Background: an optimization exercise with open tools, aiming at small area and few clock cycles per item. Do not read the settings as production practice.
Only simulation tests tie the RTL to the original design; equivalence was not proved.
Some runs may be left out. An edit can pass the tests and still lose a function that they never use.
With no activity given, the tool overestimates toggling in this design, so its power and IR-drop figures are unreliable.

Run 1, static IR drop:
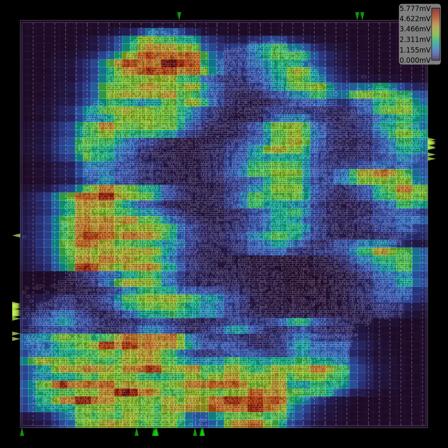
Run 1, clock distribution:
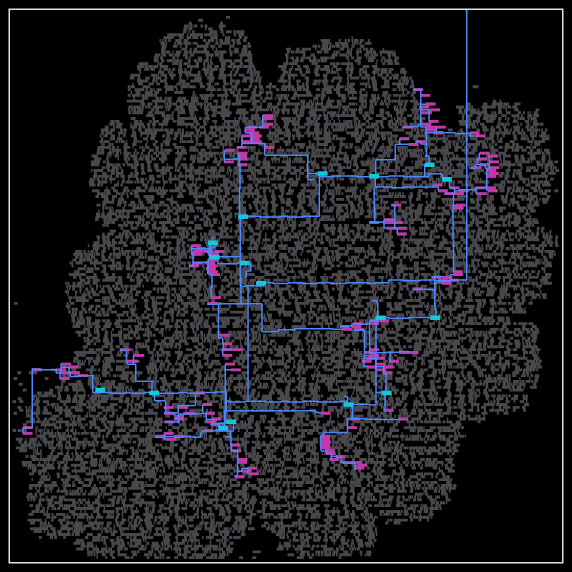
Run 1, nets reached from selected ports:
Bar = 200 um.
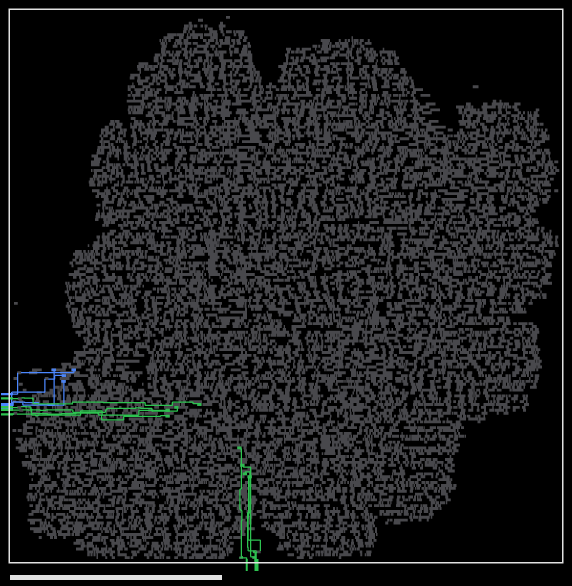
Run 1, I/O pins on the die edge:
Bar = 200 um. Pins as bars across the die edge, other pins in grey.
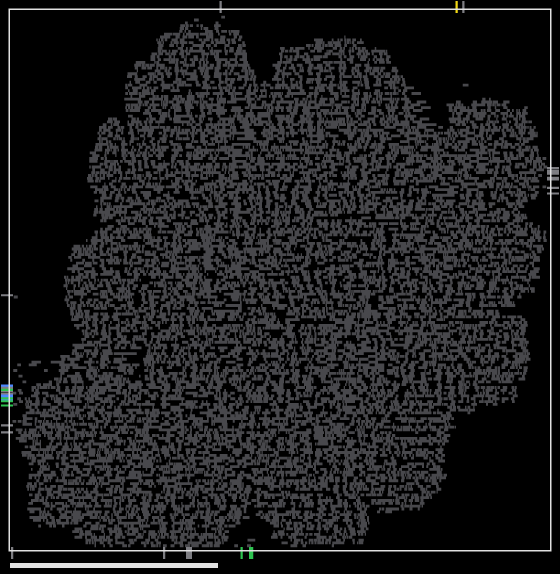
## flow/design.v

```verilog
module RSA_IP #(parameter WIDTH = 3) (
    IN_P, IN_Q, IN_E,
    OUT_N, OUT_D 
);
input  [WIDTH-1:0]   IN_P, IN_Q;
input  [WIDTH*2-1:0] IN_E;
output [WIDTH*2-1:0] OUT_N, OUT_D;
genvar k ; 
assign OUT_N = IN_P * IN_Q ;
wire [WIDTH*2-2:0] phi_N ;
assign phi_N = (IN_P - 1) * (IN_Q - 1) ;
wire        [WIDTH*2-2:0] r        [0:2*WIDTH-1] ;
wire signed [WIDTH*2-1:0] t        [0:2*WIDTH-1] ;
wire        [4:0]         quotient [0:2*WIDTH-1] ;
assign r[0] = phi_N ;
assign t[0] = 0 ;
assign quotient[0] = 0 ;
assign r[1] = IN_E ;
assign t[1] = 1 ;
assign quotient[1] = 0 ;
generate
	for (k=2 ; k< (2*WIDTH) ; k=k+1) begin : gen_d_level
		assign quotient[k] = r[k-2]  /  r[k-1] ; 
		assign t[k] = (r[k-1] ==1)? t[k-1]         : t[k-2]  - quotient[k] * t[k-1] ;
		assign r[k] = (r[k-1] ==1)? 1 				: r[k-2]  - quotient[k] * r[k-1] ;
	end
endgenerate
assign OUT_D =(t[(2*WIDTH)-1] > 0 ) ? t[(2*WIDTH)-1] : t[(2*WIDTH)-1] + phi_N; 
endmodule
module RSA_TOP (
    clk, rst_n, in_valid,
    in_p, in_q, in_e, in_c,
    out_valid, out_m
);
input clk, rst_n, in_valid;
input [3:0] in_p, in_q;
input [7:0] in_e, in_c;
output reg out_valid;
output reg [7:0] out_m;
parameter WIDTH = 4 ;
parameter ST_IN = 0 ;
parameter ST_OUT = 1 ;  
reg current_state  ;
reg next_state  ;
reg  [WIDTH*2-1:0] c_text , c_wait_1 ;
reg  [WIDTH-1  :0] get_p, get_q ;
reg  [WIDTH*2-1:0] get_e ;
reg  [WIDTH*2-1:0] decrypted_text  ;
reg  [WIDTH*2-1:0] decrypted_text_wait_1  ;
wire [WIDTH*2-1:0] OUT_D, OUT_N ;
reg  [WIDTH*2-1:0] private_D , private_N ;
reg  [2:0] count_number ;
reg  [2:0] count_out ; 
integer i  ;
reg count_1 ;
always@(posedge clk, negedge rst_n)
begin
	if(!rst_n)
		begin
			count_1 <= 'd0 ;
		end
	else if (current_state == ST_IN)
		begin
			if (in_valid) begin
				if(count_1 !=1) 
					count_1 <= count_1 + 'd1 ;
			end
		end
	else
		count_1 <= 'd0 ;
end	
reg [2:0] count_8 ;
always@(posedge clk, negedge rst_n)
begin
	if(!rst_n)
		begin
			count_8 <= 'd0 ;
		end
	else if (current_state == ST_IN)
		begin
			if (in_valid) begin
				count_8 <= count_8 + 'd1 ;
			end
		end
	else if (current_state == ST_OUT)
		begin
			count_8 <= count_8 + 'd1 ;
		end
	else
		count_8 <= 'd0 ;
end
always@(posedge clk, negedge rst_n)
begin
	if(!rst_n)
		begin
			get_e <='d0;
			get_p <='d0;
			get_q <='d0;
		end
	else 
		begin
			if (count_1 == 0)
				begin
					get_e <= in_e ;
					get_p <= in_p ;
					get_q <= in_q ;
				end
		end	
end
always@(posedge clk, negedge rst_n)
begin
	if(!rst_n)
		begin
				c_text <= 'd0;
		end
	else if (current_state == ST_IN)
		begin
			if(in_valid ) 
				c_text <= in_c;
		end
end
always@ (posedge clk , negedge rst_n )begin
	if (!rst_n )begin
		c_wait_1 <= 'd0 ;
	end else begin
		c_wait_1 <= c_text ;
	end
end
always@(posedge clk, negedge rst_n)
begin
	if(!rst_n)begin
			private_D <= 'd0;
			private_N <= 'd0;
	end
	else if (current_state == ST_IN)begin
			if (count_1 == 1)begin
				private_D <= OUT_D;
				private_N <= OUT_N;
			end
	end
end
RSA_IP #(.WIDTH(WIDTH)) U0 ( .IN_P(get_p) , .IN_Q(get_q) , .IN_E(get_e) , .OUT_N (OUT_N) , .OUT_D (OUT_D) )  ; 
wire [WIDTH*2-1:0] a0 , a1  ;
wire [WIDTH*4-1:0] a0_square ;
assign a0 = c_wait_1 % private_N ;	 
assign a0_square = a0*a0 ;  
assign a1 = (a0_square)  % private_N ;	 
reg [WIDTH*2-1:0] pipe_a0 , pipe_a1 ;
always@(posedge clk , negedge rst_n)begin
	if (!rst_n)begin
		pipe_a0    <= 'd0 ;
		pipe_a1    <= 'd0 ;
	end else begin
		pipe_a0 <= a0 ;
		pipe_a1 <= a1 ;
	end
end
wire [WIDTH*2-1:0] a0_a1_value ; 
reg [WIDTH*2-1:0] tmp_1_to_2 ;
wire [WIDTH*2-1:0] a2, a3 ;
wire [WIDTH*4-1:0] pipe_a1_square  ;
wire [WIDTH*4-1:0] a2_square   ;
wire [WIDTH*4-1:0] pipe_a0_mult_a1 ;
assign pipe_a1_square  = (pipe_a1 * pipe_a1) ;
assign pipe_a0_mult_a1 = (pipe_a0 * pipe_a1) ; 
assign a2_square   = (a2      * a2 ) ; 
assign a0_a1_value = (pipe_a0_mult_a1  ) % private_N ; 
assign a2          = (pipe_a1_square   ) % private_N ;
assign a3      = (a2_square    ) % private_N ; 
always@(*)begin
	if (private_D[0] == 1  && private_D[1] == 1)begin
		tmp_1_to_2 = a0_a1_value ;
	end else if (private_D[0] == 1  && private_D[1] == 0)begin
		tmp_1_to_2 = pipe_a0 ;
	end else if (private_D[0] == 0  && private_D[1] == 1)begin
		tmp_1_to_2 = pipe_a1 ;
	end else begin   
		tmp_1_to_2 = 0 ;
	end
end
reg [WIDTH*2-1:0] pipe_a3 , pipe_tmp1 , pipe_a2;
always@(posedge clk , negedge rst_n)begin
	if (!rst_n)begin
		pipe_a3    <= 'd0 ;
		pipe_tmp1  <= 'd0 ;
		pipe_a2    <= 'd0 ;
	end else begin
		pipe_tmp1  <= tmp_1_to_2 ;
		pipe_a3    <= a3 ;
		pipe_a2    <= a2 ; 
	end
end
reg [WIDTH*2-1:0] tmp_2_to_3 ;
wire [WIDTH*2-1:0] a4, a5 ;
wire [WIDTH*4-1:0] pipe_a3_square  ;
wire [WIDTH*4-1:0] tmp_a4_square   ;
assign pipe_a3_square  = (pipe_a3 * pipe_a3 ) ;
assign tmp_a4_square   = (a4  * a4  ) ;
assign a4 = (pipe_a3_square )%private_N ; 
assign a5 = (tmp_a4_square  )%private_N ;
wire [WIDTH*4-1:0] pipe_a2_a3 ;
assign pipe_a2_a3 = pipe_a2 * pipe_a3 ; 
wire [WIDTH*2-1:0] a2_a3_value ;
assign a2_a3_value = pipe_a2_a3% private_N ; 
always@(*)begin
	if (private_D[2] == 1  && private_D[3] == 1)begin
		tmp_2_to_3 = a2_a3_value ;
	end else if (private_D[2] == 1  && private_D[3] == 0)begin
		tmp_2_to_3 = pipe_a2 ;
	end else if (private_D[2] == 0  && private_D[3] == 1)begin
		tmp_2_to_3 = pipe_a3 ;
	end else begin   
		tmp_2_to_3 = 0 ;
	end
end
reg [WIDTH*2-1:0] pipe_a5 , pipe_tmp2_0 , pipe_a4 , pipe_tmp2_1 ;
reg in_valid_3 ; 
always@(posedge clk , negedge rst_n)begin
	if (!rst_n)begin
		pipe_a5        <= 'd0 ;
		pipe_a4        <= 'd0 ;
		pipe_tmp2_0    <= 'd0 ;
		pipe_tmp2_1    <= 'd0 ;
	end else begin
		pipe_a5      <= a5 ;
		pipe_a4      <= a4 ;
		pipe_tmp2_0  <= pipe_tmp1 ; 
		pipe_tmp2_1  <= tmp_2_to_3 ; 
	end
end
reg [WIDTH*2-1:0] tmp_3_to_4_0 , tmp_3_to_4_1 ;
wire [WIDTH*2-1:0] a6 ;
wire [WIDTH*4-1:0] pipe_a5_square ;
assign pipe_a5_square = (pipe_a5 * pipe_a5 ) ;
assign a6     = (pipe_a5_square)%private_N ; 
wire [WIDTH*4-1:0] pipe_a4_a5 ;
assign pipe_a4_a5  = pipe_a4 * pipe_a5 ; 
wire [WIDTH*2-1:0] a4_a5_value ;
assign a4_a5_value = pipe_a4_a5 % private_N ; 
wire [WIDTH*4-1:0] pipe_tmp0_tmp1 ;
assign pipe_tmp0_tmp1 = pipe_tmp2_0 * pipe_tmp2_1 ; 
wire [WIDTH*2-1:0] tmp0_tmp1_value ;
assign tmp0_tmp1_value = pipe_tmp0_tmp1 % private_N ; 
always@(*)begin    
	if (private_D[4] == 1  && private_D[5] == 1)begin
		tmp_3_to_4_0 = a4_a5_value ;
	end else if (private_D[4] == 1  && private_D[5] == 0)begin
		tmp_3_to_4_0 = pipe_a4 ;
	end else if (private_D[4] == 0  && private_D[5] == 1)begin
		tmp_3_to_4_0 = pipe_a5 ;
	end else begin   
		tmp_3_to_4_0 = 0 ;
	end
end
always@(*)begin
	if (pipe_tmp2_0 == 0  && pipe_tmp2_1 == 0)begin
		tmp_3_to_4_1 = 0 ;
	end else if (pipe_tmp2_0 == 0 ) begin
		tmp_3_to_4_1 = pipe_tmp2_1 ;
	end else if (pipe_tmp2_1 == 0)begin
		tmp_3_to_4_1 = pipe_tmp2_0 ;
	end else begin  
		tmp_3_to_4_1 = tmp0_tmp1_value ;
	end
end
reg [WIDTH*2-1:0] pipe_a6 , pipe_tmp3_0 , pipe_tmp3_1 ;
always@(posedge clk , negedge rst_n)begin
	if (!rst_n)begin
		pipe_a6	     <= 'd0 ;
		pipe_tmp3_0  <= 'd0 ;
	 	pipe_tmp3_1  <= 'd0 ; 
	end else begin
		pipe_a6	      <= a6 ;
		pipe_tmp3_0   <= tmp_3_to_4_0 ; 
		pipe_tmp3_1   <= tmp_3_to_4_1 ; 
	end
end
reg [WIDTH*2-1:0] tmp_4_to_5 ; 
wire [WIDTH*4-1:0] pipe_tmp3_0_tmp3_1 ;
assign pipe_tmp3_0_tmp3_1 = pipe_tmp3_0 * pipe_tmp3_1 ;
wire [WIDTH*2-1:0] tmp3_0_tmp3_1_value ;
assign  tmp3_0_tmp3_1_value = pipe_tmp3_0_tmp3_1 % private_N ; 
always@(*)begin
	if (pipe_tmp3_0 == 0  && pipe_tmp3_1 == 0)begin
		tmp_4_to_5 = 0 ;
	end else if (pipe_tmp3_0 == 0 ) begin
		tmp_4_to_5 = pipe_tmp3_1 ;
	end else if (pipe_tmp3_1 == 0)begin
		tmp_4_to_5 = pipe_tmp3_0 ;
	end else begin  
		tmp_4_to_5 = tmp3_0_tmp3_1_value ;
	end
end
reg [WIDTH*2-1:0] pipe_tmp5_0, pipe_tmp5_1 ;
always@(posedge clk , negedge rst_n)begin
	if (!rst_n)begin
		pipe_tmp5_0 <= 'd0 ;
		pipe_tmp5_1 <= 'd0 ;
	end else begin
		pipe_tmp5_0 <= pipe_a6 ;
		pipe_tmp5_1 <= tmp_4_to_5 ; 
	end
end
reg [WIDTH*2-1:0] tmp_5_to_6 ; 
wire [WIDTH*4-1:0] pipe_tmp5_0_tmp5_1 ;
assign pipe_tmp5_0_tmp5_1 = pipe_tmp5_0 * pipe_tmp5_1 ;
wire [WIDTH*2-1:0] tmp5_0_tmp5_1_value ;
assign tmp5_0_tmp5_1_value = pipe_tmp5_0_tmp5_1 % private_N ; 
always@(*)begin
	if (private_D[6] == 0  && pipe_tmp5_1 == 0)begin
		tmp_5_to_6 = 0 ;
	end else if (private_D[6] == 0 ) begin
		tmp_5_to_6 = pipe_tmp5_1 ;
	end else if (pipe_tmp5_1 == 0)begin
		tmp_5_to_6 = pipe_tmp5_0 ;
	end else begin  
		tmp_5_to_6 = tmp5_0_tmp5_1_value ;
	end
end
always@(posedge clk , negedge rst_n)begin
	if (!rst_n)begin
		decrypted_text <= 'd0 ;
	end else begin
		decrypted_text <= tmp_5_to_6 ; 
	end
end
always@(posedge clk , negedge rst_n)
begin
	if(!rst_n)
		begin
			out_valid <= 'd0; 
			out_m     <= 'd0; 
		end
	else if (current_state == ST_OUT)
		begin
			out_valid <= 'd1 ;
			out_m	  <= decrypted_text ;
		end
	else 
		begin
			out_valid <= 'd0 ;
			out_m	  <= 'd0 ;
		end
end
always@ (posedge clk , negedge rst_n)
begin
	if (!rst_n ) begin
		current_state <= ST_IN ;
	end else begin
		current_state <= next_state ;
	end
end
always@(*)begin
	case(current_state)
		ST_IN : begin
				if (count_8 == 7 )
					next_state = ST_OUT ; 
				else 
					next_state = ST_IN ; 
		end
		ST_OUT : begin
				if (count_8 == 7)
					next_state = ST_IN ;
				else 
					next_state = ST_OUT ; 
		end
		default : next_state = ST_IN ; 
	endcase
end
endmodule
```

## flow/run.sh

```bash
#!/bin/bash
# synth_recipe.tcl (not shown) runs the flow's synth.tcl, then flattens the netlist and writes it again
# the make line also repeats each setting of config.mk as NAME=value (left out here)
make -C /OpenROAD-flow-scripts/flow DESIGN_CONFIG=/design/flow/config.mk WORK_HOME=/design/flow/orfs CLKGATE_MAP_FILE= SYNTH_SCRIPT=/design/flow/synth_recipe.tcl finish
```

## flow/config.mk

```make
export PLATFORM = sky130hd
export DESIGN_NAME = RSA_TOP
export DESIGN_NICKNAME = RSA_TOP
export VERILOG_FILES = /design/flow/design.v
export SDC_FILE = /design/flow/constraint.sdc
export NUM_CORES = 4
export LEC_CHECK = 0
export CAP_MARGIN = 20
export CORE_MARGIN = 2
export CORE_UTILIZATION = 40
export SLEW_MARGIN = 20
```

## flow/constraint.sdc

```tcl
create_clock -name core_clock -period 90.0 [get_ports {clk}]
set_input_delay 18.0000 -clock core_clock [delete_from_list [all_inputs] [get_ports {clk}]]
set_output_delay 18.0000 -clock core_clock [all_outputs]
set_load 0.01 [all_outputs]
```

==> results.json, run 1 <==
{
  "max_freq_mhz": 11.92,
  "grt-busiest-layer": "met2",
  "regArea_mm2": 0.004517,
  "cts.clk_slew.worst_paths_ns": 0.09,
  "cp_max_fo": 19,
  "synth_top_family_by_area": "adder cells",
  "r2r_cells": 384,
  "status": "complete, no violations",
  "vias": 97240,
  "slew_headroom": 0.2806,
  "gp_congestion": 0.8650,
  "core_mm2": 0.2649,
  "n_all_buffers": 172,
  "synthFlopType": "dfrtp_1",
  "critical_path.max_stage_delay_ns": 0.73,
  "grt.met1_usage": 0.3018,
  "yosysMostFrequentCell": "ha_1",
  "htreeDepth": 4,
  "dp.cells": 17290,
  "seq_area_frac_synth": 0.04235,
  "grtUsageMet3": 0.01328,
  "wl_met3_mm": 9.418,
  "seq_cell_count": 180,
  "crit_cells": 384,
  "min_path_cells": 0,
  "crit_required_ns": 90.44,
  "synth_compound_area_frac": 0.2389,
  "worstSetupPathType": "flip-flop to flip-flop",
  "tritoncts": "yes",
  "grt_pass1_vias": 91600,
  "fin_tns_setup_ns": 0,
  "hp-class": "flip-flop to flip-flop",
  "ys_warn_count": 2,
  "diodes": 5,
  "min_from": "pipe_tmp1[3]",
  "multi_input_area_mm2": 0.09661,
  "startpoint_type": "flip-flop",
  "dr.pass1.iters": 7,
  "finish.utilization": 0.4221,
  "period_minus_slack_ns": 83.91,
  "tightest_slew_ns": 1.052,
  "rr_startpoint": "get_q[0]",
  "routed.top_layer": "met4",
  "initial_core_util": 0.4016,
  "layout_common_cells": "1973 x ha_1, 1306 x nand2_1, 1143 x nor2_1, 1085 x inv_1, 839 x o21a_1",
  "drc": 0,
  "cts_buffers": 17
}
Testbench counts for the RTL of run 1, summed over its fixed seeds: cycles 5,440, items 2,560.
Notes on 'static IR drop' above:

Notes on 'clock distribution' above:
Blue shows clock wires, length 4230 um. Cyan shows clock drivers, count 17. Magenta shows flip-flops, count 180.
There are 18 routed clock nets.
clock network latency to the later pin of the worst-skew pair: 0.56 ns
clock skew: 0.03560 ns

Notes on 'nets reached from selected ports' above:
Blue shows `in_p`, bits 4, direction input, edge left, end cells 4, buffers 4, wire 309 um. Green shows `in_c`, bits 8, direction input, edge 4 bottom, 4 left, end cells 8, buffers 8, wire 1110 um.
port bufs: 34
Ports: 36

Notes on 'I/O pins on the die edge' above:
Green shows `in_c`, pins 8, direction input, edge 4 bottom, 4 left. Blue shows `in_p`, pins 4, direction input, edge left. Yellow shows `clk`, pins 1, direction input, edge top.
All pins by edge: 15 left, 10 bottom, 8 right, 3 top.
Die W: 519.7 um
Die Y: 519.7 um

Run 1, congestion heat map:
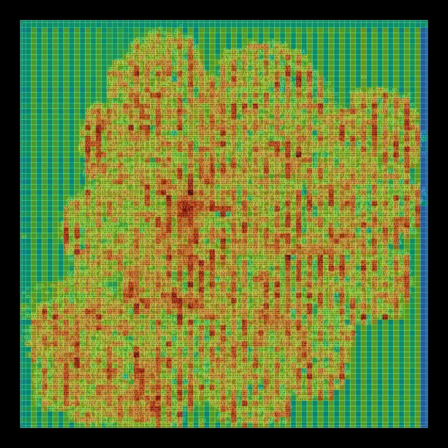

==> run 2: a larger rewrite; changed files in full <==
==> flow/design.v <==
module RSA_IP (
    IN_P, IN_Q, IN_E,
    A_SEL, B_SEL, E1, E3, E5
);
input  [3:0] IN_P, IN_Q;
input  [7:0] IN_E;
output [2:0] A_SEL;
output [1:0] B_SEL;
output       E1, E3;
output [1:0] E5;
wire [3:0] lo = (IN_P < IN_Q) ? IN_P : IN_Q;
wire [3:0] hi = (IN_P < IN_Q) ? IN_Q : IN_P;
reg [2:0] a_sel;
reg [1:0] b_sel;
always @(*) begin
	case (lo)
		4'd2:    a_sel = 3'd0;
		4'd3:    a_sel = 3'd1;
		4'd5:    a_sel = 3'd2;
		4'd7:    a_sel = 3'd3;
		default: a_sel = 3'd4;
	endcase
	case (hi)
		4'd5:    b_sel = 2'd0;
		4'd7:    b_sel = 2'd1;
		4'd11:   b_sel = 2'd2;
		default: b_sel = 2'd3;
	endcase
end
wire [3:0] e_mod3 = IN_E % 3;
wire [3:0] e_mod5 = IN_E % 5;
assign A_SEL = a_sel;
assign B_SEL = b_sel;
assign E1    = IN_E[1];
assign E3    = e_mod3[1];
assign E5    = e_mod5[1:0] - 2'd1;
endmodule
module RSA_TOP (
    clk, rst_n, in_valid,
    in_p, in_q, in_e, in_c,
    out_valid, out_m
);
input clk, rst_n, in_valid;
input [3:0] in_p, in_q;
input [7:0] in_e, in_c;
output out_valid;
output [7:0] out_m;
reg  [2:0] cnt;
always @(posedge clk, negedge rst_n) begin
	if (!rst_n)
		cnt <= 3'd0;
	else if (in_valid)
		cnt <= cnt + 3'd1;
	else
		cnt <= 3'd0;
end
wire       first = (cnt == 3'd0);
wire [2:0] k_a;
wire [1:0] k_b;
wire       k_e1, k_e3;
wire [1:0] k_e5;
RSA_IP U0 (.IN_P(in_p), .IN_Q(in_q), .IN_E(in_e),
           .A_SEL(k_a), .B_SEL(k_b), .E1(k_e1), .E3(k_e3), .E5(k_e5));
reg  [8:0] key_r;
wire [8:0] key = first ? {k_a, k_b, k_e1, k_e3, k_e5} : key_r;
always @(posedge clk) key_r <= key;
wire [2:0] a_sel = key[8:6];
wire [1:0] b_sel = key[5:4];
wire       e1    = key[3];
wire       e3    = key[2];
wire [1:0] e5    = key[1:0];
wire [7:0] c = in_c;
wire [3:0] r3  = c % 3;
wire [3:0] r5  = c % 5;
wire [3:0] r7  = c % 7;
wire [3:0] r11 = c % 11;
wire [3:0] r13 = c % 13;
function [3:0] pow5; input [3:0] x; input [0:0] k;
	case ({k, x})
		{1'd0, 4'd0}: pow5 = 4'd0;
		{1'd0, 4'd1}: pow5 = 4'd1;
		{1'd0, 4'd2}: pow5 = 4'd2;
		{1'd0, 4'd3}: pow5 = 4'd3;
		{1'd0, 4'd4}: pow5 = 4'd4;
		{1'd1, 4'd0}: pow5 = 4'd0;
		{1'd1, 4'd1}: pow5 = 4'd1;
		{1'd1, 4'd2}: pow5 = 4'd3;
		{1'd1, 4'd3}: pow5 = 4'd2;
		{1'd1, 4'd4}: pow5 = 4'd4;
		default: pow5 = 4'bxxxx;
	endcase
endfunction
function [3:0] pow7; input [3:0] x; input [0:0] k;
	case ({k, x})
		{1'd0, 4'd0}: pow7 = 4'd0;
		{1'd0, 4'd1}: pow7 = 4'd1;
		{1'd0, 4'd2}: pow7 = 4'd2;
		{1'd0, 4'd3}: pow7 = 4'd3;
		{1'd0, 4'd4}: pow7 = 4'd4;
		{1'd0, 4'd5}: pow7 = 4'd5;
		{1'd0, 4'd6}: pow7 = 4'd6;
		{1'd1, 4'd0}: pow7 = 4'd0;
		{1'd1, 4'd1}: pow7 = 4'd1;
		{1'd1, 4'd2}: pow7 = 4'd4;
		{1'd1, 4'd3}: pow7 = 4'd5;
		{1'd1, 4'd4}: pow7 = 4'd2;
		{1'd1, 4'd5}: pow7 = 4'd3;
		{1'd1, 4'd6}: pow7 = 4'd6;
		default: pow7 = 4'bxxxx;
	endcase
endfunction
function [3:0] pow11; input [3:0] x; input [1:0] k;
	case ({k, x})
		{2'd0, 4'd0}: pow11 = 4'd0;
		{2'd0, 4'd1}: pow11 = 4'd1;
		{2'd0, 4'd2}: pow11 = 4'd2;
		{2'd0, 4'd3}: pow11 = 4'd3;
		{2'd0, 4'd4}: pow11 = 4'd4;
		{2'd0, 4'd5}: pow11 = 4'd5;
		{2'd0, 4'd6}: pow11 = 4'd6;
		{2'd0, 4'd7}: pow11 = 4'd7;
		{2'd0, 4'd8}: pow11 = 4'd8;
		{2'd0, 4'd9}: pow11 = 4'd9;
		{2'd0, 4'd10}: pow11 = 4'd10;
		{2'd1, 4'd0}: pow11 = 4'd0;
		{2'd1, 4'd1}: pow11 = 4'd1;
		{2'd1, 4'd2}: pow11 = 4'd8;
		{2'd1, 4'd3}: pow11 = 4'd5;
		{2'd1, 4'd4}: pow11 = 4'd9;
		{2'd1, 4'd5}: pow11 = 4'd4;
		{2'd1, 4'd6}: pow11 = 4'd7;
		{2'd1, 4'd7}: pow11 = 4'd2;
		{2'd1, 4'd8}: pow11 = 4'd6;
		{2'd1, 4'd9}: pow11 = 4'd3;
		{2'd1, 4'd10}: pow11 = 4'd10;
		{2'd2, 4'd0}: pow11 = 4'd0;
		{2'd2, 4'd1}: pow11 = 4'd1;
		{2'd2, 4'd2}: pow11 = 4'd7;
		{2'd2, 4'd3}: pow11 = 4'd9;
		{2'd2, 4'd4}: pow11 = 4'd5;
		{2'd2, 4'd5}: pow11 = 4'd3;
		{2'd2, 4'd6}: pow11 = 4'd8;
		{2'd2, 4'd7}: pow11 = 4'd6;
		{2'd2, 4'd8}: pow11 = 4'd2;
		{2'd2, 4'd9}: pow11 = 4'd4;
		{2'd2, 4'd10}: pow11 = 4'd10;
		{2'd3, 4'd0}: pow11 = 4'd0;
		{2'd3, 4'd1}: pow11 = 4'd1;
		{2'd3, 4'd2}: pow11 = 4'd6;
		{2'd3, 4'd3}: pow11 = 4'd4;
		{2'd3, 4'd4}: pow11 = 4'd3;
		{2'd3, 4'd5}: pow11 = 4'd9;
		{2'd3, 4'd6}: pow11 = 4'd2;
		{2'd3, 4'd7}: pow11 = 4'd8;
		{2'd3, 4'd8}: pow11 = 4'd7;
		{2'd3, 4'd9}: pow11 = 4'd5;
		{2'd3, 4'd10}: pow11 = 4'd10;
		default: pow11 = 4'bxxxx;
	endcase
endfunction
function [3:0] pow13; input [3:0] x; input [1:0] k;
	case ({k, x})
		{2'd0, 4'd0}: pow13 = 4'd0;
		{2'd0, 4'd1}: pow13 = 4'd1;
		{2'd0, 4'd2}: pow13 = 4'd2;
		{2'd0, 4'd3}: pow13 = 4'd3;
		{2'd0, 4'd4}: pow13 = 4'd4;
		{2'd0, 4'd5}: pow13 = 4'd5;
		{2'd0, 4'd6}: pow13 = 4'd6;
		{2'd0, 4'd7}: pow13 = 4'd7;
		{2'd0, 4'd8}: pow13 = 4'd8;
		{2'd0, 4'd9}: pow13 = 4'd9;
		{2'd0, 4'd10}: pow13 = 4'd10;
		{2'd0, 4'd11}: pow13 = 4'd11;
		{2'd0, 4'd12}: pow13 = 4'd12;
		{2'd1, 4'd0}: pow13 = 4'd0;
		{2'd1, 4'd1}: pow13 = 4'd1;
		{2'd1, 4'd2}: pow13 = 4'd6;
		{2'd1, 4'd3}: pow13 = 4'd9;
		{2'd1, 4'd4}: pow13 = 4'd10;
		{2'd1, 4'd5}: pow13 = 4'd5;
		{2'd1, 4'd6}: pow13 = 4'd2;
		{2'd1, 4'd7}: pow13 = 4'd11;
		{2'd1, 4'd8}: pow13 = 4'd8;
		{2'd1, 4'd9}: pow13 = 4'd3;
		{2'd1, 4'd10}: pow13 = 4'd4;
		{2'd1, 4'd11}: pow13 = 4'd7;
		{2'd1, 4'd12}: pow13 = 4'd12;
		{2'd2, 4'd0}: pow13 = 4'd0;
		{2'd2, 4'd1}: pow13 = 4'd1;
		{2'd2, 4'd2}: pow13 = 4'd11;
		{2'd2, 4'd3}: pow13 = 4'd3;
		{2'd2, 4'd4}: pow13 = 4'd4;
		{2'd2, 4'd5}: pow13 = 4'd8;
		{2'd2, 4'd6}: pow13 = 4'd7;
		{2'd2, 4'd7}: pow13 = 4'd6;
		{2'd2, 4'd8}: pow13 = 4'd5;
		{2'd2, 4'd9}: pow13 = 4'd9;
		{2'd2, 4'd10}: pow13 = 4'd10;
		{2'd2, 4'd11}: pow13 = 4'd2;
		{2'd2, 4'd12}: pow13 = 4'd12;
		{2'd3, 4'd0}: pow13 = 4'd0;
		{2'd3, 4'd1}: pow13 = 4'd1;
		{2'd3, 4'd2}: pow13 = 4'd7;
		{2'd3, 4'd3}: pow13 = 4'd9;
		{2'd3, 4'd4}: pow13 = 4'd10;
		{2'd3, 4'd5}: pow13 = 4'd8;
		{2'd3, 4'd6}: pow13 = 4'd11;
		{2'd3, 4'd7}: pow13 = 4'd2;
		{2'd3, 4'd8}: pow13 = 4'd5;
		{2'd3, 4'd9}: pow13 = 4'd3;
		{2'd3, 4'd10}: pow13 = 4'd4;
		{2'd3, 4'd11}: pow13 = 4'd6;
		{2'd3, 4'd12}: pow13 = 4'd12;
		default: pow13 = 4'bxxxx;
	endcase
endfunction
function [3:0] crt_h; input [2:0] ai; input [1:0] bi; input [3:0] s;
	case ({ai, bi, s})
		{3'd0, 2'd0, 4'd0}: crt_h = 4'd0;
		{3'd0, 2'd0, 4'd1}: crt_h = 4'd3;
		{3'd0, 2'd0, 4'd2}: crt_h = 4'd1;
		{3'd0, 2'd0, 4'd3}: crt_h = 4'd4;
		{3'd0, 2'd0, 4'd4}: crt_h = 4'd2;
		{3'd0, 2'd1, 4'd0}: crt_h = 4'd0;
		{3'd0, 2'd1, 4'd1}: crt_h = 4'd4;
		{3'd0, 2'd1, 4'd2}: crt_h = 4'd1;
		{3'd0, 2'd1, 4'd3}: crt_h = 4'd5;
		{3'd0, 2'd1, 4'd4}: crt_h = 4'd2;
		{3'd0, 2'd1, 4'd5}: crt_h = 4'd6;
		{3'd0, 2'd1, 4'd6}: crt_h = 4'd3;
		{3'd0, 2'd2, 4'd0}: crt_h = 4'd0;
		{3'd0, 2'd2, 4'd1}: crt_h = 4'd6;
		{3'd0, 2'd2, 4'd2}: crt_h = 4'd1;
		{3'd0, 2'd2, 4'd3}: crt_h = 4'd7;
		{3'd0, 2'd2, 4'd4}: crt_h = 4'd2;
		{3'd0, 2'd2, 4'd5}: crt_h = 4'd8;
		{3'd0, 2'd2, 4'd6}: crt_h = 4'd3;
		{3'd0, 2'd2, 4'd7}: crt_h = 4'd9;
		{3'd0, 2'd2, 4'd8}: crt_h = 4'd4;
		{3'd0, 2'd2, 4'd9}: crt_h = 4'd10;
		{3'd0, 2'd2, 4'd10}: crt_h = 4'd5;
		{3'd0, 2'd3, 4'd0}: crt_h = 4'd0;
		{3'd0, 2'd3, 4'd1}: crt_h = 4'd7;
		{3'd0, 2'd3, 4'd2}: crt_h = 4'd1;
		{3'd0, 2'd3, 4'd3}: crt_h = 4'd8;
		{3'd0, 2'd3, 4'd4}: crt_h = 4'd2;
		{3'd0, 2'd3, 4'd5}: crt_h = 4'd9;
		{3'd0, 2'd3, 4'd6}: crt_h = 4'd3;
		{3'd0, 2'd3, 4'd7}: crt_h = 4'd10;
		{3'd0, 2'd3, 4'd8}: crt_h = 4'd4;
		{3'd0, 2'd3, 4'd9}: crt_h = 4'd11;
		{3'd0, 2'd3, 4'd10}: crt_h = 4'd5;
		{3'd0, 2'd3, 4'd11}: crt_h = 4'd12;
		{3'd0, 2'd3, 4'd12}: crt_h = 4'd6;
		{3'd1, 2'd0, 4'd0}: crt_h = 4'd0;
		{3'd1, 2'd0, 4'd1}: crt_h = 4'd2;
		{3'd1, 2'd0, 4'd2}: crt_h = 4'd4;
		{3'd1, 2'd0, 4'd3}: crt_h = 4'd1;
		{3'd1, 2'd0, 4'd4}: crt_h = 4'd3;
		{3'd1, 2'd1, 4'd0}: crt_h = 4'd0;
		{3'd1, 2'd1, 4'd1}: crt_h = 4'd5;
		{3'd1, 2'd1, 4'd2}: crt_h = 4'd3;
		{3'd1, 2'd1, 4'd3}: crt_h = 4'd1;
		{3'd1, 2'd1, 4'd4}: crt_h = 4'd6;
		{3'd1, 2'd1, 4'd5}: crt_h = 4'd4;
		{3'd1, 2'd1, 4'd6}: crt_h = 4'd2;
		{3'd1, 2'd2, 4'd0}: crt_h = 4'd0;
		{3'd1, 2'd2, 4'd1}: crt_h = 4'd4;
		{3'd1, 2'd2, 4'd2}: crt_h = 4'd8;
		{3'd1, 2'd2, 4'd3}: crt_h = 4'd1;
		{3'd1, 2'd2, 4'd4}: crt_h = 4'd5;
		{3'd1, 2'd2, 4'd5}: crt_h = 4'd9;
		{3'd1, 2'd2, 4'd6}: crt_h = 4'd2;
		{3'd1, 2'd2, 4'd7}: crt_h = 4'd6;
		{3'd1, 2'd2, 4'd8}: crt_h = 4'd10;
		{3'd1, 2'd2, 4'd9}: crt_h = 4'd3;
		{3'd1, 2'd2, 4'd10}: crt_h = 4'd7;
		{3'd1, 2'd3, 4'd0}: crt_h = 4'd0;
		{3'd1, 2'd3, 4'd1}: crt_h = 4'd9;
		{3'd1, 2'd3, 4'd2}: crt_h = 4'd5;
		{3'd1, 2'd3, 4'd3}: crt_h = 4'd1;
		{3'd1, 2'd3, 4'd4}: crt_h = 4'd10;
		{3'd1, 2'd3, 4'd5}: crt_h = 4'd6;
		{3'd1, 2'd3, 4'd6}: crt_h = 4'd2;
		{3'd1, 2'd3, 4'd7}: crt_h = 4'd11;
		{3'd1, 2'd3, 4'd8}: crt_h = 4'd7;
		{3'd1, 2'd3, 4'd9}: crt_h = 4'd3;
		{3'd1, 2'd3, 4'd10}: crt_h = 4'd12;
		{3'd1, 2'd3, 4'd11}: crt_h = 4'd8;
		{3'd1, 2'd3, 4'd12}: crt_h = 4'd4;
		{3'd2, 2'd1, 4'd0}: crt_h = 4'd0;
		{3'd2, 2'd1, 4'd1}: crt_h = 4'd3;
		{3'd2, 2'd1, 4'd2}: crt_h = 4'd6;
		{3'd2, 2'd1, 4'd3}: crt_h = 4'd2;
		{3'd2, 2'd1, 4'd4}: crt_h = 4'd5;
		{3'd2, 2'd1, 4'd5}: crt_h = 4'd1;
		{3'd2, 2'd1, 4'd6}: crt_h = 4'd4;
		{3'd2, 2'd2, 4'd0}: crt_h = 4'd0;
		{3'd2, 2'd2, 4'd1}: crt_h = 4'd9;
		{3'd2, 2'd2, 4'd2}: crt_h = 4'd7;
		{3'd2, 2'd2, 4'd3}: crt_h = 4'd5;
		{3'd2, 2'd2, 4'd4}: crt_h = 4'd3;
		{3'd2, 2'd2, 4'd5}: crt_h = 4'd1;
		{3'd2, 2'd2, 4'd6}: crt_h = 4'd10;
		{3'd2, 2'd2, 4'd7}: crt_h = 4'd8;
		{3'd2, 2'd2, 4'd8}: crt_h = 4'd6;
		{3'd2, 2'd2, 4'd9}: crt_h = 4'd4;
		{3'd2, 2'd2, 4'd10}: crt_h = 4'd2;
		{3'd2, 2'd3, 4'd0}: crt_h = 4'd0;
		{3'd2, 2'd3, 4'd1}: crt_h = 4'd8;
		{3'd2, 2'd3, 4'd2}: crt_h = 4'd3;
		{3'd2, 2'd3, 4'd3}: crt_h = 4'd11;
		{3'd2, 2'd3, 4'd4}: crt_h = 4'd6;
		{3'd2, 2'd3, 4'd5}: crt_h = 4'd1;
		{3'd2, 2'd3, 4'd6}: crt_h = 4'd9;
		{3'd2, 2'd3, 4'd7}: crt_h = 4'd4;
		{3'd2, 2'd3, 4'd8}: crt_h = 4'd12;
		{3'd2, 2'd3, 4'd9}: crt_h = 4'd7;
		{3'd2, 2'd3, 4'd10}: crt_h = 4'd2;
		{3'd2, 2'd3, 4'd11}: crt_h = 4'd10;
		{3'd2, 2'd3, 4'd12}: crt_h = 4'd5;
		{3'd3, 2'd2, 4'd0}: crt_h = 4'd0;
		{3'd3, 2'd2, 4'd1}: crt_h = 4'd8;
		{3'd3, 2'd2, 4'd2}: crt_h = 4'd5;
		{3'd3, 2'd2, 4'd3}: crt_h = 4'd2;
		{3'd3, 2'd2, 4'd4}: crt_h = 4'd10;
		{3'd3, 2'd2, 4'd5}: crt_h = 4'd7;
		{3'd3, 2'd2, 4'd6}: crt_h = 4'd4;
		{3'd3, 2'd2, 4'd7}: crt_h = 4'd1;
		{3'd3, 2'd2, 4'd8}: crt_h = 4'd9;
		{3'd3, 2'd2, 4'd9}: crt_h = 4'd6;
		{3'd3, 2'd2, 4'd10}: crt_h = 4'd3;
		{3'd3, 2'd3, 4'd0}: crt_h = 4'd0;
		{3'd3, 2'd3, 4'd1}: crt_h = 4'd2;
		{3'd3, 2'd3, 4'd2}: crt_h = 4'd4;
		{3'd3, 2'd3, 4'd3}: crt_h = 4'd6;
		{3'd3, 2'd3, 4'd4}: crt_h = 4'd8;
		{3'd3, 2'd3, 4'd5}: crt_h = 4'd10;
		{3'd3, 2'd3, 4'd6}: crt_h = 4'd12;
		{3'd3, 2'd3, 4'd7}: crt_h = 4'd1;
		{3'd3, 2'd3, 4'd8}: crt_h = 4'd3;
		{3'd3, 2'd3, 4'd9}: crt_h = 4'd5;
		{3'd3, 2'd3, 4'd10}: crt_h = 4'd7;
		{3'd3, 2'd3, 4'd11}: crt_h = 4'd9;
		{3'd3, 2'd3, 4'd12}: crt_h = 4'd11;
		{3'd4, 2'd3, 4'd0}: crt_h = 4'd0;
		{3'd4, 2'd3, 4'd1}: crt_h = 4'd6;
		{3'd4, 2'd3, 4'd2}: crt_h = 4'd12;
		{3'd4, 2'd3, 4'd3}: crt_h = 4'd5;
		{3'd4, 2'd3, 4'd4}: crt_h = 4'd11;
		{3'd4, 2'd3, 4'd5}: crt_h = 4'd4;
		{3'd4, 2'd3, 4'd6}: crt_h = 4'd10;
		{3'd4, 2'd3, 4'd7}: crt_h = 4'd3;
		{3'd4, 2'd3, 4'd8}: crt_h = 4'd9;
		{3'd4, 2'd3, 4'd9}: crt_h = 4'd2;
		{3'd4, 2'd3, 4'd10}: crt_h = 4'd8;
		{3'd4, 2'd3, 4'd11}: crt_h = 4'd1;
		{3'd4, 2'd3, 4'd12}: crt_h = 4'd7;
		default: crt_h = 4'bxxxx;
	endcase
endfunction
wire [3:0] y2  = {3'd0, c[0]};
wire [3:0] y3  = r3;
wire [3:0] y5  = pow5(r5, e1);
wire [3:0] y7  = pow7(r7, e3);
wire [3:0] y11 = pow11(r11, e5);
wire [3:0] y13 = pow13(r13, {e1, e3});
reg [3:0] ya, yb, bv, av;
always @(*) begin
	case (a_sel)
		3'd0: begin ya = y2;  av = 4'd2;  end
		3'd1: begin ya = y3;  av = 4'd3;  end
		3'd2: begin ya = y5;  av = 4'd5;  end
		3'd3: begin ya = y7;  av = 4'd7;  end
		default: begin ya = y11; av = 4'd11; end
	endcase
	case (b_sel)
		2'd0: begin yb = y5;  bv = 4'd5;  end
		2'd1: begin yb = y7;  bv = 4'd7;  end
		2'd2: begin yb = y11; bv = 4'd11; end
		default: begin yb = y13; bv = 4'd13; end
	endcase
end
wire [4:0] df = {1'b0, yb} - {1'b0, ya};
wire [3:0] s  = df[4] ? df[3:0] + bv : df[3:0];
wire [3:0] h  = crt_h(a_sel, b_sel, s);
wire [7:0] m  = ya + av * h;
assign out_valid = in_valid & rst_n;
assign out_m     = out_valid ? m : 8'd0;
endmodule
==> flow/config.mk <==
export PLATFORM = sky130hd
export DESIGN_NAME = RSA_TOP
export DESIGN_NICKNAME = RSA_TOP
export VERILOG_FILES = /design/flow/design.v
export SDC_FILE = /design/flow/constraint.sdc
export NUM_CORES = 4
export LEC_CHECK = 0
export ABC_AREA = 1
export CAP_MARGIN = 20
export CORE_MARGIN = 2
export CORE_UTILIZATION = 60
export SLEW_MARGIN = 20
Run 2, congestion heat map:
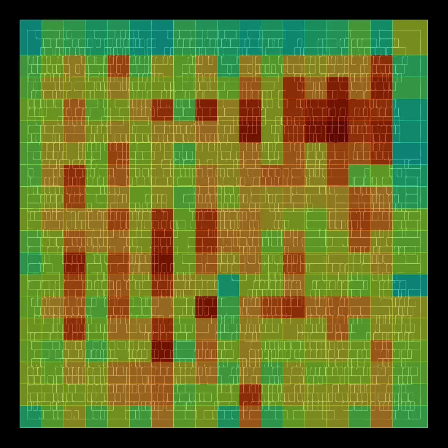
Most Crowded Layer GR: met2
Layout Utilization: 0.6493
met3 usage: 0.01377
DR WL/cell: 12.01 um
met2 Usage GRT: 0.5031

Run 2, zoomed window:
Region (54, 54) to (74, 74) um. Cells in grey, sequential cells in the stronger grey; small squares are vias.
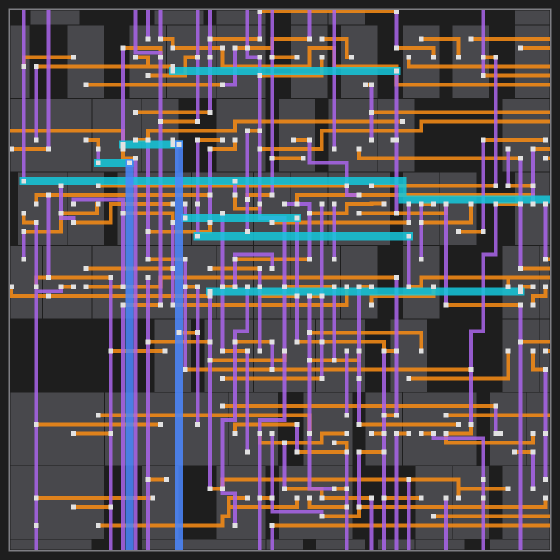
Blue shows metal 4. Orange shows metal 1. Cyan shows metal 3. Purple shows metal 2.
55 logic cells have their middle in the window. Sequential cells in the window: 0. Most frequent: nand2_1 (19), nand3_1 (13), inv_1 (6).

==> results.json, run 2 <==
{
  "crit_end": "out_m[7]",
  "status": "complete, no violations",
  "hp-class": "flip-flop to flip-flop",
  "r2r_slack_ns": 87.66,
  "grt_pass1_vias": 9215,
  "gp_congestion": 0.9535,
  "synthSimpleGateAreaFrac": 0.5394,
  "initial_core_util": 0.6123,
  "min_from": "cnt[0]",
  "die_w_um": 128.3,
  "cts_buffers": 3,
  "seq_cell_count": 12,
  "die_y_um": 128.3,
  "dr.pass1.iters": 6,
  "seq_area_frac_synth": 0.02752,
  "dp.cells": 1887,
  "synthFlopType": "dfxtp_1",
  "synth_xor_area_frac": 0.04695,
  "drc": 0,
  "wl_met3_um": 949,
  "vias": 10290,
  "core_mm2": 0.01515,
  "synth_top_family_by_area": "simple AND/OR/NAND/NOR gates",
  "largest_reg_flops": 9,
  "clock_latency_ns": 0.25,
  "stdcell_area_mm2": 0.009834,
  "regArea_um2": 255.2,
  "cp_max_fo": 21,
  "crit_required_ns": 72.00,
  "routed.top_layer": "met4",
  "io_pins": 36,
  "tightest_slew_ns": 0.7934,
  "fin_skew_ns": 0.004314,
  "crit_cells": 85,
  "n_all_buffers": 43,
  "synth_compound_area_frac": 0.1271,
  "worstSetupPathType": "primary input to output pin",
  "multi_input_area_share": 0.7992,
  "slew_headroom": 0.4694,
  "htreeDepth": 1,
  "ys_warn_count": 2,
  "timing.final.ws_setup_ns": 40.24,
  "critical_path.max_stage_delay_ns": 0.85,
  "worst_hold_slack_ns": 0.4553,
  "startpoint_type": "primary input",
  "yosysMostFrequentCell": "nand2_1",
  "tritoncts": "yes",
  "layout_common_cells": "509 x nand2_1, 209 x inv_1, 187 x nand3_1, 141 x nor2_1, 85 x ha_1",
  "min_path_cells": 1,
  "r2r_cells": 9,
  "diodes": 0,
  "period_minus_slack_ns": 49.76
}
Testbench counts for the RTL of run 2, summed over its fixed seeds: cycles 2,560, items 2,560.
Run 2, nets reached from selected ports:
Bar = 50 um.
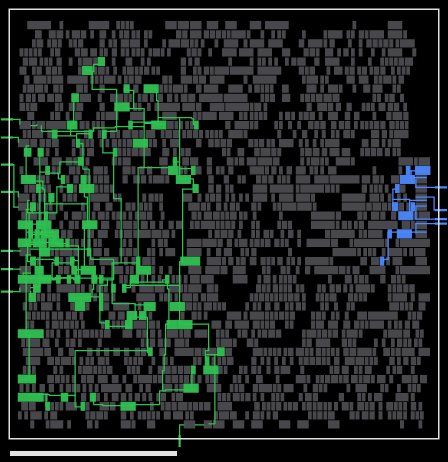
port bufs: 35

Run 2, static IR drop:
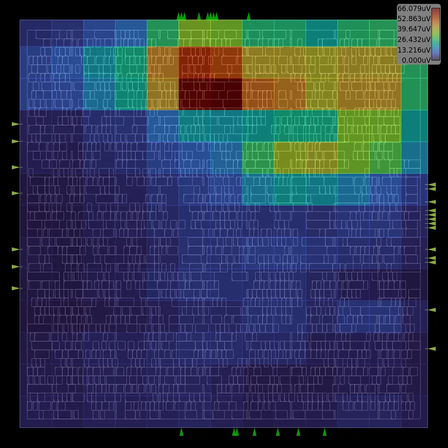

--- run 3 (changed files replaced; the others as in run 2) ---
==> flow/design.v <==
module RSA_IP (
    IN_P, IN_Q, IN_E,
    S_SEL, L_SEL, E1, E3, E5
);
input  [3:0] IN_P, IN_Q;
input  [7:0] IN_E;
output [2:0] S_SEL;
output [1:0] L_SEL;
output       E1, E3;
output [1:0] E5;
tab_pair u_pair (.x({IN_Q, IN_P}), .y({L_SEL, S_SEL}));
tab_e3   u_e3   (.x(IN_E[6:1]), .y(E3));
tab_e5   u_e5   (.x(IN_E[6:1]), .y(E5));
assign E1 = IN_E[1];
endmodule
module tab_e3 (input [5:0] x, output [0:0] y);
  wire new_n8, new_n9, new_n10, new_n11, new_n12, new_n13, new_n14, new_n15, new_n16, new_n17, new_n18, new_n19, new_n20, new_n21, new_n22, new_n23, new_n24, new_n25, new_n26;
  assign new_n8 = ~x[1] & x[4];
  assign new_n9 = ~x[2] & x[3];
  assign new_n10 = x[5] & new_n9;
  assign new_n11 = x[2] & ~x[3];
  assign new_n12 = ~x[5] & new_n11;
  assign new_n13 = ~new_n10 & ~new_n12;
  assign new_n14 = x[5] & ~new_n11;
  assign new_n15 = ~new_n9 & ~new_n14;
  assign new_n16 = x[0] & new_n15;
  assign new_n17 = new_n13 & ~new_n16;
  assign new_n18 = ~x[0] & ~new_n15;
  assign new_n19 = new_n17 & ~new_n18;
  assign new_n20 = ~new_n8 & ~new_n19;
  assign new_n21 = x[1] & ~x[4];
  assign new_n22 = x[0] & ~new_n13;
  assign new_n23 = ~new_n17 & ~new_n22;
  assign new_n24 = ~new_n21 & ~new_n23;
  assign new_n25 = new_n20 & new_n24;
  assign new_n26 = ~new_n20 & ~new_n24;
  assign y[0] = new_n25 | new_n26;
endmodule
module tab_e5 (input [5:0] x, output [1:0] y);
  wire new_n9, new_n10, new_n11, new_n12, new_n13, new_n14, new_n15, new_n16, new_n17, new_n18, new_n19, new_n20, new_n21, new_n22, new_n23, new_n24, new_n25, new_n26, new_n27, new_n28, new_n29, new_n30, new_n32, new_n33, new_n34, new_n35, new_n36, new_n37;
  assign new_n9 = x[1] & ~x[3];
  assign new_n10 = ~x[1] & x[3];
  assign new_n11 = ~new_n9 & ~new_n10;
  assign new_n12 = ~x[0] & x[2];
  assign new_n13 = ~x[4] & new_n12;
  assign new_n14 = ~x[5] & ~new_n13;
  assign new_n15 = x[4] & ~new_n12;
  assign new_n16 = x[0] & ~x[2];
  assign new_n17 = x[5] & ~new_n16;
  assign new_n18 = ~new_n15 & new_n17;
  assign new_n19 = ~new_n14 & ~new_n18;
  assign new_n20 = new_n11 & new_n19;
  assign new_n21 = ~new_n9 & ~new_n20;
  assign new_n22 = new_n15 & ~new_n16;
  assign new_n23 = x[5] & new_n12;
  assign new_n24 = ~new_n16 & ~new_n23;
  assign new_n25 = ~x[4] & ~new_n24;
  assign new_n26 = ~new_n22 & ~new_n25;
  assign new_n27 = new_n14 & ~new_n16;
  assign new_n28 = new_n26 & ~new_n27;
  assign new_n29 = ~new_n21 & ~new_n28;
  assign new_n30 = new_n21 & new_n26;
  assign y[1] = ~new_n29 & ~new_n30;
  assign new_n32 = ~new_n11 & y[1];
  assign new_n33 = new_n9 & ~new_n26;
  assign new_n34 = new_n10 & new_n27;
  assign new_n35 = ~new_n33 & ~new_n34;
  assign new_n36 = ~new_n32 & new_n35;
  assign new_n37 = ~new_n19 & ~new_n36;
  assign y[0] = new_n20 | new_n37;
endmodule
module tab_pair (input [7:0] x, output [4:0] y);
  wire new_n14, new_n15, new_n16, new_n17, new_n18, new_n19, new_n20, new_n21, new_n22, new_n23, new_n24, new_n25, new_n26, new_n27, new_n28, new_n29, new_n30, new_n31, new_n32, new_n34, new_n35, new_n36, new_n37, new_n38, new_n39, new_n40, new_n41, new_n42, new_n43, new_n44, new_n45, new_n46, new_n47, new_n48, new_n49, new_n50, new_n51, new_n52, new_n53, new_n54, new_n56, new_n57, new_n60, new_n61;
  assign new_n14 = x[1] & x[2];
  assign new_n15 = ~x[7] & ~new_n14;
  assign new_n16 = x[5] & new_n15;
  assign new_n17 = x[3] & ~new_n16;
  assign new_n18 = x[5] & x[6];
  assign new_n19 = x[1] & ~new_n18;
  assign new_n20 = x[7] & ~new_n19;
  assign new_n21 = ~x[2] & x[6];
  assign new_n22 = ~x[3] & ~x[7];
  assign new_n23 = x[2] & ~x[6];
  assign new_n24 = new_n22 & ~new_n23;
  assign new_n25 = ~new_n21 & new_n24;
  assign new_n26 = ~x[5] & ~x[6];
  assign new_n27 = ~x[1] & ~x[2];
  assign new_n28 = ~new_n26 & ~new_n27;
  assign new_n29 = x[0] & x[4];
  assign new_n30 = new_n28 & new_n29;
  assign new_n31 = ~new_n25 & new_n30;
  assign new_n32 = ~new_n20 & new_n31;
  assign y[0] = ~new_n17 & new_n32;
  assign new_n34 = ~x[3] & ~new_n18;
  assign new_n35 = ~x[2] & ~x[3];
  assign new_n36 = x[1] & ~new_n35;
  assign new_n37 = ~new_n34 & ~new_n36;
  assign new_n38 = new_n15 & ~new_n37;
  assign new_n39 = ~x[2] & ~x[5];
  assign new_n40 = ~x[1] & ~x[6];
  assign new_n41 = ~new_n39 & ~new_n40;
  assign new_n42 = ~new_n15 & new_n41;
  assign new_n43 = ~new_n34 & new_n42;
  assign new_n44 = ~x[6] & ~x[7];
  assign new_n45 = ~x[4] & ~new_n44;
  assign new_n46 = ~x[0] & ~new_n35;
  assign new_n47 = new_n28 & ~new_n46;
  assign new_n48 = ~new_n45 & new_n47;
  assign new_n49 = ~new_n43 & new_n48;
  assign new_n50 = ~new_n38 & new_n49;
  assign new_n51 = x[3] & x[7];
  assign new_n52 = x[2] & ~new_n51;
  assign new_n53 = ~new_n44 & new_n52;
  assign new_n54 = new_n50 & new_n53;
  assign y[4] = ~new_n22 & new_n49;
  assign new_n56 = ~x[7] & new_n21;
  assign new_n57 = y[4] & new_n56;
  assign y[1] = new_n54 | new_n57;
  assign y[2] = new_n50 & new_n51;
  assign new_n60 = ~x[3] & ~x[6];
  assign new_n61 = x[7] & new_n60;
  assign y[3] = new_n50 & ~new_n61;
endmodule
module RSA_TOP (
    clk, rst_n, in_valid,
    in_p, in_q, in_e, in_c,
    out_valid, out_m
);
input clk, rst_n, in_valid;
input [3:0] in_p, in_q;
input [7:0] in_e, in_c;
output out_valid;
output [7:0] out_m;
reg  [2:0] cnt;
always @(posedge clk, negedge rst_n) begin
	if (!rst_n)
		cnt <= 3'd0;
	else if (in_valid)
		cnt <= cnt + 3'd1;
	else
		cnt <= 3'd0;
end
wire       first = (cnt == 3'd0);
wire [2:0] k_s;
wire [1:0] k_l;
wire       k_e1, k_e3;
wire [1:0] k_e5;
RSA_IP U0 (.IN_P(in_p), .IN_Q(in_q), .IN_E(in_e),
           .S_SEL(k_s), .L_SEL(k_l), .E1(k_e1), .E3(k_e3), .E5(k_e5));
reg  [8:0] key_r;
wire [8:0] key = first ? {k_s, k_l, k_e1, k_e3, k_e5} : key_r;
always @(posedge clk) key_r <= key;
wire [2:0] s_sel = key[8:6];
wire [1:0] l_sel = key[5:4];
wire       e1    = key[3];
wire       e3    = key[2];
wire [1:0] e5    = key[1:0];
wire [7:0] c  = in_c;
wire [3:0] ch = c[7:4];
wire [3:0] cl = c[3:0];
wire [4:0] t1  = ch + cl;                        
wire [4:0] t7  = {ch, 1'b0} + cl;                
wire [5:0] t13 = {ch, 1'b0} + ch + cl;           
wire [5:0] t11 = c[4:0] + (4'd11 - c[7:5]);      
wire [1:0] y3;
wire [2:0] y5, y7;
wire [3:0] r11, r13, y11, y13;
tab_y3  u_y3  (.x(t1), .y(y3));
tab_y5  u_y5  (.x({e1, t1}), .y(y5));
tab_y7  u_y7  (.x({e3, t7}), .y(y7));
tab_r11 u_r11 (.x(t11), .y(r11));
tab_p11 u_p11 (.x({e5, r11}), .y(y11));
tab_r13 u_r13 (.x(t13), .y(r13));
tab_p13 u_p13 (.x({e1, e3, r13}), .y(y13));
reg [3:0] ys, yl, sv, lv;
always @(*) begin
	case (s_sel)
		3'd0:    begin ys = {3'd0, c[0]}; sv = 4'd2;  end
		3'd1:    begin ys = {2'd0, y3};   sv = 4'd3;  end
		3'd2:    begin ys = {1'd0, y5};   sv = 4'd5;  end
		3'd3:    begin ys = {1'd0, y7};   sv = 4'd7;  end
		default: begin ys = y11;          sv = 4'd11; end
	endcase
	case (l_sel)
		2'd0:    begin yl = {1'd0, y5}; lv = 4'd5;  end
		2'd1:    begin yl = {1'd0, y7}; lv = 4'd7;  end
		2'd2:    begin yl = y11;        lv = 4'd11; end
		default: begin yl = y13;        lv = 4'd13; end
	endcase
end
wire [3:0] ylm;                                   
tab_ymod u_ymod (.x({s_sel, yl}), .y(ylm));
wire [4:0] df = {1'b0, ys} - {1'b0, ylm};
wire [3:0] s  = df[4] ? df[3:0] + sv : df[3:0];   
wire [3:0] g;
tab_g u_g (.x({s_sel, l_sel, s}), .y(g));
wire [7:0] m  = yl + lv * g;
assign out_valid = in_valid & rst_n;
assign out_m     = out_valid ? m : 8'd0;
endmodule
module tab_y3 (input [4:0] x, output [1:0] y);
  wire new_n8, new_n9, new_n10, new_n11, new_n12, new_n13, new_n14, new_n15, new_n16, new_n17, new_n18, new_n19, new_n20, new_n21, new_n22, new_n24, new_n25;
  assign new_n8 = ~x[1] & x[2];
  assign new_n9 = ~x[3] & ~new_n8;
  assign new_n10 = x[4] & ~new_n9;
  assign new_n11 = x[1] & ~x[2];
  assign new_n12 = x[3] & new_n11;
  assign new_n13 = ~x[3] & ~new_n11;
  assign new_n14 = ~x[4] & ~new_n8;
  assign new_n15 = new_n13 & ~new_n14;
  assign new_n16 = ~new_n12 & ~new_n15;
  assign new_n17 = ~new_n10 & ~new_n16;
  assign new_n18 = ~x[0] & ~new_n17;
  assign new_n19 = ~new_n13 & new_n14;
  assign new_n20 = ~new_n15 & ~new_n19;
  assign new_n21 = ~new_n10 & new_n20;
  assign new_n22 = x[0] & ~new_n21;
  assign y[0] = ~new_n18 & ~new_n22;
  assign new_n24 = new_n18 & ~new_n20;
  assign new_n25 = x[0] & new_n17;
  assign y[1] = new_n24 | new_n25;
endmodule
module tab_y5 (input [5:0] x, output [2:0] y);
  wire new_n10, new_n11, new_n12, new_n13, new_n14, new_n15, new_n16, new_n17, new_n18, new_n19, new_n20, new_n21, new_n22, new_n23, new_n24, new_n25, new_n26, new_n27, new_n29, new_n30, new_n31, new_n32, new_n33, new_n35, new_n36;
  assign new_n10 = ~x[0] & x[2];
  assign new_n11 = ~x[3] & new_n10;
  assign new_n12 = x[0] & ~x[2];
  assign new_n13 = ~x[4] & ~new_n12;
  assign new_n14 = x[3] & ~new_n13;
  assign new_n15 = ~new_n11 & ~new_n14;
  assign new_n16 = ~new_n10 & new_n13;
  assign new_n17 = new_n15 & ~new_n16;
  assign new_n18 = x[1] & new_n17;
  assign new_n19 = x[4] & new_n12;
  assign new_n20 = ~x[3] & ~new_n19;
  assign new_n21 = x[1] & new_n20;
  assign new_n22 = ~new_n17 & ~new_n21;
  assign new_n23 = ~new_n18 & ~new_n22;
  assign new_n24 = ~x[1] & ~new_n20;
  assign new_n25 = ~new_n21 & ~new_n24;
  assign new_n26 = ~x[4] & ~new_n15;
  assign new_n27 = ~new_n14 & ~new_n26;
  assign y[1] = ~new_n25 & new_n27;
  assign new_n29 = ~x[5] & y[1];
  assign new_n30 = ~new_n23 & new_n29;
  assign new_n31 = x[1] & new_n26;
  assign new_n32 = new_n23 & ~new_n29;
  assign new_n33 = ~new_n31 & ~new_n32;
  assign y[0] = new_n30 | ~new_n33;
  assign new_n35 = ~x[1] & new_n26;
  assign new_n36 = new_n18 & ~new_n20;
  assign y[2] = new_n35 | new_n36;
endmodule
module tab_y7 (input [5:0] x, output [2:0] y);
  wire new_n10, new_n11, new_n12, new_n13, new_n14, new_n15, new_n16, new_n17, new_n18, new_n19, new_n20, new_n21, new_n22, new_n24, new_n25, new_n26, new_n27, new_n28, new_n29, new_n31, new_n32;
  assign new_n10 = x[0] & x[3];
  assign new_n11 = ~x[0] & ~x[3];
  assign new_n12 = ~new_n10 & ~new_n11;
  assign new_n13 = ~x[1] & ~x[4];
  assign new_n14 = x[2] & ~new_n13;
  assign new_n15 = new_n12 & new_n14;
  assign new_n16 = x[1] & x[4];
  assign new_n17 = ~new_n13 & ~new_n16;
  assign new_n18 = ~new_n10 & ~new_n15;
  assign new_n19 = new_n17 & new_n18;
  assign new_n20 = ~new_n13 & ~new_n19;
  assign new_n21 = x[2] & new_n20;
  assign new_n22 = ~new_n12 & ~new_n21;
  assign y[0] = ~new_n15 & ~new_n22;
  assign new_n24 = ~new_n17 & ~new_n18;
  assign new_n25 = ~new_n19 & ~new_n24;
  assign new_n26 = ~x[5] & new_n25;
  assign new_n27 = ~x[2] & ~new_n20;
  assign new_n28 = ~new_n21 & ~new_n27;
  assign new_n29 = x[5] & ~new_n28;
  assign y[1] = ~new_n26 & ~new_n29;
  assign new_n31 = ~x[5] & ~new_n28;
  assign new_n32 = x[5] & new_n25;
  assign y[2] = ~new_n31 & ~new_n32;
endmodule
module tab_r11 (input [5:0] x, output [3:0] y);
  wire new_n11, new_n12, new_n13, new_n14, new_n15, new_n16, new_n17, new_n18, new_n19, new_n20, new_n21, new_n22, new_n23, new_n24, new_n25, new_n26, new_n27, new_n28, new_n29, new_n30, new_n31, new_n32, new_n33, new_n34, new_n35, new_n36, new_n37, new_n38, new_n40, new_n41, new_n42, new_n43, new_n44, new_n45, new_n46, new_n47, new_n48, new_n49, new_n51, new_n52, new_n53, new_n54, new_n55, new_n56, new_n57, new_n58, new_n59, new_n60, new_n61, new_n62, new_n64, new_n65, new_n66, new_n67, new_n68;
  assign new_n11 = x[3] & ~x[4];
  assign new_n12 = x[0] & x[1];
  assign new_n13 = ~x[2] & ~new_n12;
  assign new_n14 = new_n11 & ~new_n13;
  assign new_n15 = x[1] & x[2];
  assign new_n16 = x[0] & ~x[5];
  assign new_n17 = new_n15 & new_n16;
  assign new_n18 = ~x[4] & x[5];
  assign new_n19 = ~x[0] & new_n18;
  assign new_n20 = x[2] & x[3];
  assign new_n21 = new_n19 & ~new_n20;
  assign new_n22 = x[3] & new_n16;
  assign new_n23 = ~new_n21 & ~new_n22;
  assign new_n24 = ~x[1] & ~x[2];
  assign new_n25 = new_n19 & new_n24;
  assign new_n26 = x[4] & ~x[5];
  assign new_n27 = ~new_n15 & new_n26;
  assign new_n28 = ~new_n24 & new_n27;
  assign new_n29 = ~new_n25 & ~new_n28;
  assign new_n30 = new_n13 & new_n26;
  assign new_n31 = ~x[0] & ~x[1];
  assign new_n32 = x[2] & new_n18;
  assign new_n33 = ~new_n31 & new_n32;
  assign new_n34 = ~new_n30 & ~new_n33;
  assign new_n35 = ~x[3] & ~new_n34;
  assign new_n36 = x[3] & ~new_n29;
  assign new_n37 = ~x[4] & new_n17;
  assign new_n38 = ~new_n36 & ~new_n37;
  assign y[2] = new_n35 | ~new_n38;
  assign new_n40 = ~new_n29 & ~y[2];
  assign new_n41 = ~new_n23 & ~new_n40;
  assign new_n42 = ~new_n17 & ~new_n41;
  assign new_n43 = ~new_n14 & ~new_n42;
  assign new_n44 = ~x[0] & ~x[5];
  assign new_n45 = new_n11 & new_n44;
  assign new_n46 = x[2] & new_n45;
  assign new_n47 = ~x[0] & ~x[3];
  assign new_n48 = new_n27 & new_n47;
  assign new_n49 = ~new_n46 & ~new_n48;
  assign y[0] = new_n43 | ~new_n49;
  assign new_n51 = x[2] & ~new_n23;
  assign new_n52 = new_n26 & ~new_n47;
  assign new_n53 = ~x[1] & ~new_n52;
  assign new_n54 = ~new_n25 & new_n53;
  assign new_n55 = ~new_n51 & new_n54;
  assign new_n56 = ~x[2] & ~x[5];
  assign new_n57 = x[0] & ~x[3];
  assign new_n58 = ~x[4] & new_n57;
  assign new_n59 = ~new_n56 & new_n58;
  assign new_n60 = x[1] & ~new_n45;
  assign new_n61 = ~new_n48 & new_n60;
  assign new_n62 = ~new_n59 & new_n61;
  assign y[1] = ~new_n55 & ~new_n62;
  assign new_n64 = new_n11 & new_n13;
  assign new_n65 = ~new_n25 & new_n64;
  assign new_n66 = x[1] & new_n20;
  assign new_n67 = new_n26 & new_n66;
  assign new_n68 = ~new_n65 & ~new_n67;
  assign y[3] = new_n40 | ~new_n68;
endmodule
module tab_p11 (input [5:0] x, output [3:0] y);
  wire new_n11, new_n12, new_n13, new_n14, new_n15, new_n16, new_n17, new_n18, new_n19, new_n20, new_n21, new_n22, new_n23, new_n24, new_n25, new_n26, new_n27, new_n28, new_n29, new_n31, new_n32, new_n33, new_n34, new_n35, new_n36, new_n37, new_n38, new_n40, new_n41, new_n42, new_n43, new_n44, new_n45, new_n46, new_n47, new_n48, new_n49, new_n51, new_n52, new_n53;
  assign new_n11 = ~x[0] & ~x[2];
  assign new_n12 = x[2] & ~x[4];
  assign new_n13 = x[0] & ~new_n12;
  assign new_n14 = ~x[0] & new_n12;
  assign new_n15 = ~new_n13 & ~new_n14;
  assign new_n16 = x[2] & ~new_n15;
  assign new_n17 = ~new_n11 & ~new_n16;
  assign new_n18 = ~x[5] & ~new_n17;
  assign new_n19 = ~x[3] & x[4];
  assign new_n20 = ~x[1] & ~x[4];
  assign new_n21 = ~new_n19 & ~new_n20;
  assign new_n22 = ~x[2] & new_n21;
  assign new_n23 = ~x[1] & ~x[3];
  assign new_n24 = ~new_n11 & new_n23;
  assign new_n25 = x[5] & ~new_n24;
  assign new_n26 = ~new_n22 & new_n25;
  assign new_n27 = ~x[1] & ~x[2];
  assign new_n28 = x[3] & ~new_n27;
  assign new_n29 = ~new_n26 & ~new_n28;
  assign y[0] = ~new_n18 & new_n29;
  assign new_n31 = x[5] & ~new_n15;
  assign new_n32 = ~x[2] & new_n23;
  assign new_n33 = x[5] & ~new_n32;
  assign new_n34 = x[1] & x[2];
  assign new_n35 = ~new_n21 & ~new_n34;
  assign new_n36 = ~new_n33 & new_n35;
  assign new_n37 = ~new_n31 & ~new_n36;
  assign new_n38 = ~new_n11 & new_n28;
  assign y[1] = new_n37 & ~new_n38;
  assign new_n40 = ~new_n28 & ~new_n32;
  assign new_n41 = ~x[0] & ~x[1];
  assign new_n42 = x[0] & x[1];
  assign new_n43 = ~new_n41 & ~new_n42;
  assign new_n44 = ~x[5] & new_n43;
  assign new_n45 = ~x[4] & ~new_n43;
  assign new_n46 = ~new_n44 & ~new_n45;
  assign new_n47 = x[2] & ~new_n46;
  assign new_n48 = ~x[2] & new_n46;
  assign new_n49 = ~new_n47 & ~new_n48;
  assign y[2] = new_n40 & ~new_n49;
  assign new_n51 = new_n11 & new_n28;
  assign new_n52 = ~new_n37 & new_n40;
  assign new_n53 = new_n49 & new_n52;
  assign y[3] = new_n51 | new_n53;
endmodule
module tab_r13 (input [5:0] x, output [3:0] y);
  wire new_n11, new_n12, new_n13, new_n14, new_n15, new_n16, new_n17, new_n18, new_n19, new_n20, new_n21, new_n22, new_n23, new_n24, new_n25, new_n26, new_n28, new_n29, new_n30, new_n31, new_n32, new_n33, new_n34, new_n35, new_n36, new_n38, new_n39, new_n40, new_n41, new_n42, new_n43, new_n44, new_n45, new_n46, new_n47, new_n48, new_n49, new_n51, new_n52, new_n53;
  assign new_n11 = ~x[1] & ~x[2];
  assign new_n12 = x[3] & ~new_n11;
  assign new_n13 = x[4] & ~new_n12;
  assign new_n14 = x[2] & ~x[4];
  assign new_n15 = x[3] & new_n14;
  assign new_n16 = ~x[5] & ~new_n15;
  assign new_n17 = x[1] & x[2];
  assign new_n18 = ~x[3] & ~new_n17;
  assign new_n19 = ~new_n16 & ~new_n18;
  assign new_n20 = ~new_n13 & ~new_n19;
  assign new_n21 = ~x[0] & ~new_n20;
  assign new_n22 = x[1] & ~x[5];
  assign new_n23 = ~x[5] & new_n13;
  assign new_n24 = ~new_n22 & ~new_n23;
  assign new_n25 = new_n21 & ~new_n24;
  assign new_n26 = x[0] & new_n20;
  assign y[0] = new_n25 | new_n26;
  assign new_n28 = x[0] & new_n17;
  assign new_n29 = ~x[3] & ~x[4];
  assign new_n30 = x[5] & new_n29;
  assign new_n31 = ~new_n28 & new_n30;
  assign new_n32 = x[4] & new_n20;
  assign new_n33 = ~new_n31 & ~new_n32;
  assign new_n34 = ~new_n25 & new_n33;
  assign new_n35 = new_n22 & new_n34;
  assign new_n36 = ~x[1] & ~new_n34;
  assign y[1] = new_n35 | new_n36;
  assign new_n38 = ~new_n23 & ~new_n31;
  assign new_n39 = ~new_n21 & ~new_n38;
  assign new_n40 = new_n11 & ~new_n39;
  assign new_n41 = x[0] & x[2];
  assign new_n42 = ~x[5] & ~new_n17;
  assign new_n43 = ~new_n41 & new_n42;
  assign new_n44 = ~new_n20 & new_n43;
  assign new_n45 = new_n14 & new_n16;
  assign new_n46 = ~new_n11 & ~new_n45;
  assign new_n47 = ~new_n44 & new_n46;
  assign new_n48 = ~new_n40 & ~new_n47;
  assign new_n49 = new_n17 & ~new_n33;
  assign y[2] = new_n48 | new_n49;
  assign new_n51 = ~new_n38 & new_n47;
  assign new_n52 = x[3] & new_n43;
  assign new_n53 = ~new_n32 & new_n52;
  assign y[3] = new_n51 | new_n53;
endmodule
module tab_p13 (input [5:0] x, output [3:0] y);
  wire new_n11, new_n12, new_n13, new_n14, new_n15, new_n16, new_n17, new_n18, new_n19, new_n21, new_n22, new_n23, new_n24, new_n25, new_n26, new_n27, new_n28, new_n29, new_n30, new_n31, new_n32, new_n33, new_n34, new_n35, new_n37, new_n38, new_n39, new_n40, new_n41, new_n42, new_n43, new_n45, new_n46, new_n47, new_n48, new_n49, new_n50, new_n51;
  assign new_n11 = x[1] & x[3];
  assign new_n12 = x[0] & x[2];
  assign new_n13 = ~new_n11 & ~new_n12;
  assign new_n14 = x[5] & ~new_n13;
  assign new_n15 = ~x[1] & ~x[3];
  assign new_n16 = x[5] & ~new_n15;
  assign new_n17 = ~x[0] & ~new_n16;
  assign new_n18 = x[2] & x[3];
  assign new_n19 = ~new_n17 & ~new_n18;
  assign y[0] = ~new_n14 & new_n19;
  assign new_n21 = x[0] & ~x[2];
  assign new_n22 = ~x[2] & ~x[4];
  assign new_n23 = ~x[0] & x[2];
  assign new_n24 = x[4] & new_n23;
  assign new_n25 = x[0] & ~x[3];
  assign new_n26 = ~x[0] & x[3];
  assign new_n27 = ~new_n25 & ~new_n26;
  assign new_n28 = ~new_n24 & new_n27;
  assign new_n29 = ~new_n22 & new_n28;
  assign new_n30 = new_n21 & new_n29;
  assign new_n31 = x[1] & new_n22;
  assign new_n32 = x[1] & ~new_n21;
  assign new_n33 = ~new_n24 & ~new_n32;
  assign new_n34 = ~x[3] & ~new_n33;
  assign new_n35 = ~new_n31 & ~new_n34;
  assign y[1] = new_n30 | ~new_n35;
  assign new_n37 = x[1] & x[4];
  assign new_n38 = ~new_n28 & ~new_n37;
  assign new_n39 = ~new_n29 & ~new_n38;
  assign new_n40 = y[0] & new_n39;
  assign new_n41 = x[1] & ~new_n22;
  assign new_n42 = ~new_n28 & ~new_n41;
  assign new_n43 = ~y[0] & new_n42;
  assign y[3] = new_n40 | new_n43;
  assign new_n45 = ~new_n26 & ~new_n37;
  assign new_n46 = ~x[2] & ~new_n45;
  assign new_n47 = x[2] & ~x[3];
  assign new_n48 = ~new_n37 & new_n47;
  assign new_n49 = ~new_n46 & ~new_n48;
  assign new_n50 = ~y[3] & ~new_n49;
  assign new_n51 = new_n18 & y[3];
  assign y[2] = new_n50 | new_n51;
endmodule
module tab_ymod (input [6:0] x, output [3:0] y);
  wire new_n12, new_n13, new_n14, new_n15, new_n16, new_n17, new_n18, new_n19, new_n20, new_n21, new_n22, new_n23, new_n24, new_n25, new_n26, new_n27, new_n28, new_n29, new_n30, new_n31, new_n32, new_n33, new_n34, new_n35, new_n36, new_n37, new_n38, new_n39, new_n40, new_n41, new_n42, new_n43, new_n44, new_n45, new_n47, new_n48, new_n49, new_n50, new_n51, new_n52, new_n53, new_n54, new_n55, new_n56, new_n57, new_n58, new_n59, new_n60, new_n61, new_n62, new_n64, new_n65, new_n67;
  assign new_n12 = x[1] & x[3];
  assign new_n13 = ~x[5] & ~new_n12;
  assign new_n14 = ~x[2] & ~x[6];
  assign new_n15 = ~new_n13 & new_n14;
  assign new_n16 = ~x[4] & ~x[5];
  assign new_n17 = x[1] & ~x[4];
  assign new_n18 = x[2] & ~x[5];
  assign new_n19 = ~x[1] & x[4];
  assign new_n20 = ~new_n18 & ~new_n19;
  assign new_n21 = ~new_n17 & new_n20;
  assign new_n22 = ~x[6] & ~new_n21;
  assign new_n23 = ~new_n16 & ~new_n22;
  assign new_n24 = x[3] & ~new_n21;
  assign new_n25 = ~new_n23 & ~new_n24;
  assign new_n26 = ~new_n15 & ~new_n25;
  assign new_n27 = x[5] & ~x[6];
  assign new_n28 = x[4] & new_n27;
  assign new_n29 = x[6] & new_n16;
  assign new_n30 = ~new_n28 & ~new_n29;
  assign new_n31 = ~x[0] & ~x[1];
  assign new_n32 = ~new_n30 & new_n31;
  assign new_n33 = new_n26 & new_n32;
  assign new_n34 = x[1] & ~x[2];
  assign new_n35 = ~x[1] & ~x[3];
  assign new_n36 = x[5] & ~new_n35;
  assign new_n37 = ~new_n34 & new_n36;
  assign new_n38 = new_n18 & new_n19;
  assign new_n39 = x[3] & x[4];
  assign new_n40 = ~new_n38 & ~new_n39;
  assign new_n41 = ~new_n37 & new_n40;
  assign new_n42 = x[0] & ~new_n41;
  assign new_n43 = ~x[0] & new_n41;
  assign new_n44 = ~new_n42 & ~new_n43;
  assign new_n45 = ~new_n26 & new_n44;
  assign y[0] = new_n33 | new_n45;
  assign new_n47 = new_n14 & new_n26;
  assign new_n48 = ~new_n17 & new_n27;
  assign new_n49 = ~new_n29 & ~new_n48;
  assign new_n50 = x[3] & ~new_n19;
  assign new_n51 = x[2] & new_n50;
  assign new_n52 = ~new_n49 & ~new_n51;
  assign new_n53 = x[1] & new_n52;
  assign new_n54 = ~new_n34 & ~new_n50;
  assign new_n55 = ~new_n12 & new_n27;
  assign new_n56 = ~new_n54 & new_n55;
  assign new_n57 = ~new_n53 & ~new_n56;
  assign new_n58 = new_n42 & ~new_n57;
  assign new_n59 = ~new_n42 & new_n57;
  assign new_n60 = ~new_n58 & ~new_n59;
  assign new_n61 = ~new_n47 & ~new_n60;
  assign new_n62 = x[0] & new_n26;
  assign y[1] = ~new_n61 & ~new_n62;
  assign new_n64 = new_n52 & ~new_n62;
  assign new_n65 = ~x[2] & ~new_n58;
  assign y[2] = new_n64 & ~new_n65;
  assign new_n67 = x[3] & x[6];
  assign y[3] = new_n64 & new_n67;
endmodule
module tab_g (input [8:0] x, output [3:0] y);
  wire new_n14, new_n15, new_n16, new_n17, new_n18, new_n19, new_n20, new_n21, new_n22, new_n23, new_n24, new_n25, new_n26, new_n27, new_n28, new_n29, new_n30, new_n31, new_n32, new_n33, new_n34, new_n35, new_n36, new_n37, new_n38, new_n39, new_n40, new_n41, new_n42, new_n43, new_n44, new_n45, new_n46, new_n47, new_n48, new_n49, new_n50, new_n51, new_n52, new_n53, new_n54, new_n55, new_n56, new_n57, new_n58, new_n59, new_n60, new_n61, new_n62, new_n63, new_n65, new_n66, new_n67, new_n68, new_n69, new_n70, new_n71, new_n72, new_n73, new_n74, new_n75, new_n76, new_n77, new_n78, new_n79, new_n80, new_n81, new_n82, new_n83, new_n84, new_n85, new_n87, new_n88, new_n89, new_n90, new_n91, new_n93;
  assign new_n14 = ~x[1] & x[2];
  assign new_n15 = x[1] & x[6];
  assign new_n16 = ~new_n14 & ~new_n15;
  assign new_n17 = ~x[0] & ~new_n16;
  assign new_n18 = x[4] & new_n17;
  assign new_n19 = x[5] & x[7];
  assign new_n20 = x[0] & ~x[2];
  assign new_n21 = ~x[4] & x[6];
  assign new_n22 = new_n20 & new_n21;
  assign new_n23 = ~x[7] & new_n22;
  assign new_n24 = ~new_n19 & ~new_n23;
  assign new_n25 = new_n14 & new_n21;
  assign new_n26 = ~new_n24 & ~new_n25;
  assign new_n27 = ~new_n18 & new_n26;
  assign new_n28 = x[4] & ~x[6];
  assign new_n29 = x[7] & ~new_n28;
  assign new_n30 = ~x[1] & new_n20;
  assign new_n31 = ~x[7] & ~new_n21;
  assign new_n32 = x[1] & ~x[2];
  assign new_n33 = ~x[0] & new_n32;
  assign new_n34 = ~new_n31 & new_n33;
  assign new_n35 = ~new_n30 & ~new_n34;
  assign new_n36 = ~new_n29 & ~new_n35;
  assign new_n37 = ~x[6] & new_n20;
  assign new_n38 = ~new_n36 & new_n37;
  assign new_n39 = ~x[0] & x[6];
  assign new_n40 = x[2] & new_n39;
  assign new_n41 = ~new_n38 & ~new_n40;
  assign new_n42 = new_n27 & new_n41;
  assign new_n43 = new_n24 & ~new_n36;
  assign new_n44 = ~x[8] & ~new_n43;
  assign new_n45 = ~new_n42 & new_n44;
  assign new_n46 = x[5] & ~x[7];
  assign new_n47 = x[8] & new_n46;
  assign new_n48 = new_n28 & new_n47;
  assign new_n49 = x[1] & new_n48;
  assign new_n50 = ~new_n45 & ~new_n49;
  assign new_n51 = x[0] & x[4];
  assign new_n52 = ~x[1] & ~new_n51;
  assign new_n53 = ~x[3] & ~x[8];
  assign new_n54 = x[6] & new_n19;
  assign new_n55 = new_n53 & new_n54;
  assign new_n56 = ~new_n52 & new_n55;
  assign new_n57 = ~x[0] & x[3];
  assign new_n58 = x[0] & ~x[3];
  assign new_n59 = ~new_n57 & ~new_n58;
  assign new_n60 = new_n48 & ~new_n59;
  assign new_n61 = ~new_n56 & ~new_n60;
  assign new_n62 = ~x[2] & ~new_n61;
  assign new_n63 = x[3] & ~new_n62;
  assign y[0] = ~new_n50 & ~new_n63;
  assign new_n65 = ~new_n18 & new_n39;
  assign new_n66 = ~x[4] & new_n32;
  assign new_n67 = ~x[6] & ~new_n66;
  assign new_n68 = ~new_n15 & ~new_n67;
  assign new_n69 = ~new_n24 & new_n68;
  assign new_n70 = ~new_n65 & new_n69;
  assign new_n71 = new_n19 & new_n22;
  assign new_n72 = ~x[2] & ~x[7];
  assign new_n73 = new_n18 & new_n72;
  assign new_n74 = ~new_n71 & ~new_n73;
  assign new_n75 = ~new_n70 & new_n74;
  assign new_n76 = new_n53 & ~new_n75;
  assign new_n77 = x[3] & ~new_n36;
  assign new_n78 = new_n48 & ~new_n77;
  assign new_n79 = x[7] & new_n28;
  assign new_n80 = new_n53 & new_n79;
  assign new_n81 = ~x[1] & new_n80;
  assign new_n82 = ~new_n78 & ~new_n81;
  assign new_n83 = ~x[0] & x[2];
  assign new_n84 = ~new_n20 & ~new_n83;
  assign new_n85 = ~new_n82 & ~new_n84;
  assign y[1] = new_n76 | new_n85;
  assign new_n87 = new_n32 & new_n80;
  assign new_n88 = new_n50 & new_n87;
  assign new_n89 = new_n17 & new_n53;
  assign new_n90 = new_n27 & new_n89;
  assign new_n91 = ~new_n62 & ~new_n90;
  assign y[2] = new_n88 | ~new_n91;
  assign new_n93 = x[0] & ~new_n62;
  assign y[3] = new_n78 & new_n93;
endmodule
Run 3, congestion heat map:
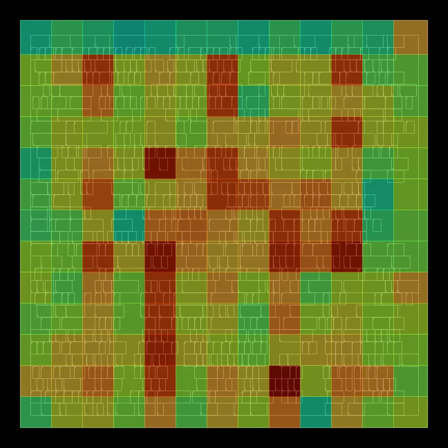
GR Util met1: 0.3225
met2 Usage GRT: 0.5094
DR WL/cell: 11.89 um

Run 3, static IR drop:
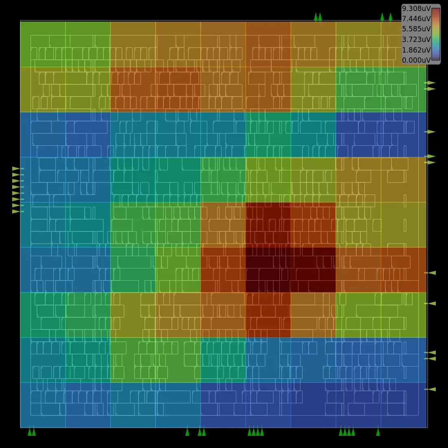

==> results.json, run 3 <==
{
  "drv_slew": 0,
  "critical_path.max_stage_delay_ns": 0.69,
  "io_pins": 36,
  "synthSimpleGateAreaFrac": 0.4056,
  "finish.utilization": 0.6843,
  "initial_core_util": 0.6167,
  "drc": 0,
  "crit_required_ns": 72.00,
  "vias": 4781,
  "seq_area_frac_synth": 0.05706,
  "min_path_cells": 1,
  "vias_per_cell": 5.470,
  "grt_pass1_vias": 4580,
  "stdcell_area_mm2": 0.004964,
  "largest_reg_flops": 9,
  "synthFlopType": "dfxtp_1",
  "status": "complete, no violations",
  "rr_startpoint": "cnt[0]",
  "hold_viol_final": 0,
  "startpoint_type": "primary input",
  "grtUsageMet3": 0.01503,
  "synth_compound_area_frac": 0.1538,
  "diodes": 0,
  "tritoncts": "yes",
  "yosysMostFrequentCell": "nand2_1",
  "cts_buffers": 3,
  "routed.top_layer": "met4",
  "fin_skew_ns": 0.008365,
  "grt-busiest-layer": "met2",
  "multi_input_area_mm2": 0.003651,
  "seq_cell_count": 12,
  "worst_hold_slack_ns": 0.4505,
  "regArea_um2": 255.2,
  "cts.clk_slew.worst_paths_ns": 0.05,
  "r2r_slack_ns": 88.09,
  "min_from": "cnt[0]",
  "n_all_buffers": 33,
  "htreeDepth": 1,
  "period_minus_slack_ns": 47.24,
  "cp_max_fo": 8,
  "wl_met3_um": 361,
  "hold_buffers": 0,
  "timing.final.ws_setup_ns": 42.76,
  "slew_headroom": 0.5624,
  "multi_input_area_share": 0.7356,
  "cp.buffers_inverters": 12,
  "ys_warn_count": 1,
  "synth_top_family_by_area": "simple AND/OR/NAND/NOR gates",
  "layout_common_cells": "188 x nand2_1, 128 x inv_1, 62 x nand3_1, 55 x ha_1, 51 x nor2_1",
  "core_mm2": 0.007253,
  "gp_congestion": 0.9435
}
Testbench counts for the RTL of run 3, summed over its fixed seeds: cycles 2,560, items 2,560.
Run 3, clock distribution:
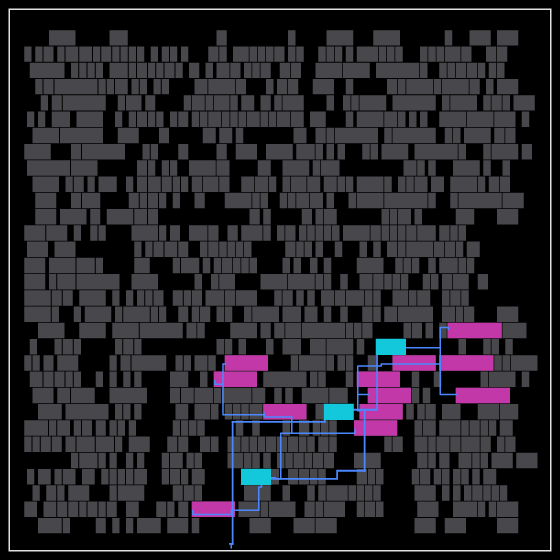
Magenta shows flip-flops, count 12. Blue shows clock wires, length 201 um. Cyan shows clock drivers, count 3.
There are 4 routed clock nets.
clock network latency to the later pin of the worst-skew pair: 0.25 ns

Run 3, I/O pins on the die edge:
Bar = 20 um. Pins as bars across the die edge, other pins in grey.
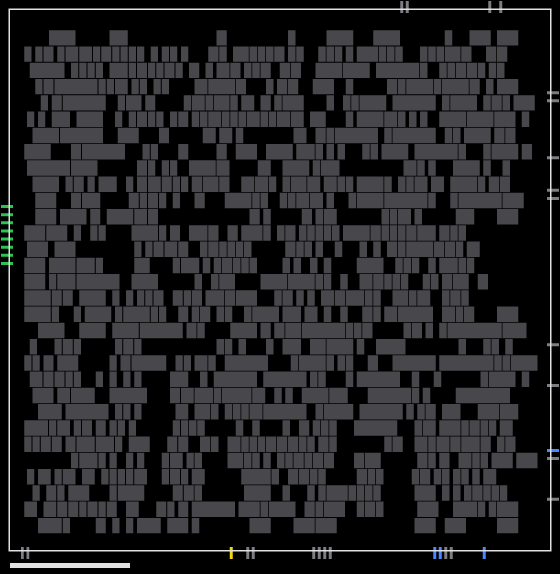
Green shows `in_c`, pins 8, direction input, edge left. Blue shows `in_p`, pins 4, direction input, edge 3 bottom, 1 right. Yellow shows `clk`, pins 1, direction input, edge bottom.
Die W: 90.34 um
Die Y: 90.34 um
port bufs: 33

--- run 4: outline of the changes from run 3 ---
flow/design.v: 625 -> 846 lines; modules unchanged: 3
  RSA_IP: edited, 15 -> 14 lines
  tab_e35: new, 51 lines
  RSA_TOP: edited, 77 -> 93 lines
  tab_r3: new, 44 lines
  tab_r5: new, 60 lines
  tab_r7: new, 49 lines
  tab_r1113: new, 172 lines
  tab_p5: new, 11 lines
  tab_p7: new, 14 lines
  tab_ymod: edited, 60 -> 61 lines
  tab_lg: new, 133 lines
  removed: tab_e3, tab_e5, tab_y3, tab_y5, tab_y7, tab_r11, tab_r13, tab_g
==> module tab_r3 as of run 4 <==
module tab_r3 (input [7:0] x, output [1:0] y);
  wire new_n11, new_n12, new_n13, new_n14, new_n15, new_n16, new_n17, new_n18, new_n19, new_n20, new_n21, new_n22, new_n23, new_n24, new_n25, new_n26, new_n27, new_n28, new_n29, new_n30, new_n31, new_n32, new_n33, new_n34, new_n35, new_n36, new_n37, new_n38, new_n39, new_n40, new_n41, new_n42, new_n44, new_n45, new_n46, new_n47, new_n48, new_n49, new_n50;
  assign new_n11 = x[1] & x[3];
  assign new_n12 = ~x[0] & ~new_n11;
  assign new_n13 = ~x[1] & ~x[3];
  assign new_n14 = x[0] & ~new_n13;
  assign new_n15 = ~new_n12 & ~new_n14;
  assign new_n16 = x[4] & x[6];
  assign new_n17 = ~x[5] & ~x[7];
  assign new_n18 = new_n16 & new_n17;
  assign new_n19 = ~x[4] & ~x[6];
  assign new_n20 = x[5] & x[7];
  assign new_n21 = ~new_n17 & ~new_n20;
  assign new_n22 = new_n19 & new_n21;
  assign new_n23 = ~new_n18 & ~new_n22;
  assign new_n24 = x[2] & ~new_n23;
  assign new_n25 = x[5] & ~new_n16;
  assign new_n26 = ~new_n19 & ~new_n25;
  assign new_n27 = x[2] & ~x[7];
  assign new_n28 = new_n26 & new_n27;
  assign new_n29 = new_n23 & ~new_n28;
  assign new_n30 = ~x[7] & new_n29;
  assign new_n31 = ~x[2] & ~new_n26;
  assign new_n32 = new_n30 & new_n31;
  assign new_n33 = ~new_n24 & ~new_n32;
  assign new_n34 = ~new_n15 & ~new_n33;
  assign new_n35 = x[0] & new_n11;
  assign new_n36 = new_n12 & ~new_n13;
  assign new_n37 = ~new_n35 & ~new_n36;
  assign new_n38 = ~new_n30 & new_n37;
  assign new_n39 = ~new_n15 & new_n37;
  assign new_n40 = new_n29 & ~new_n39;
  assign new_n41 = ~new_n38 & ~new_n40;
  assign new_n42 = new_n33 & ~new_n41;
  assign y[0] = ~new_n34 & ~new_n42;
  assign new_n44 = ~new_n15 & new_n29;
  assign new_n45 = ~new_n30 & ~new_n39;
  assign new_n46 = ~new_n44 & ~new_n45;
  assign new_n47 = new_n33 & ~new_n46;
  assign new_n48 = ~x[7] & new_n35;
  assign new_n49 = ~new_n36 & ~new_n48;
  assign new_n50 = ~new_n33 & new_n49;
  assign y[1] = ~new_n47 & ~new_n50;
endmodule
==> module RSA_IP as of run 4 <==
module RSA_IP (
    IN_P, IN_Q, IN_E,
    S_SEL, L_SEL, E1, E3, E5
);
input  [3:0] IN_P, IN_Q;
input  [7:0] IN_E;
output [2:0] S_SEL;
output [1:0] L_SEL;
output       E1, E3;
output [1:0] E5;
tab_pair u_pair (.x({IN_Q, IN_P}), .y({L_SEL, S_SEL}));
tab_e35  u_e35  (.x(IN_E[6:1]), .y({E5, E3}));
assign E1 = IN_E[1];
endmodule
==> module tab_r7 as of run 4 <==
module tab_r7 (input [7:0] x, output [2:0] y);
  wire new_n12, new_n13, new_n14, new_n15, new_n16, new_n17, new_n18, new_n19, new_n20, new_n21, new_n22, new_n23, new_n24, new_n25, new_n26, new_n27, new_n28, new_n29, new_n30, new_n31, new_n32, new_n33, new_n34, new_n35, new_n36, new_n37, new_n38, new_n39, new_n40, new_n41, new_n42, new_n43, new_n44, new_n45, new_n46, new_n47, new_n48, new_n49, new_n50, new_n52, new_n53, new_n55, new_n56;
  assign new_n12 = ~x[4] & ~x[5];
  assign new_n13 = ~x[6] & new_n12;
  assign new_n14 = x[7] & ~new_n13;
  assign new_n15 = x[2] & x[7];
  assign new_n16 = ~x[2] & ~x[5];
  assign new_n17 = x[3] & x[6];
  assign new_n18 = ~x[3] & ~x[6];
  assign new_n19 = x[0] & ~new_n18;
  assign new_n20 = ~new_n17 & ~new_n19;
  assign new_n21 = x[1] & ~new_n20;
  assign new_n22 = new_n16 & ~new_n21;
  assign new_n23 = x[2] & x[5];
  assign new_n24 = x[0] & new_n17;
  assign new_n25 = ~x[1] & ~new_n24;
  assign new_n26 = ~x[0] & new_n18;
  assign new_n27 = ~new_n25 & ~new_n26;
  assign new_n28 = ~new_n16 & new_n27;
  assign new_n29 = ~new_n23 & ~new_n28;
  assign new_n30 = new_n23 & new_n27;
  assign new_n31 = ~new_n29 & ~new_n30;
  assign new_n32 = ~new_n22 & ~new_n31;
  assign new_n33 = x[4] & new_n32;
  assign new_n34 = ~new_n15 & ~new_n33;
  assign new_n35 = new_n20 & ~new_n26;
  assign new_n36 = ~new_n24 & ~new_n35;
  assign new_n37 = ~new_n29 & ~new_n36;
  assign new_n38 = new_n29 & new_n36;
  assign new_n39 = ~new_n37 & ~new_n38;
  assign new_n40 = ~new_n34 & new_n39;
  assign new_n41 = ~new_n14 & ~new_n40;
  assign new_n42 = ~x[1] & new_n20;
  assign new_n43 = ~new_n21 & ~new_n42;
  assign new_n44 = ~new_n37 & ~new_n43;
  assign new_n45 = ~new_n21 & new_n28;
  assign new_n46 = ~new_n44 & ~new_n45;
  assign new_n47 = ~x[4] & ~x[7];
  assign new_n48 = new_n46 & ~new_n47;
  assign new_n49 = new_n32 & new_n48;
  assign new_n50 = ~new_n39 & ~new_n49;
  assign y[0] = new_n41 & ~new_n50;
  assign new_n52 = ~new_n46 & new_n47;
  assign new_n53 = ~new_n48 & ~new_n52;
  assign y[1] = new_n41 & new_n53;
  assign new_n55 = ~new_n32 & ~new_n48;
  assign new_n56 = ~new_n49 & ~new_n55;
  assign y[2] = new_n41 & new_n56;
endmodule
==> module tab_p7 as of run 4 <==
module tab_p7 (input [3:0] x, output [2:0] y);
  wire new_n8, new_n10, new_n11, new_n12, new_n13, new_n15, new_n16, new_n17;
  assign new_n8 = x[1] & x[2];
  assign y[0] = x[0] & ~new_n8;
  assign new_n10 = x[0] & new_n8;
  assign new_n11 = ~x[2] & x[3];
  assign new_n12 = ~x[1] & ~x[3];
  assign new_n13 = ~new_n11 & ~new_n12;
  assign y[1] = ~new_n10 & new_n13;
  assign new_n15 = ~x[1] & x[3];
  assign new_n16 = ~x[2] & ~x[3];
  assign new_n17 = ~new_n15 & ~new_n16;
  assign y[2] = ~new_n10 & new_n17;
endmodule
==> module tab_r5 as of run 4 <==
module tab_r5 (input [7:0] x, output [2:0] y);
  wire new_n12, new_n13, new_n14, new_n15, new_n16, new_n17, new_n18, new_n19, new_n20, new_n21, new_n22, new_n23, new_n24, new_n25, new_n26, new_n27, new_n28, new_n29, new_n30, new_n31, new_n32, new_n33, new_n34, new_n35, new_n36, new_n37, new_n38, new_n39, new_n40, new_n41, new_n42, new_n43, new_n44, new_n45, new_n46, new_n47, new_n48, new_n49, new_n50, new_n51, new_n52, new_n53, new_n54, new_n55, new_n56, new_n57, new_n58, new_n59, new_n61, new_n62, new_n63, new_n64, new_n65, new_n67;
  assign new_n12 = ~x[0] & x[2];
  assign new_n13 = x[0] & ~x[2];
  assign new_n14 = ~new_n12 & ~new_n13;
  assign new_n15 = x[4] & ~x[6];
  assign new_n16 = ~x[5] & ~new_n15;
  assign new_n17 = x[5] & new_n15;
  assign new_n18 = ~new_n16 & ~new_n17;
  assign new_n19 = ~x[7] & new_n18;
  assign new_n20 = x[1] & ~x[3];
  assign new_n21 = ~x[1] & x[3];
  assign new_n22 = ~new_n20 & ~new_n21;
  assign new_n23 = ~new_n19 & new_n22;
  assign new_n24 = ~x[6] & new_n16;
  assign new_n25 = x[7] & ~new_n24;
  assign new_n26 = ~x[5] & ~x[7];
  assign new_n27 = new_n23 & new_n26;
  assign new_n28 = ~x[4] & x[6];
  assign new_n29 = new_n20 & ~new_n26;
  assign new_n30 = ~new_n28 & new_n29;
  assign new_n31 = ~x[7] & new_n21;
  assign new_n32 = new_n18 & new_n31;
  assign new_n33 = ~new_n30 & ~new_n32;
  assign new_n34 = ~new_n27 & new_n33;
  assign new_n35 = ~new_n25 & new_n34;
  assign new_n36 = new_n23 & new_n35;
  assign new_n37 = new_n27 & new_n28;
  assign new_n38 = ~x[1] & ~x[5];
  assign new_n39 = new_n28 & ~new_n38;
  assign new_n40 = ~new_n28 & new_n38;
  assign new_n41 = ~new_n39 & ~new_n40;
  assign new_n42 = new_n31 & ~new_n41;
  assign new_n43 = new_n19 & new_n20;
  assign new_n44 = ~new_n42 & ~new_n43;
  assign new_n45 = ~new_n37 & new_n44;
  assign new_n46 = ~new_n36 & new_n45;
  assign new_n47 = ~new_n14 & ~new_n46;
  assign new_n48 = ~x[0] & x[7];
  assign new_n49 = ~new_n15 & ~new_n48;
  assign new_n50 = new_n41 & new_n49;
  assign new_n51 = new_n34 & ~new_n50;
  assign new_n52 = new_n14 & new_n51;
  assign new_n53 = ~new_n12 & ~new_n52;
  assign new_n54 = new_n35 & new_n53;
  assign new_n55 = new_n47 & new_n54;
  assign new_n56 = ~new_n12 & new_n46;
  assign new_n57 = ~new_n25 & ~new_n34;
  assign new_n58 = ~new_n47 & new_n57;
  assign new_n59 = ~new_n56 & new_n58;
  assign y[2] = new_n55 | new_n59;
  assign new_n61 = ~new_n46 & new_n53;
  assign new_n62 = ~new_n14 & ~new_n51;
  assign new_n63 = ~new_n52 & ~new_n62;
  assign new_n64 = ~new_n25 & ~new_n63;
  assign new_n65 = ~new_n61 & new_n64;
  assign y[0] = ~y[2] & new_n65;
  assign new_n67 = new_n46 & ~new_n54;
  assign y[1] = ~new_n61 & ~new_n67;
endmodule
Run 4, static IR drop:
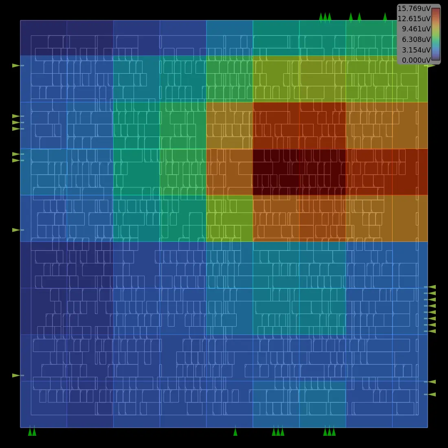

Run 4, zoomed window:
Region (34, 34) to (54, 54) um. Cells in grey, sequential cells in the stronger grey; small squares are vias.
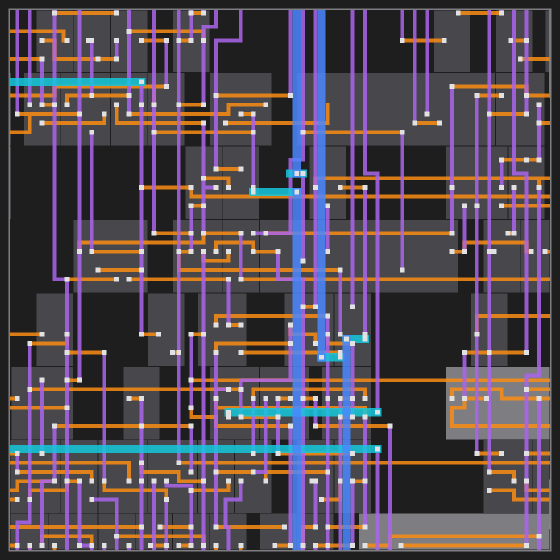
Purple shows metal 2. Cyan shows metal 3. Blue shows metal 4. Orange shows metal 1.
Most frequent: nand2_1 (19), nand3_1 (10), inv_1 (9). 54 logic cells have their middle in the window. Sequential cells in the window: 2. Netlist names of flops here include `key_r` (2).

Run 4, congestion heat map:
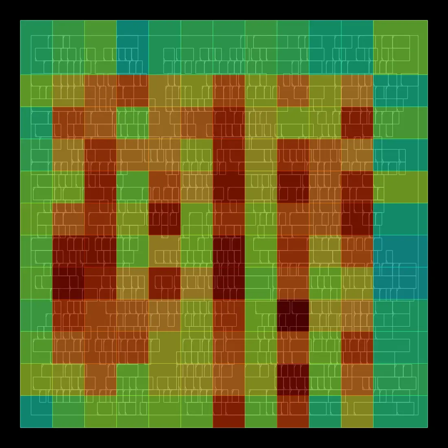
GR Util met1: 0.3371
DR WL/cell: 12.98 um
met3 usage: 0.02168
Layout Utilization: 0.6840

Run 4, I/O pins on the die edge:
Bar = 20 um. Pins as bars across the die edge, other pins in grey.
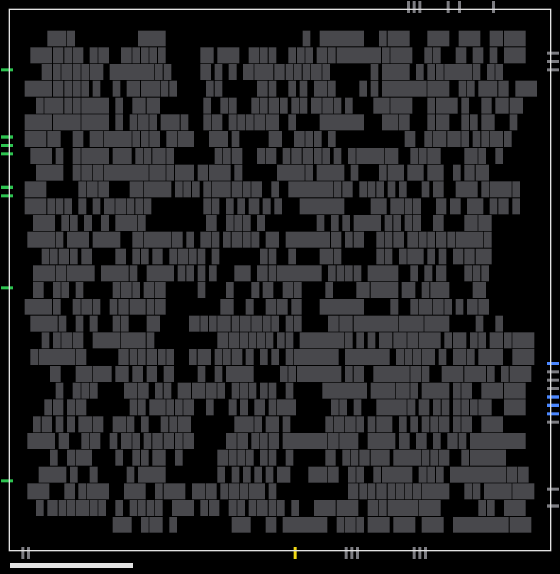
Green shows `in_c`, pins 8, direction input, edge left. Yellow shows `clk`, pins 1, direction input, edge bottom. Blue shows `in_p`, pins 4, direction input, edge right.
All pins by edge: 13 right, 9 bottom, 8 left, 6 top.
Die Y: 87.58 um
Die W: 87.58 um

==> results.json, run 4 <==
{
  "slew_headroom": 0.5338,
  "wl_met3_um": 560,
  "seq_area_frac_synth": 0.06090,
  "largest_reg_flops": 9,
  "worst_hold_slack_ns": 0.5008,
  "drc": 0,
  "vias": 4943,
  "dp.cells": 873,
  "io_buffers": 33,
  "cts.clk_slew.worst_paths_ns": 0.06,
  "routed.top_layer": "met4",
  "diodes": 0,
  "grt_pass1_vias": 4602,
  "status": "complete, no violations",
  "hold_buffers": 0,
  "timing.final.ws_setup_ns": 43.80,
  "period_minus_slack_ns": 46.20,
  "synthFlopType": "dfxtp_1",
  "fin_skew_ns": 0.001729,
  "gp_congestion": 0.9815,
  "r2r_cells": 4,
  "clock_latency_ns": 0.25,
  "crit_required_ns": 72.00,
  "min_path_cells": 2,
  "cp_max_fo": 13,
  "stdcell_area_mm2": 0.004647,
  "io_pins": 36,
  "max_freq_mhz": 21.65,
  "htreeDepth": 1,
  "synthSimpleGateAreaFrac": 0.4755,
  "setup_viol": 0,
  "tightest_slew_ns": 0.6920,
  "min_from": "key_r[0]",
  "synth_top_family_by_area": "simple AND/OR/NAND/NOR gates",
  "tritoncts": "yes",
  "drv_slew": 0,
  "seq_cell_count": 12,
  "cts_buffers": 3,
  "vias_per_cell": 5.636,
  "r2r_slack_ns": 87.79,
  "crit_cells": 58,
  "initial_core_util": 0.6169,
  "multi_input_area_mm2": 0.003426,
  "yosysMostFrequentCell": "nand2_1",
  "core_mm2": 0.006794,
  "rr_startpoint": "cnt[0]",
  "fin_tns_setup_ns": 0,
  "layout_common_cells": "220 x nand2_1, 101 x inv_1, 80 x nor2_1, 66 x nand3_1, 36 x o21ai_0",
  "ys_warn_count": 1,
  "critical_path.max_stage_delay_ns": 0.91,
  "dr.pass1.iters": 6,
  "multi_input_area_share": 0.7372,
  "grt-busiest-layer": "met2"
}
Testbench counts for the RTL of run 4, summed over its fixed seeds: cycles 2,560, items 2,560.
==> run 5, diff against run 4 <==
==> flow/flow/run.sh (new file) <==
#!/bin/bash
# Layout flow: the standard ORFS flow (standard.sh), with two changes:
#  - synthesis maps with an area-oriented ABC script (flow/abc_area.script)
#    instead of ORFS's delay-oriented one; everything else in synthesis,
#    including the register mapping and naming, is the standard synthesis;
#  - port buffers use sky130_fd_sc_hd__buf_1.
# ORFS's scripts are copied unchanged into ./scripts_local except for
# abc_area.script. Each tool's output goes to the ORFS logs under orfs/logs;
# make's own output goes to ./flow_make.log.
set -euo pipefail
W=$(pwd)
rm -rf "$W/scripts_local"
cp -r "$FLOW_HOME/scripts" "$W/scripts_local"
chmod -R u+w "$W/scripts_local"
cp "$W/flow/abc_area.script" "$W/scripts_local/abc_area.script"
bash "$W/standard.sh" "SCRIPTS_DIR=$W/scripts_local" \
  "BUFFER_PORTS_ARGS=-buffer_cell sky130_fd_sc_hd__buf_1" finish > "$W/flow_make.log" 2>&1
==> flow/flow/abc_area.script (new file) <==
strash
dch -f
amap
topo
==> flow/standard.sh (new file) <==
#!/bin/bash
# synth_recipe.tcl (not shown) runs the flow's synth.tcl, then flattens the netlist and writes it again
# the make line also repeats each setting of config.mk as NAME=value (left out here)
make -C /OpenROAD-flow-scripts/flow DESIGN_CONFIG=/design/flow/config.mk WORK_HOME=/design/flow/orfs CLKGATE_MAP_FILE= SYNTH_SCRIPT=/design/flow/synth_recipe.tcl "${@:-finish}"
--- a/flow/config.mk
+++ b/flow/config.mk
@@ -8,5 +8,5 @@
 export ABC_AREA = 1
 export CAP_MARGIN = 20
 export CORE_MARGIN = 2
-export CORE_UTILIZATION = 60
+export CORE_UTILIZATION = 65
 export SLEW_MARGIN = 20
removed: flow/run.sh
==> results.json, run 5 <==
{
  "synthFlopType": "dfxtp_1",
  "min_path_cells": 1,
  "n_all_buffers": 36,
  "synth_top_family_by_area": "compound AO/OA/AOI/OAI gates",
  "yosysMostFrequentCell": "nor2_1",
  "slew_headroom": 0.3260,
  "max_freq_mhz": 20.08,
  "ys_warn_count": 1,
  "diodes": 0,
  "core_mm2": 0.005107,
  "hold_viol_final": 0,
  "seq_cell_count": 12,
  "worst_hold_slack_ns": 0.4586,
  "synth_compound_area_frac": 0.3514,
  "crit_end": "out_m[5]",
  "io_pins": 36,
  "vias": 4301,
  "hold_buffers": 0,
  "grt_pass1_vias": 4113,
  "vias_per_cell": 6.381,
  "drt-wirelength-per-cell_um": 14.53,
  "cp_max_fo": 13,
  "initial_core_util": 0.6769,
  "dr.pass1.iters": 5,
  "gp_congestion": 0.9934,
  "min_from": "cnt[0]",
  "drc": 0,
  "period_minus_slack_ns": 49.81,
  "status": "complete, no violations",
  "routed.top_layer": "met4",
  "fin_tns_setup_ns": 0,
  "timing.final.ws_setup_ns": 40.19,
  "crit_required_ns": 72.00,
  "rr_startpoint": "cnt[2]",
  "grt-busiest-layer": "met2",
  "r2r_cells": 5,
  "io_buffers": 33,
  "dp.cells": 670,
  "wl_met3_um": 803,
  "tritoncts": "yes",
  "multi_input_area_share": 0.7685
}
Run 5, congestion heat map:
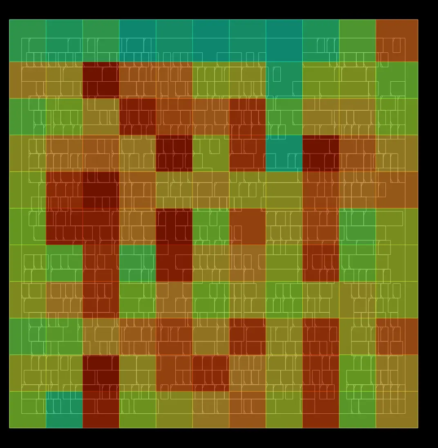
Layout Utilization: 0.7335
met3 usage: 0.03176
GR Util met1: 0.4598
met2 Usage GRT: 0.5667
GRT Total Usage: 0.3378

Run 5, clock distribution:
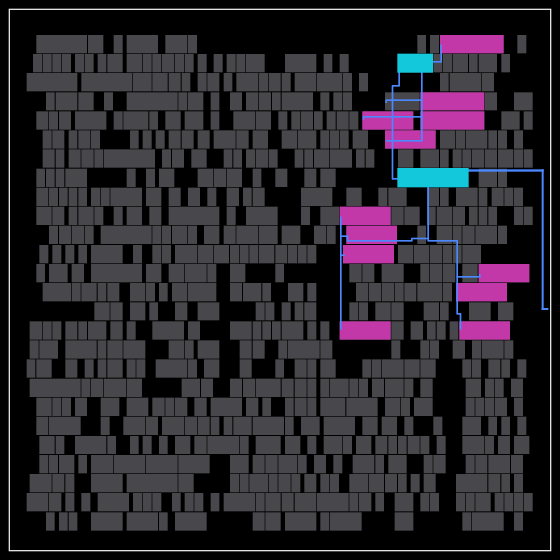
Cyan shows clock drivers, count 3. Magenta shows flip-flops, count 12. Blue shows clock wires, length 159 um.
There are 4 routed clock nets.
clock network latency to the later pin of the worst-skew pair: 0.24 ns

Run 5, nets reached from selected ports:
Bar = 20 um.
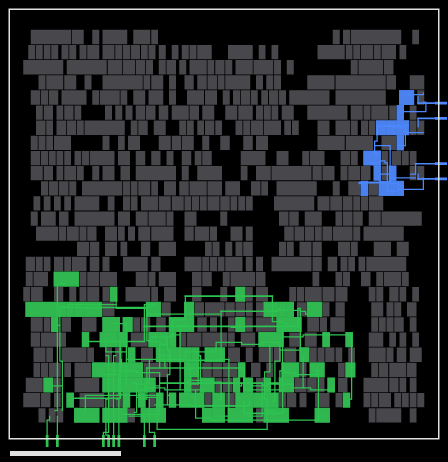

Run 5, I/O pins on the die edge:
Bar = 20 um. Pins as bars across the die edge, other pins in grey.
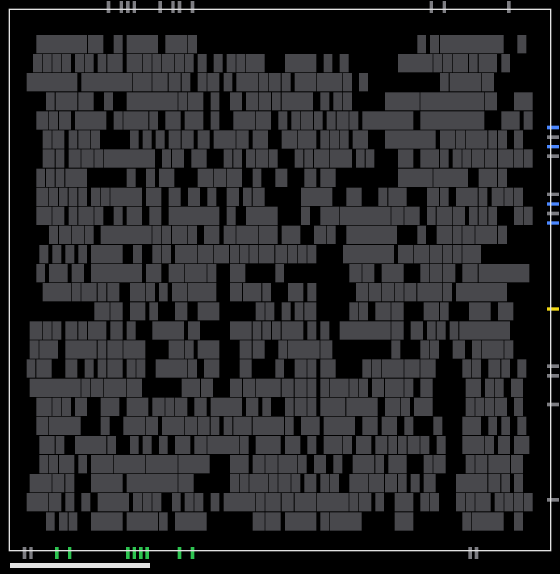
Blue shows `in_p`, pins 4, direction input, edge right. Yellow shows `clk`, pins 1, direction input, edge right. Green shows `in_c`, pins 8, direction input, edge bottom.
All pins by edge: 13 right, 12 bottom, 11 top.
Die W: 76.93 um
Die Y: 76.93 um

==> run 6, diff against run 5 <==
--- a/flow/flow/run.sh
+++ b/flow/flow/run.sh
@@ -3,6 +3,8 @@
 #  - synthesis maps with an area-oriented ABC script (flow/abc_area.script)
 #    instead of ORFS's delay-oriented one; everything else in synthesis,
 #    including the register mapping and naming, is the standard synthesis;
+#  - yosys's full/half-adder extraction is skipped (ADDER_MAP_FILE empty), so
+#    ABC maps all of the logic;
 #  - port buffers use sky130_fd_sc_hd__buf_1.
 # ORFS's scripts are copied unchanged into ./scripts_local except for
 # abc_area.script. Each tool's output goes to the ORFS logs under orfs/logs;
@@ -13,5 +15,5 @@
 cp -r "$FLOW_HOME/scripts" "$W/scripts_local"
 chmod -R u+w "$W/scripts_local"
 cp "$W/flow/abc_area.script" "$W/scripts_local/abc_area.script"
-bash "$W/standard.sh" "SCRIPTS_DIR=$W/scripts_local" \
+bash "$W/standard.sh" "SCRIPTS_DIR=$W/scripts_local" "ADDER_MAP_FILE=" \
   "BUFFER_PORTS_ARGS=-buffer_cell sky130_fd_sc_hd__buf_1" finish > "$W/flow_make.log" 2>&1
==> flow/flow/abc_area.script (replaced) <==
strash
ifraig
dch -f
amap -F 100 -A 100
topo
--- a/flow/config.mk
+++ b/flow/config.mk
@@ -8,5 +8,6 @@
 export ABC_AREA = 1
 export CAP_MARGIN = 20
 export CORE_MARGIN = 2
-export CORE_UTILIZATION = 65
+export CORE_UTILIZATION = 75
+export CTS_BUF_LIST = sky130_fd_sc_hd__clkbuf_4
 export SLEW_MARGIN = 20
==> results.json, run 6 <==
{
  "status": "complete, no violations",
  "dp.cells": 657,
  "rr_startpoint": "cnt[2]",
  "largest_reg_flops": 9,
  "startpoint_type": "primary input",
  "grt_pass1_vias": 3739,
  "synthFlopType": "dfxtp_1",
  "track_usage": 0.4113,
  "core_mm2": 0.004000,
  "vias_per_cell": 6.968,
  "setup_viol": 0,
  "layout_common_cells": "119 x nor2_1, 81 x o21ai_0, 81 x clkinv_1, 59 x a21oi_1, 48 x nand2_1",
  "yosysMostFrequentCell": "nor2_1",
  "io_buffers": 33,
  "crit_cells": 71,
  "cts_buffers": 3,
  "initial_core_util": 0.7739,
  "min_path_cells": 1,
  "tritoncts": "yes",
  "hold_buffers": 0,
  "slew_headroom": 0.3739,
  "wl_met3_mm": 1.260,
  "r2r_slack_ns": 87.46,
  "grt.met1_usage": 0.5202,
  "worstSetupPathType": "primary input to output pin",
  "cts.clk_slew.worst_paths_ns": 0.08,
  "dr.pass1.iters": 7,
  "fin_skew_ns": 0.006922,
  "gp_congestion": 1.071,
  "timing.final.ws_setup_ns": 39.90,
  "cp_max_fo": 15,
  "cp.buffers_inverters": 13,
  "routed.top_layer": "met4",
  "fin_tns_setup_ns": 0,
  "drt-wirelength-per-cell_um": 14.68,
  "diodes": 0,
  "multi_input_area_mm2": 0.002540,
  "finish.utilization": 0.8308,
  "regArea_um2": 255.2,
  "seq_cell_count": 12,
  "grtUsageMet2": 0.7051,
  "period_minus_slack_ns": 50.10,
  "r2r_cells": 5,
  "hold_viol_final": 0,
  "synth_top_family_by_area": "compound AO/OA/AOI/OAI gates"
}
Run 6, static IR drop:
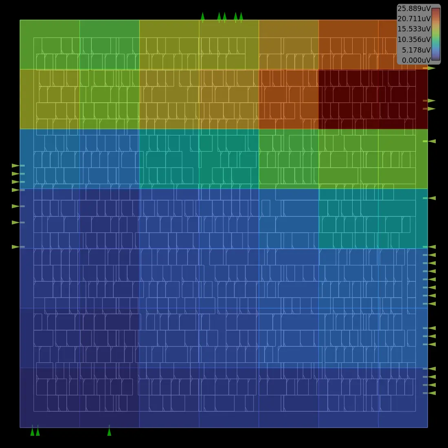

Run 6, zoomed window:
Region (24, 24) to (44, 44) um. Cells in grey, sequential cells in the stronger grey; small squares are vias.
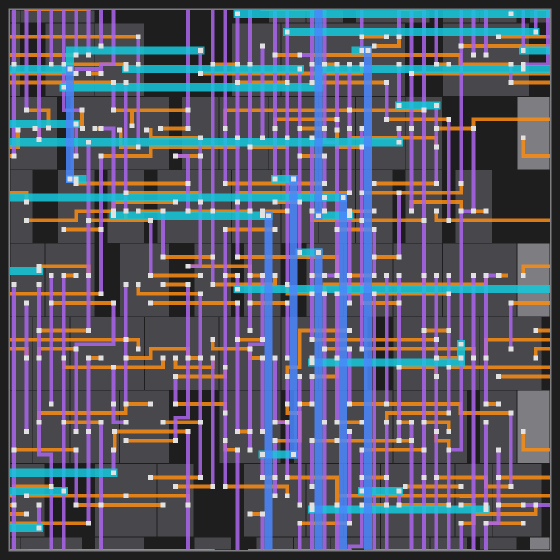
Orange shows metal 1. Blue shows metal 4. Cyan shows metal 3. Purple shows metal 2.
Most frequent: nor2_1 (12), o21ai_0 (9), a21oi_1 (7). 55 logic cells have their middle in the window. Sequential cells in the window: 0.

Run 6, clock distribution:
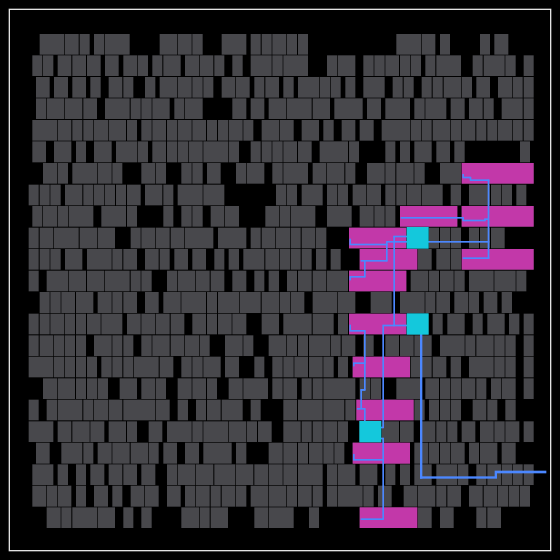
Blue shows clock wires, length 168 um. Magenta shows flip-flops, count 12. Cyan shows clock drivers, count 3.
There are 4 routed clock nets.
clock network latency to the later pin of the worst-skew pair: 0.27 ns

Run 6, I/O pins on the die edge:
Bar = 20 um. Pins as bars across the die edge, other pins in grey.
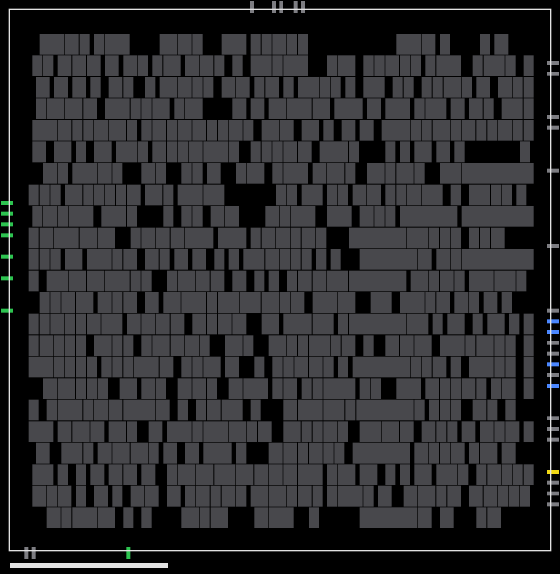
Die W: 68.25 um
Die Y: 68.25 um

==> run 7, diff against run 6 <==
--- a/flow/flow/run.sh
+++ b/flow/flow/run.sh
@@ -1,5 +1,5 @@
 #!/bin/bash
-# Layout flow: the standard ORFS flow (standard.sh), with two changes:
+# Layout flow: the standard ORFS flow (standard.sh), with these changes:
 #  - synthesis maps with an area-oriented ABC script (flow/abc_area.script)
 #    instead of ORFS's delay-oriented one; everything else in synthesis,
 #    including the register mapping and naming, is the standard synthesis;
Run 7, nets reached from selected ports:
Bar = 20 um.
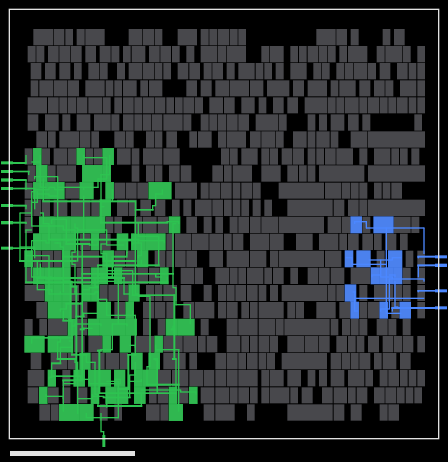
Blue shows `in_p`, bits 4, direction input, edge right, end cells 12, buffers 4, wire 102 um. Green shows `in_c`, bits 8, direction input, edge 7 left, 1 bottom, end cells 79, buffers 8, wire 786 um.

==> results.json, run 7 <==
{
  "min_from": "cnt[0]",
  "drc": 0,
  "tritoncts": "yes",
  "drt-wirelength-per-cell_um": 14.68,
  "startpoint_type": "primary input",
  "htreeDepth": 1,
  "n_all_buffers": 35,
  "dp.cells": 657,
  "hold_buffers": 0,
  "multi_input_area_mm2": 0.002540,
  "grtUsageMet2": 0.7051,
  "min_path_cells": 1,
  "multi_input_area_share": 0.7643,
  "synth_xor_area_frac": 0.005659,
  "synthFlopType": "dfxtp_1",
  "max_freq_mhz": 19.96,
  "stdcell_area_mm2": 0.003323,
  "cts_buffers": 3,
  "layout_common_cells": "119 x nor2_1, 81 x o21ai_0, 81 x clkinv_1, 59 x a21oi_1, 48 x nand2_1",
  "die_w_um": 68.25,
  "io_pins": 36,
  "ys_warn_count": 1,
  "hold_viol_final": 0,
  "clock_latency_ns": 0.27,
  "worst_hold_slack_ns": 0.4713,
  "setup_viol": 0,
  "crit_end": "out_m[7]",
  "seq_cell_count": 12,
  "cp.buffers_inverters": 13,
  "status": "complete, no violations",
  "yosysMostFrequentCell": "nor2_1",
  "regArea_um2": 255.2,
  "vias": 4606,
  "r2r_cells": 5,
  "crit_cells": 71
}
Run 7, congestion heat map:
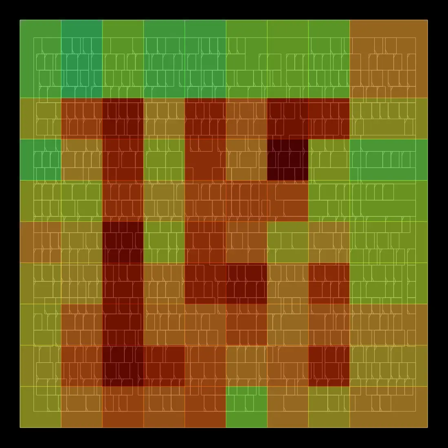
GRT Total Usage: 0.4113
met3 usage: 0.03947
Layout Utilization: 0.8308

## re-timing with driven ports
The flow's constraints put no driver on any port. The routed layouts listed below were extracted and timed again, unchanged, in two steps.
Step 1 (the two cells are an assumption about what drives the block):
set clk [get_ports {clk}]
set_driving_cell -lib_cell sky130_fd_sc_hd__clkbuf_16 $clk
set_driving_cell -lib_cell sky130_fd_sc_hd__buf_2 [delete_from_list [all_inputs] $clk]
Step 2, shift: input delay + t, output delay - t, t = (earliest + latest rising clock arrival at the registers) / 2. This alone moves slack from input paths to output paths.
a / b / c = no drivers / after step 1 / after step 2; a / b = the first two.
run | t (ns) | slack for setup (ns) | worst setup path after step 2 | worst data-port slew with drivers (ns)
run 1 | 0.647 | 6.089 / 6.089 / 6.089 | register to register | 0.08
run 2 | 0.271 | 40.240 / 40.218 / 40.218 | input to output | 0.03
run 3 | 0.269 | 42.758 / 42.736 / 42.736 | input to output | 0.03
run 4 | 0.272 | 43.805 / 43.781 / 43.781 | input to output | 0.03
run 5 | 0.256 | 40.190 / 40.162 / 40.162 | input to output | 0.03
run 6 | 0.291 | 39.896 / 39.869 / 39.869 | input to output | 0.03
run 7 | 0.291 | 39.896 / 39.869 / 39.869 | input to output | 0.03
After both steps every run listed still meets setup and hold. The setup slack of run 5, which loses most, moves by -0.028 ns with the drivers and by -0.028 ns with both steps.
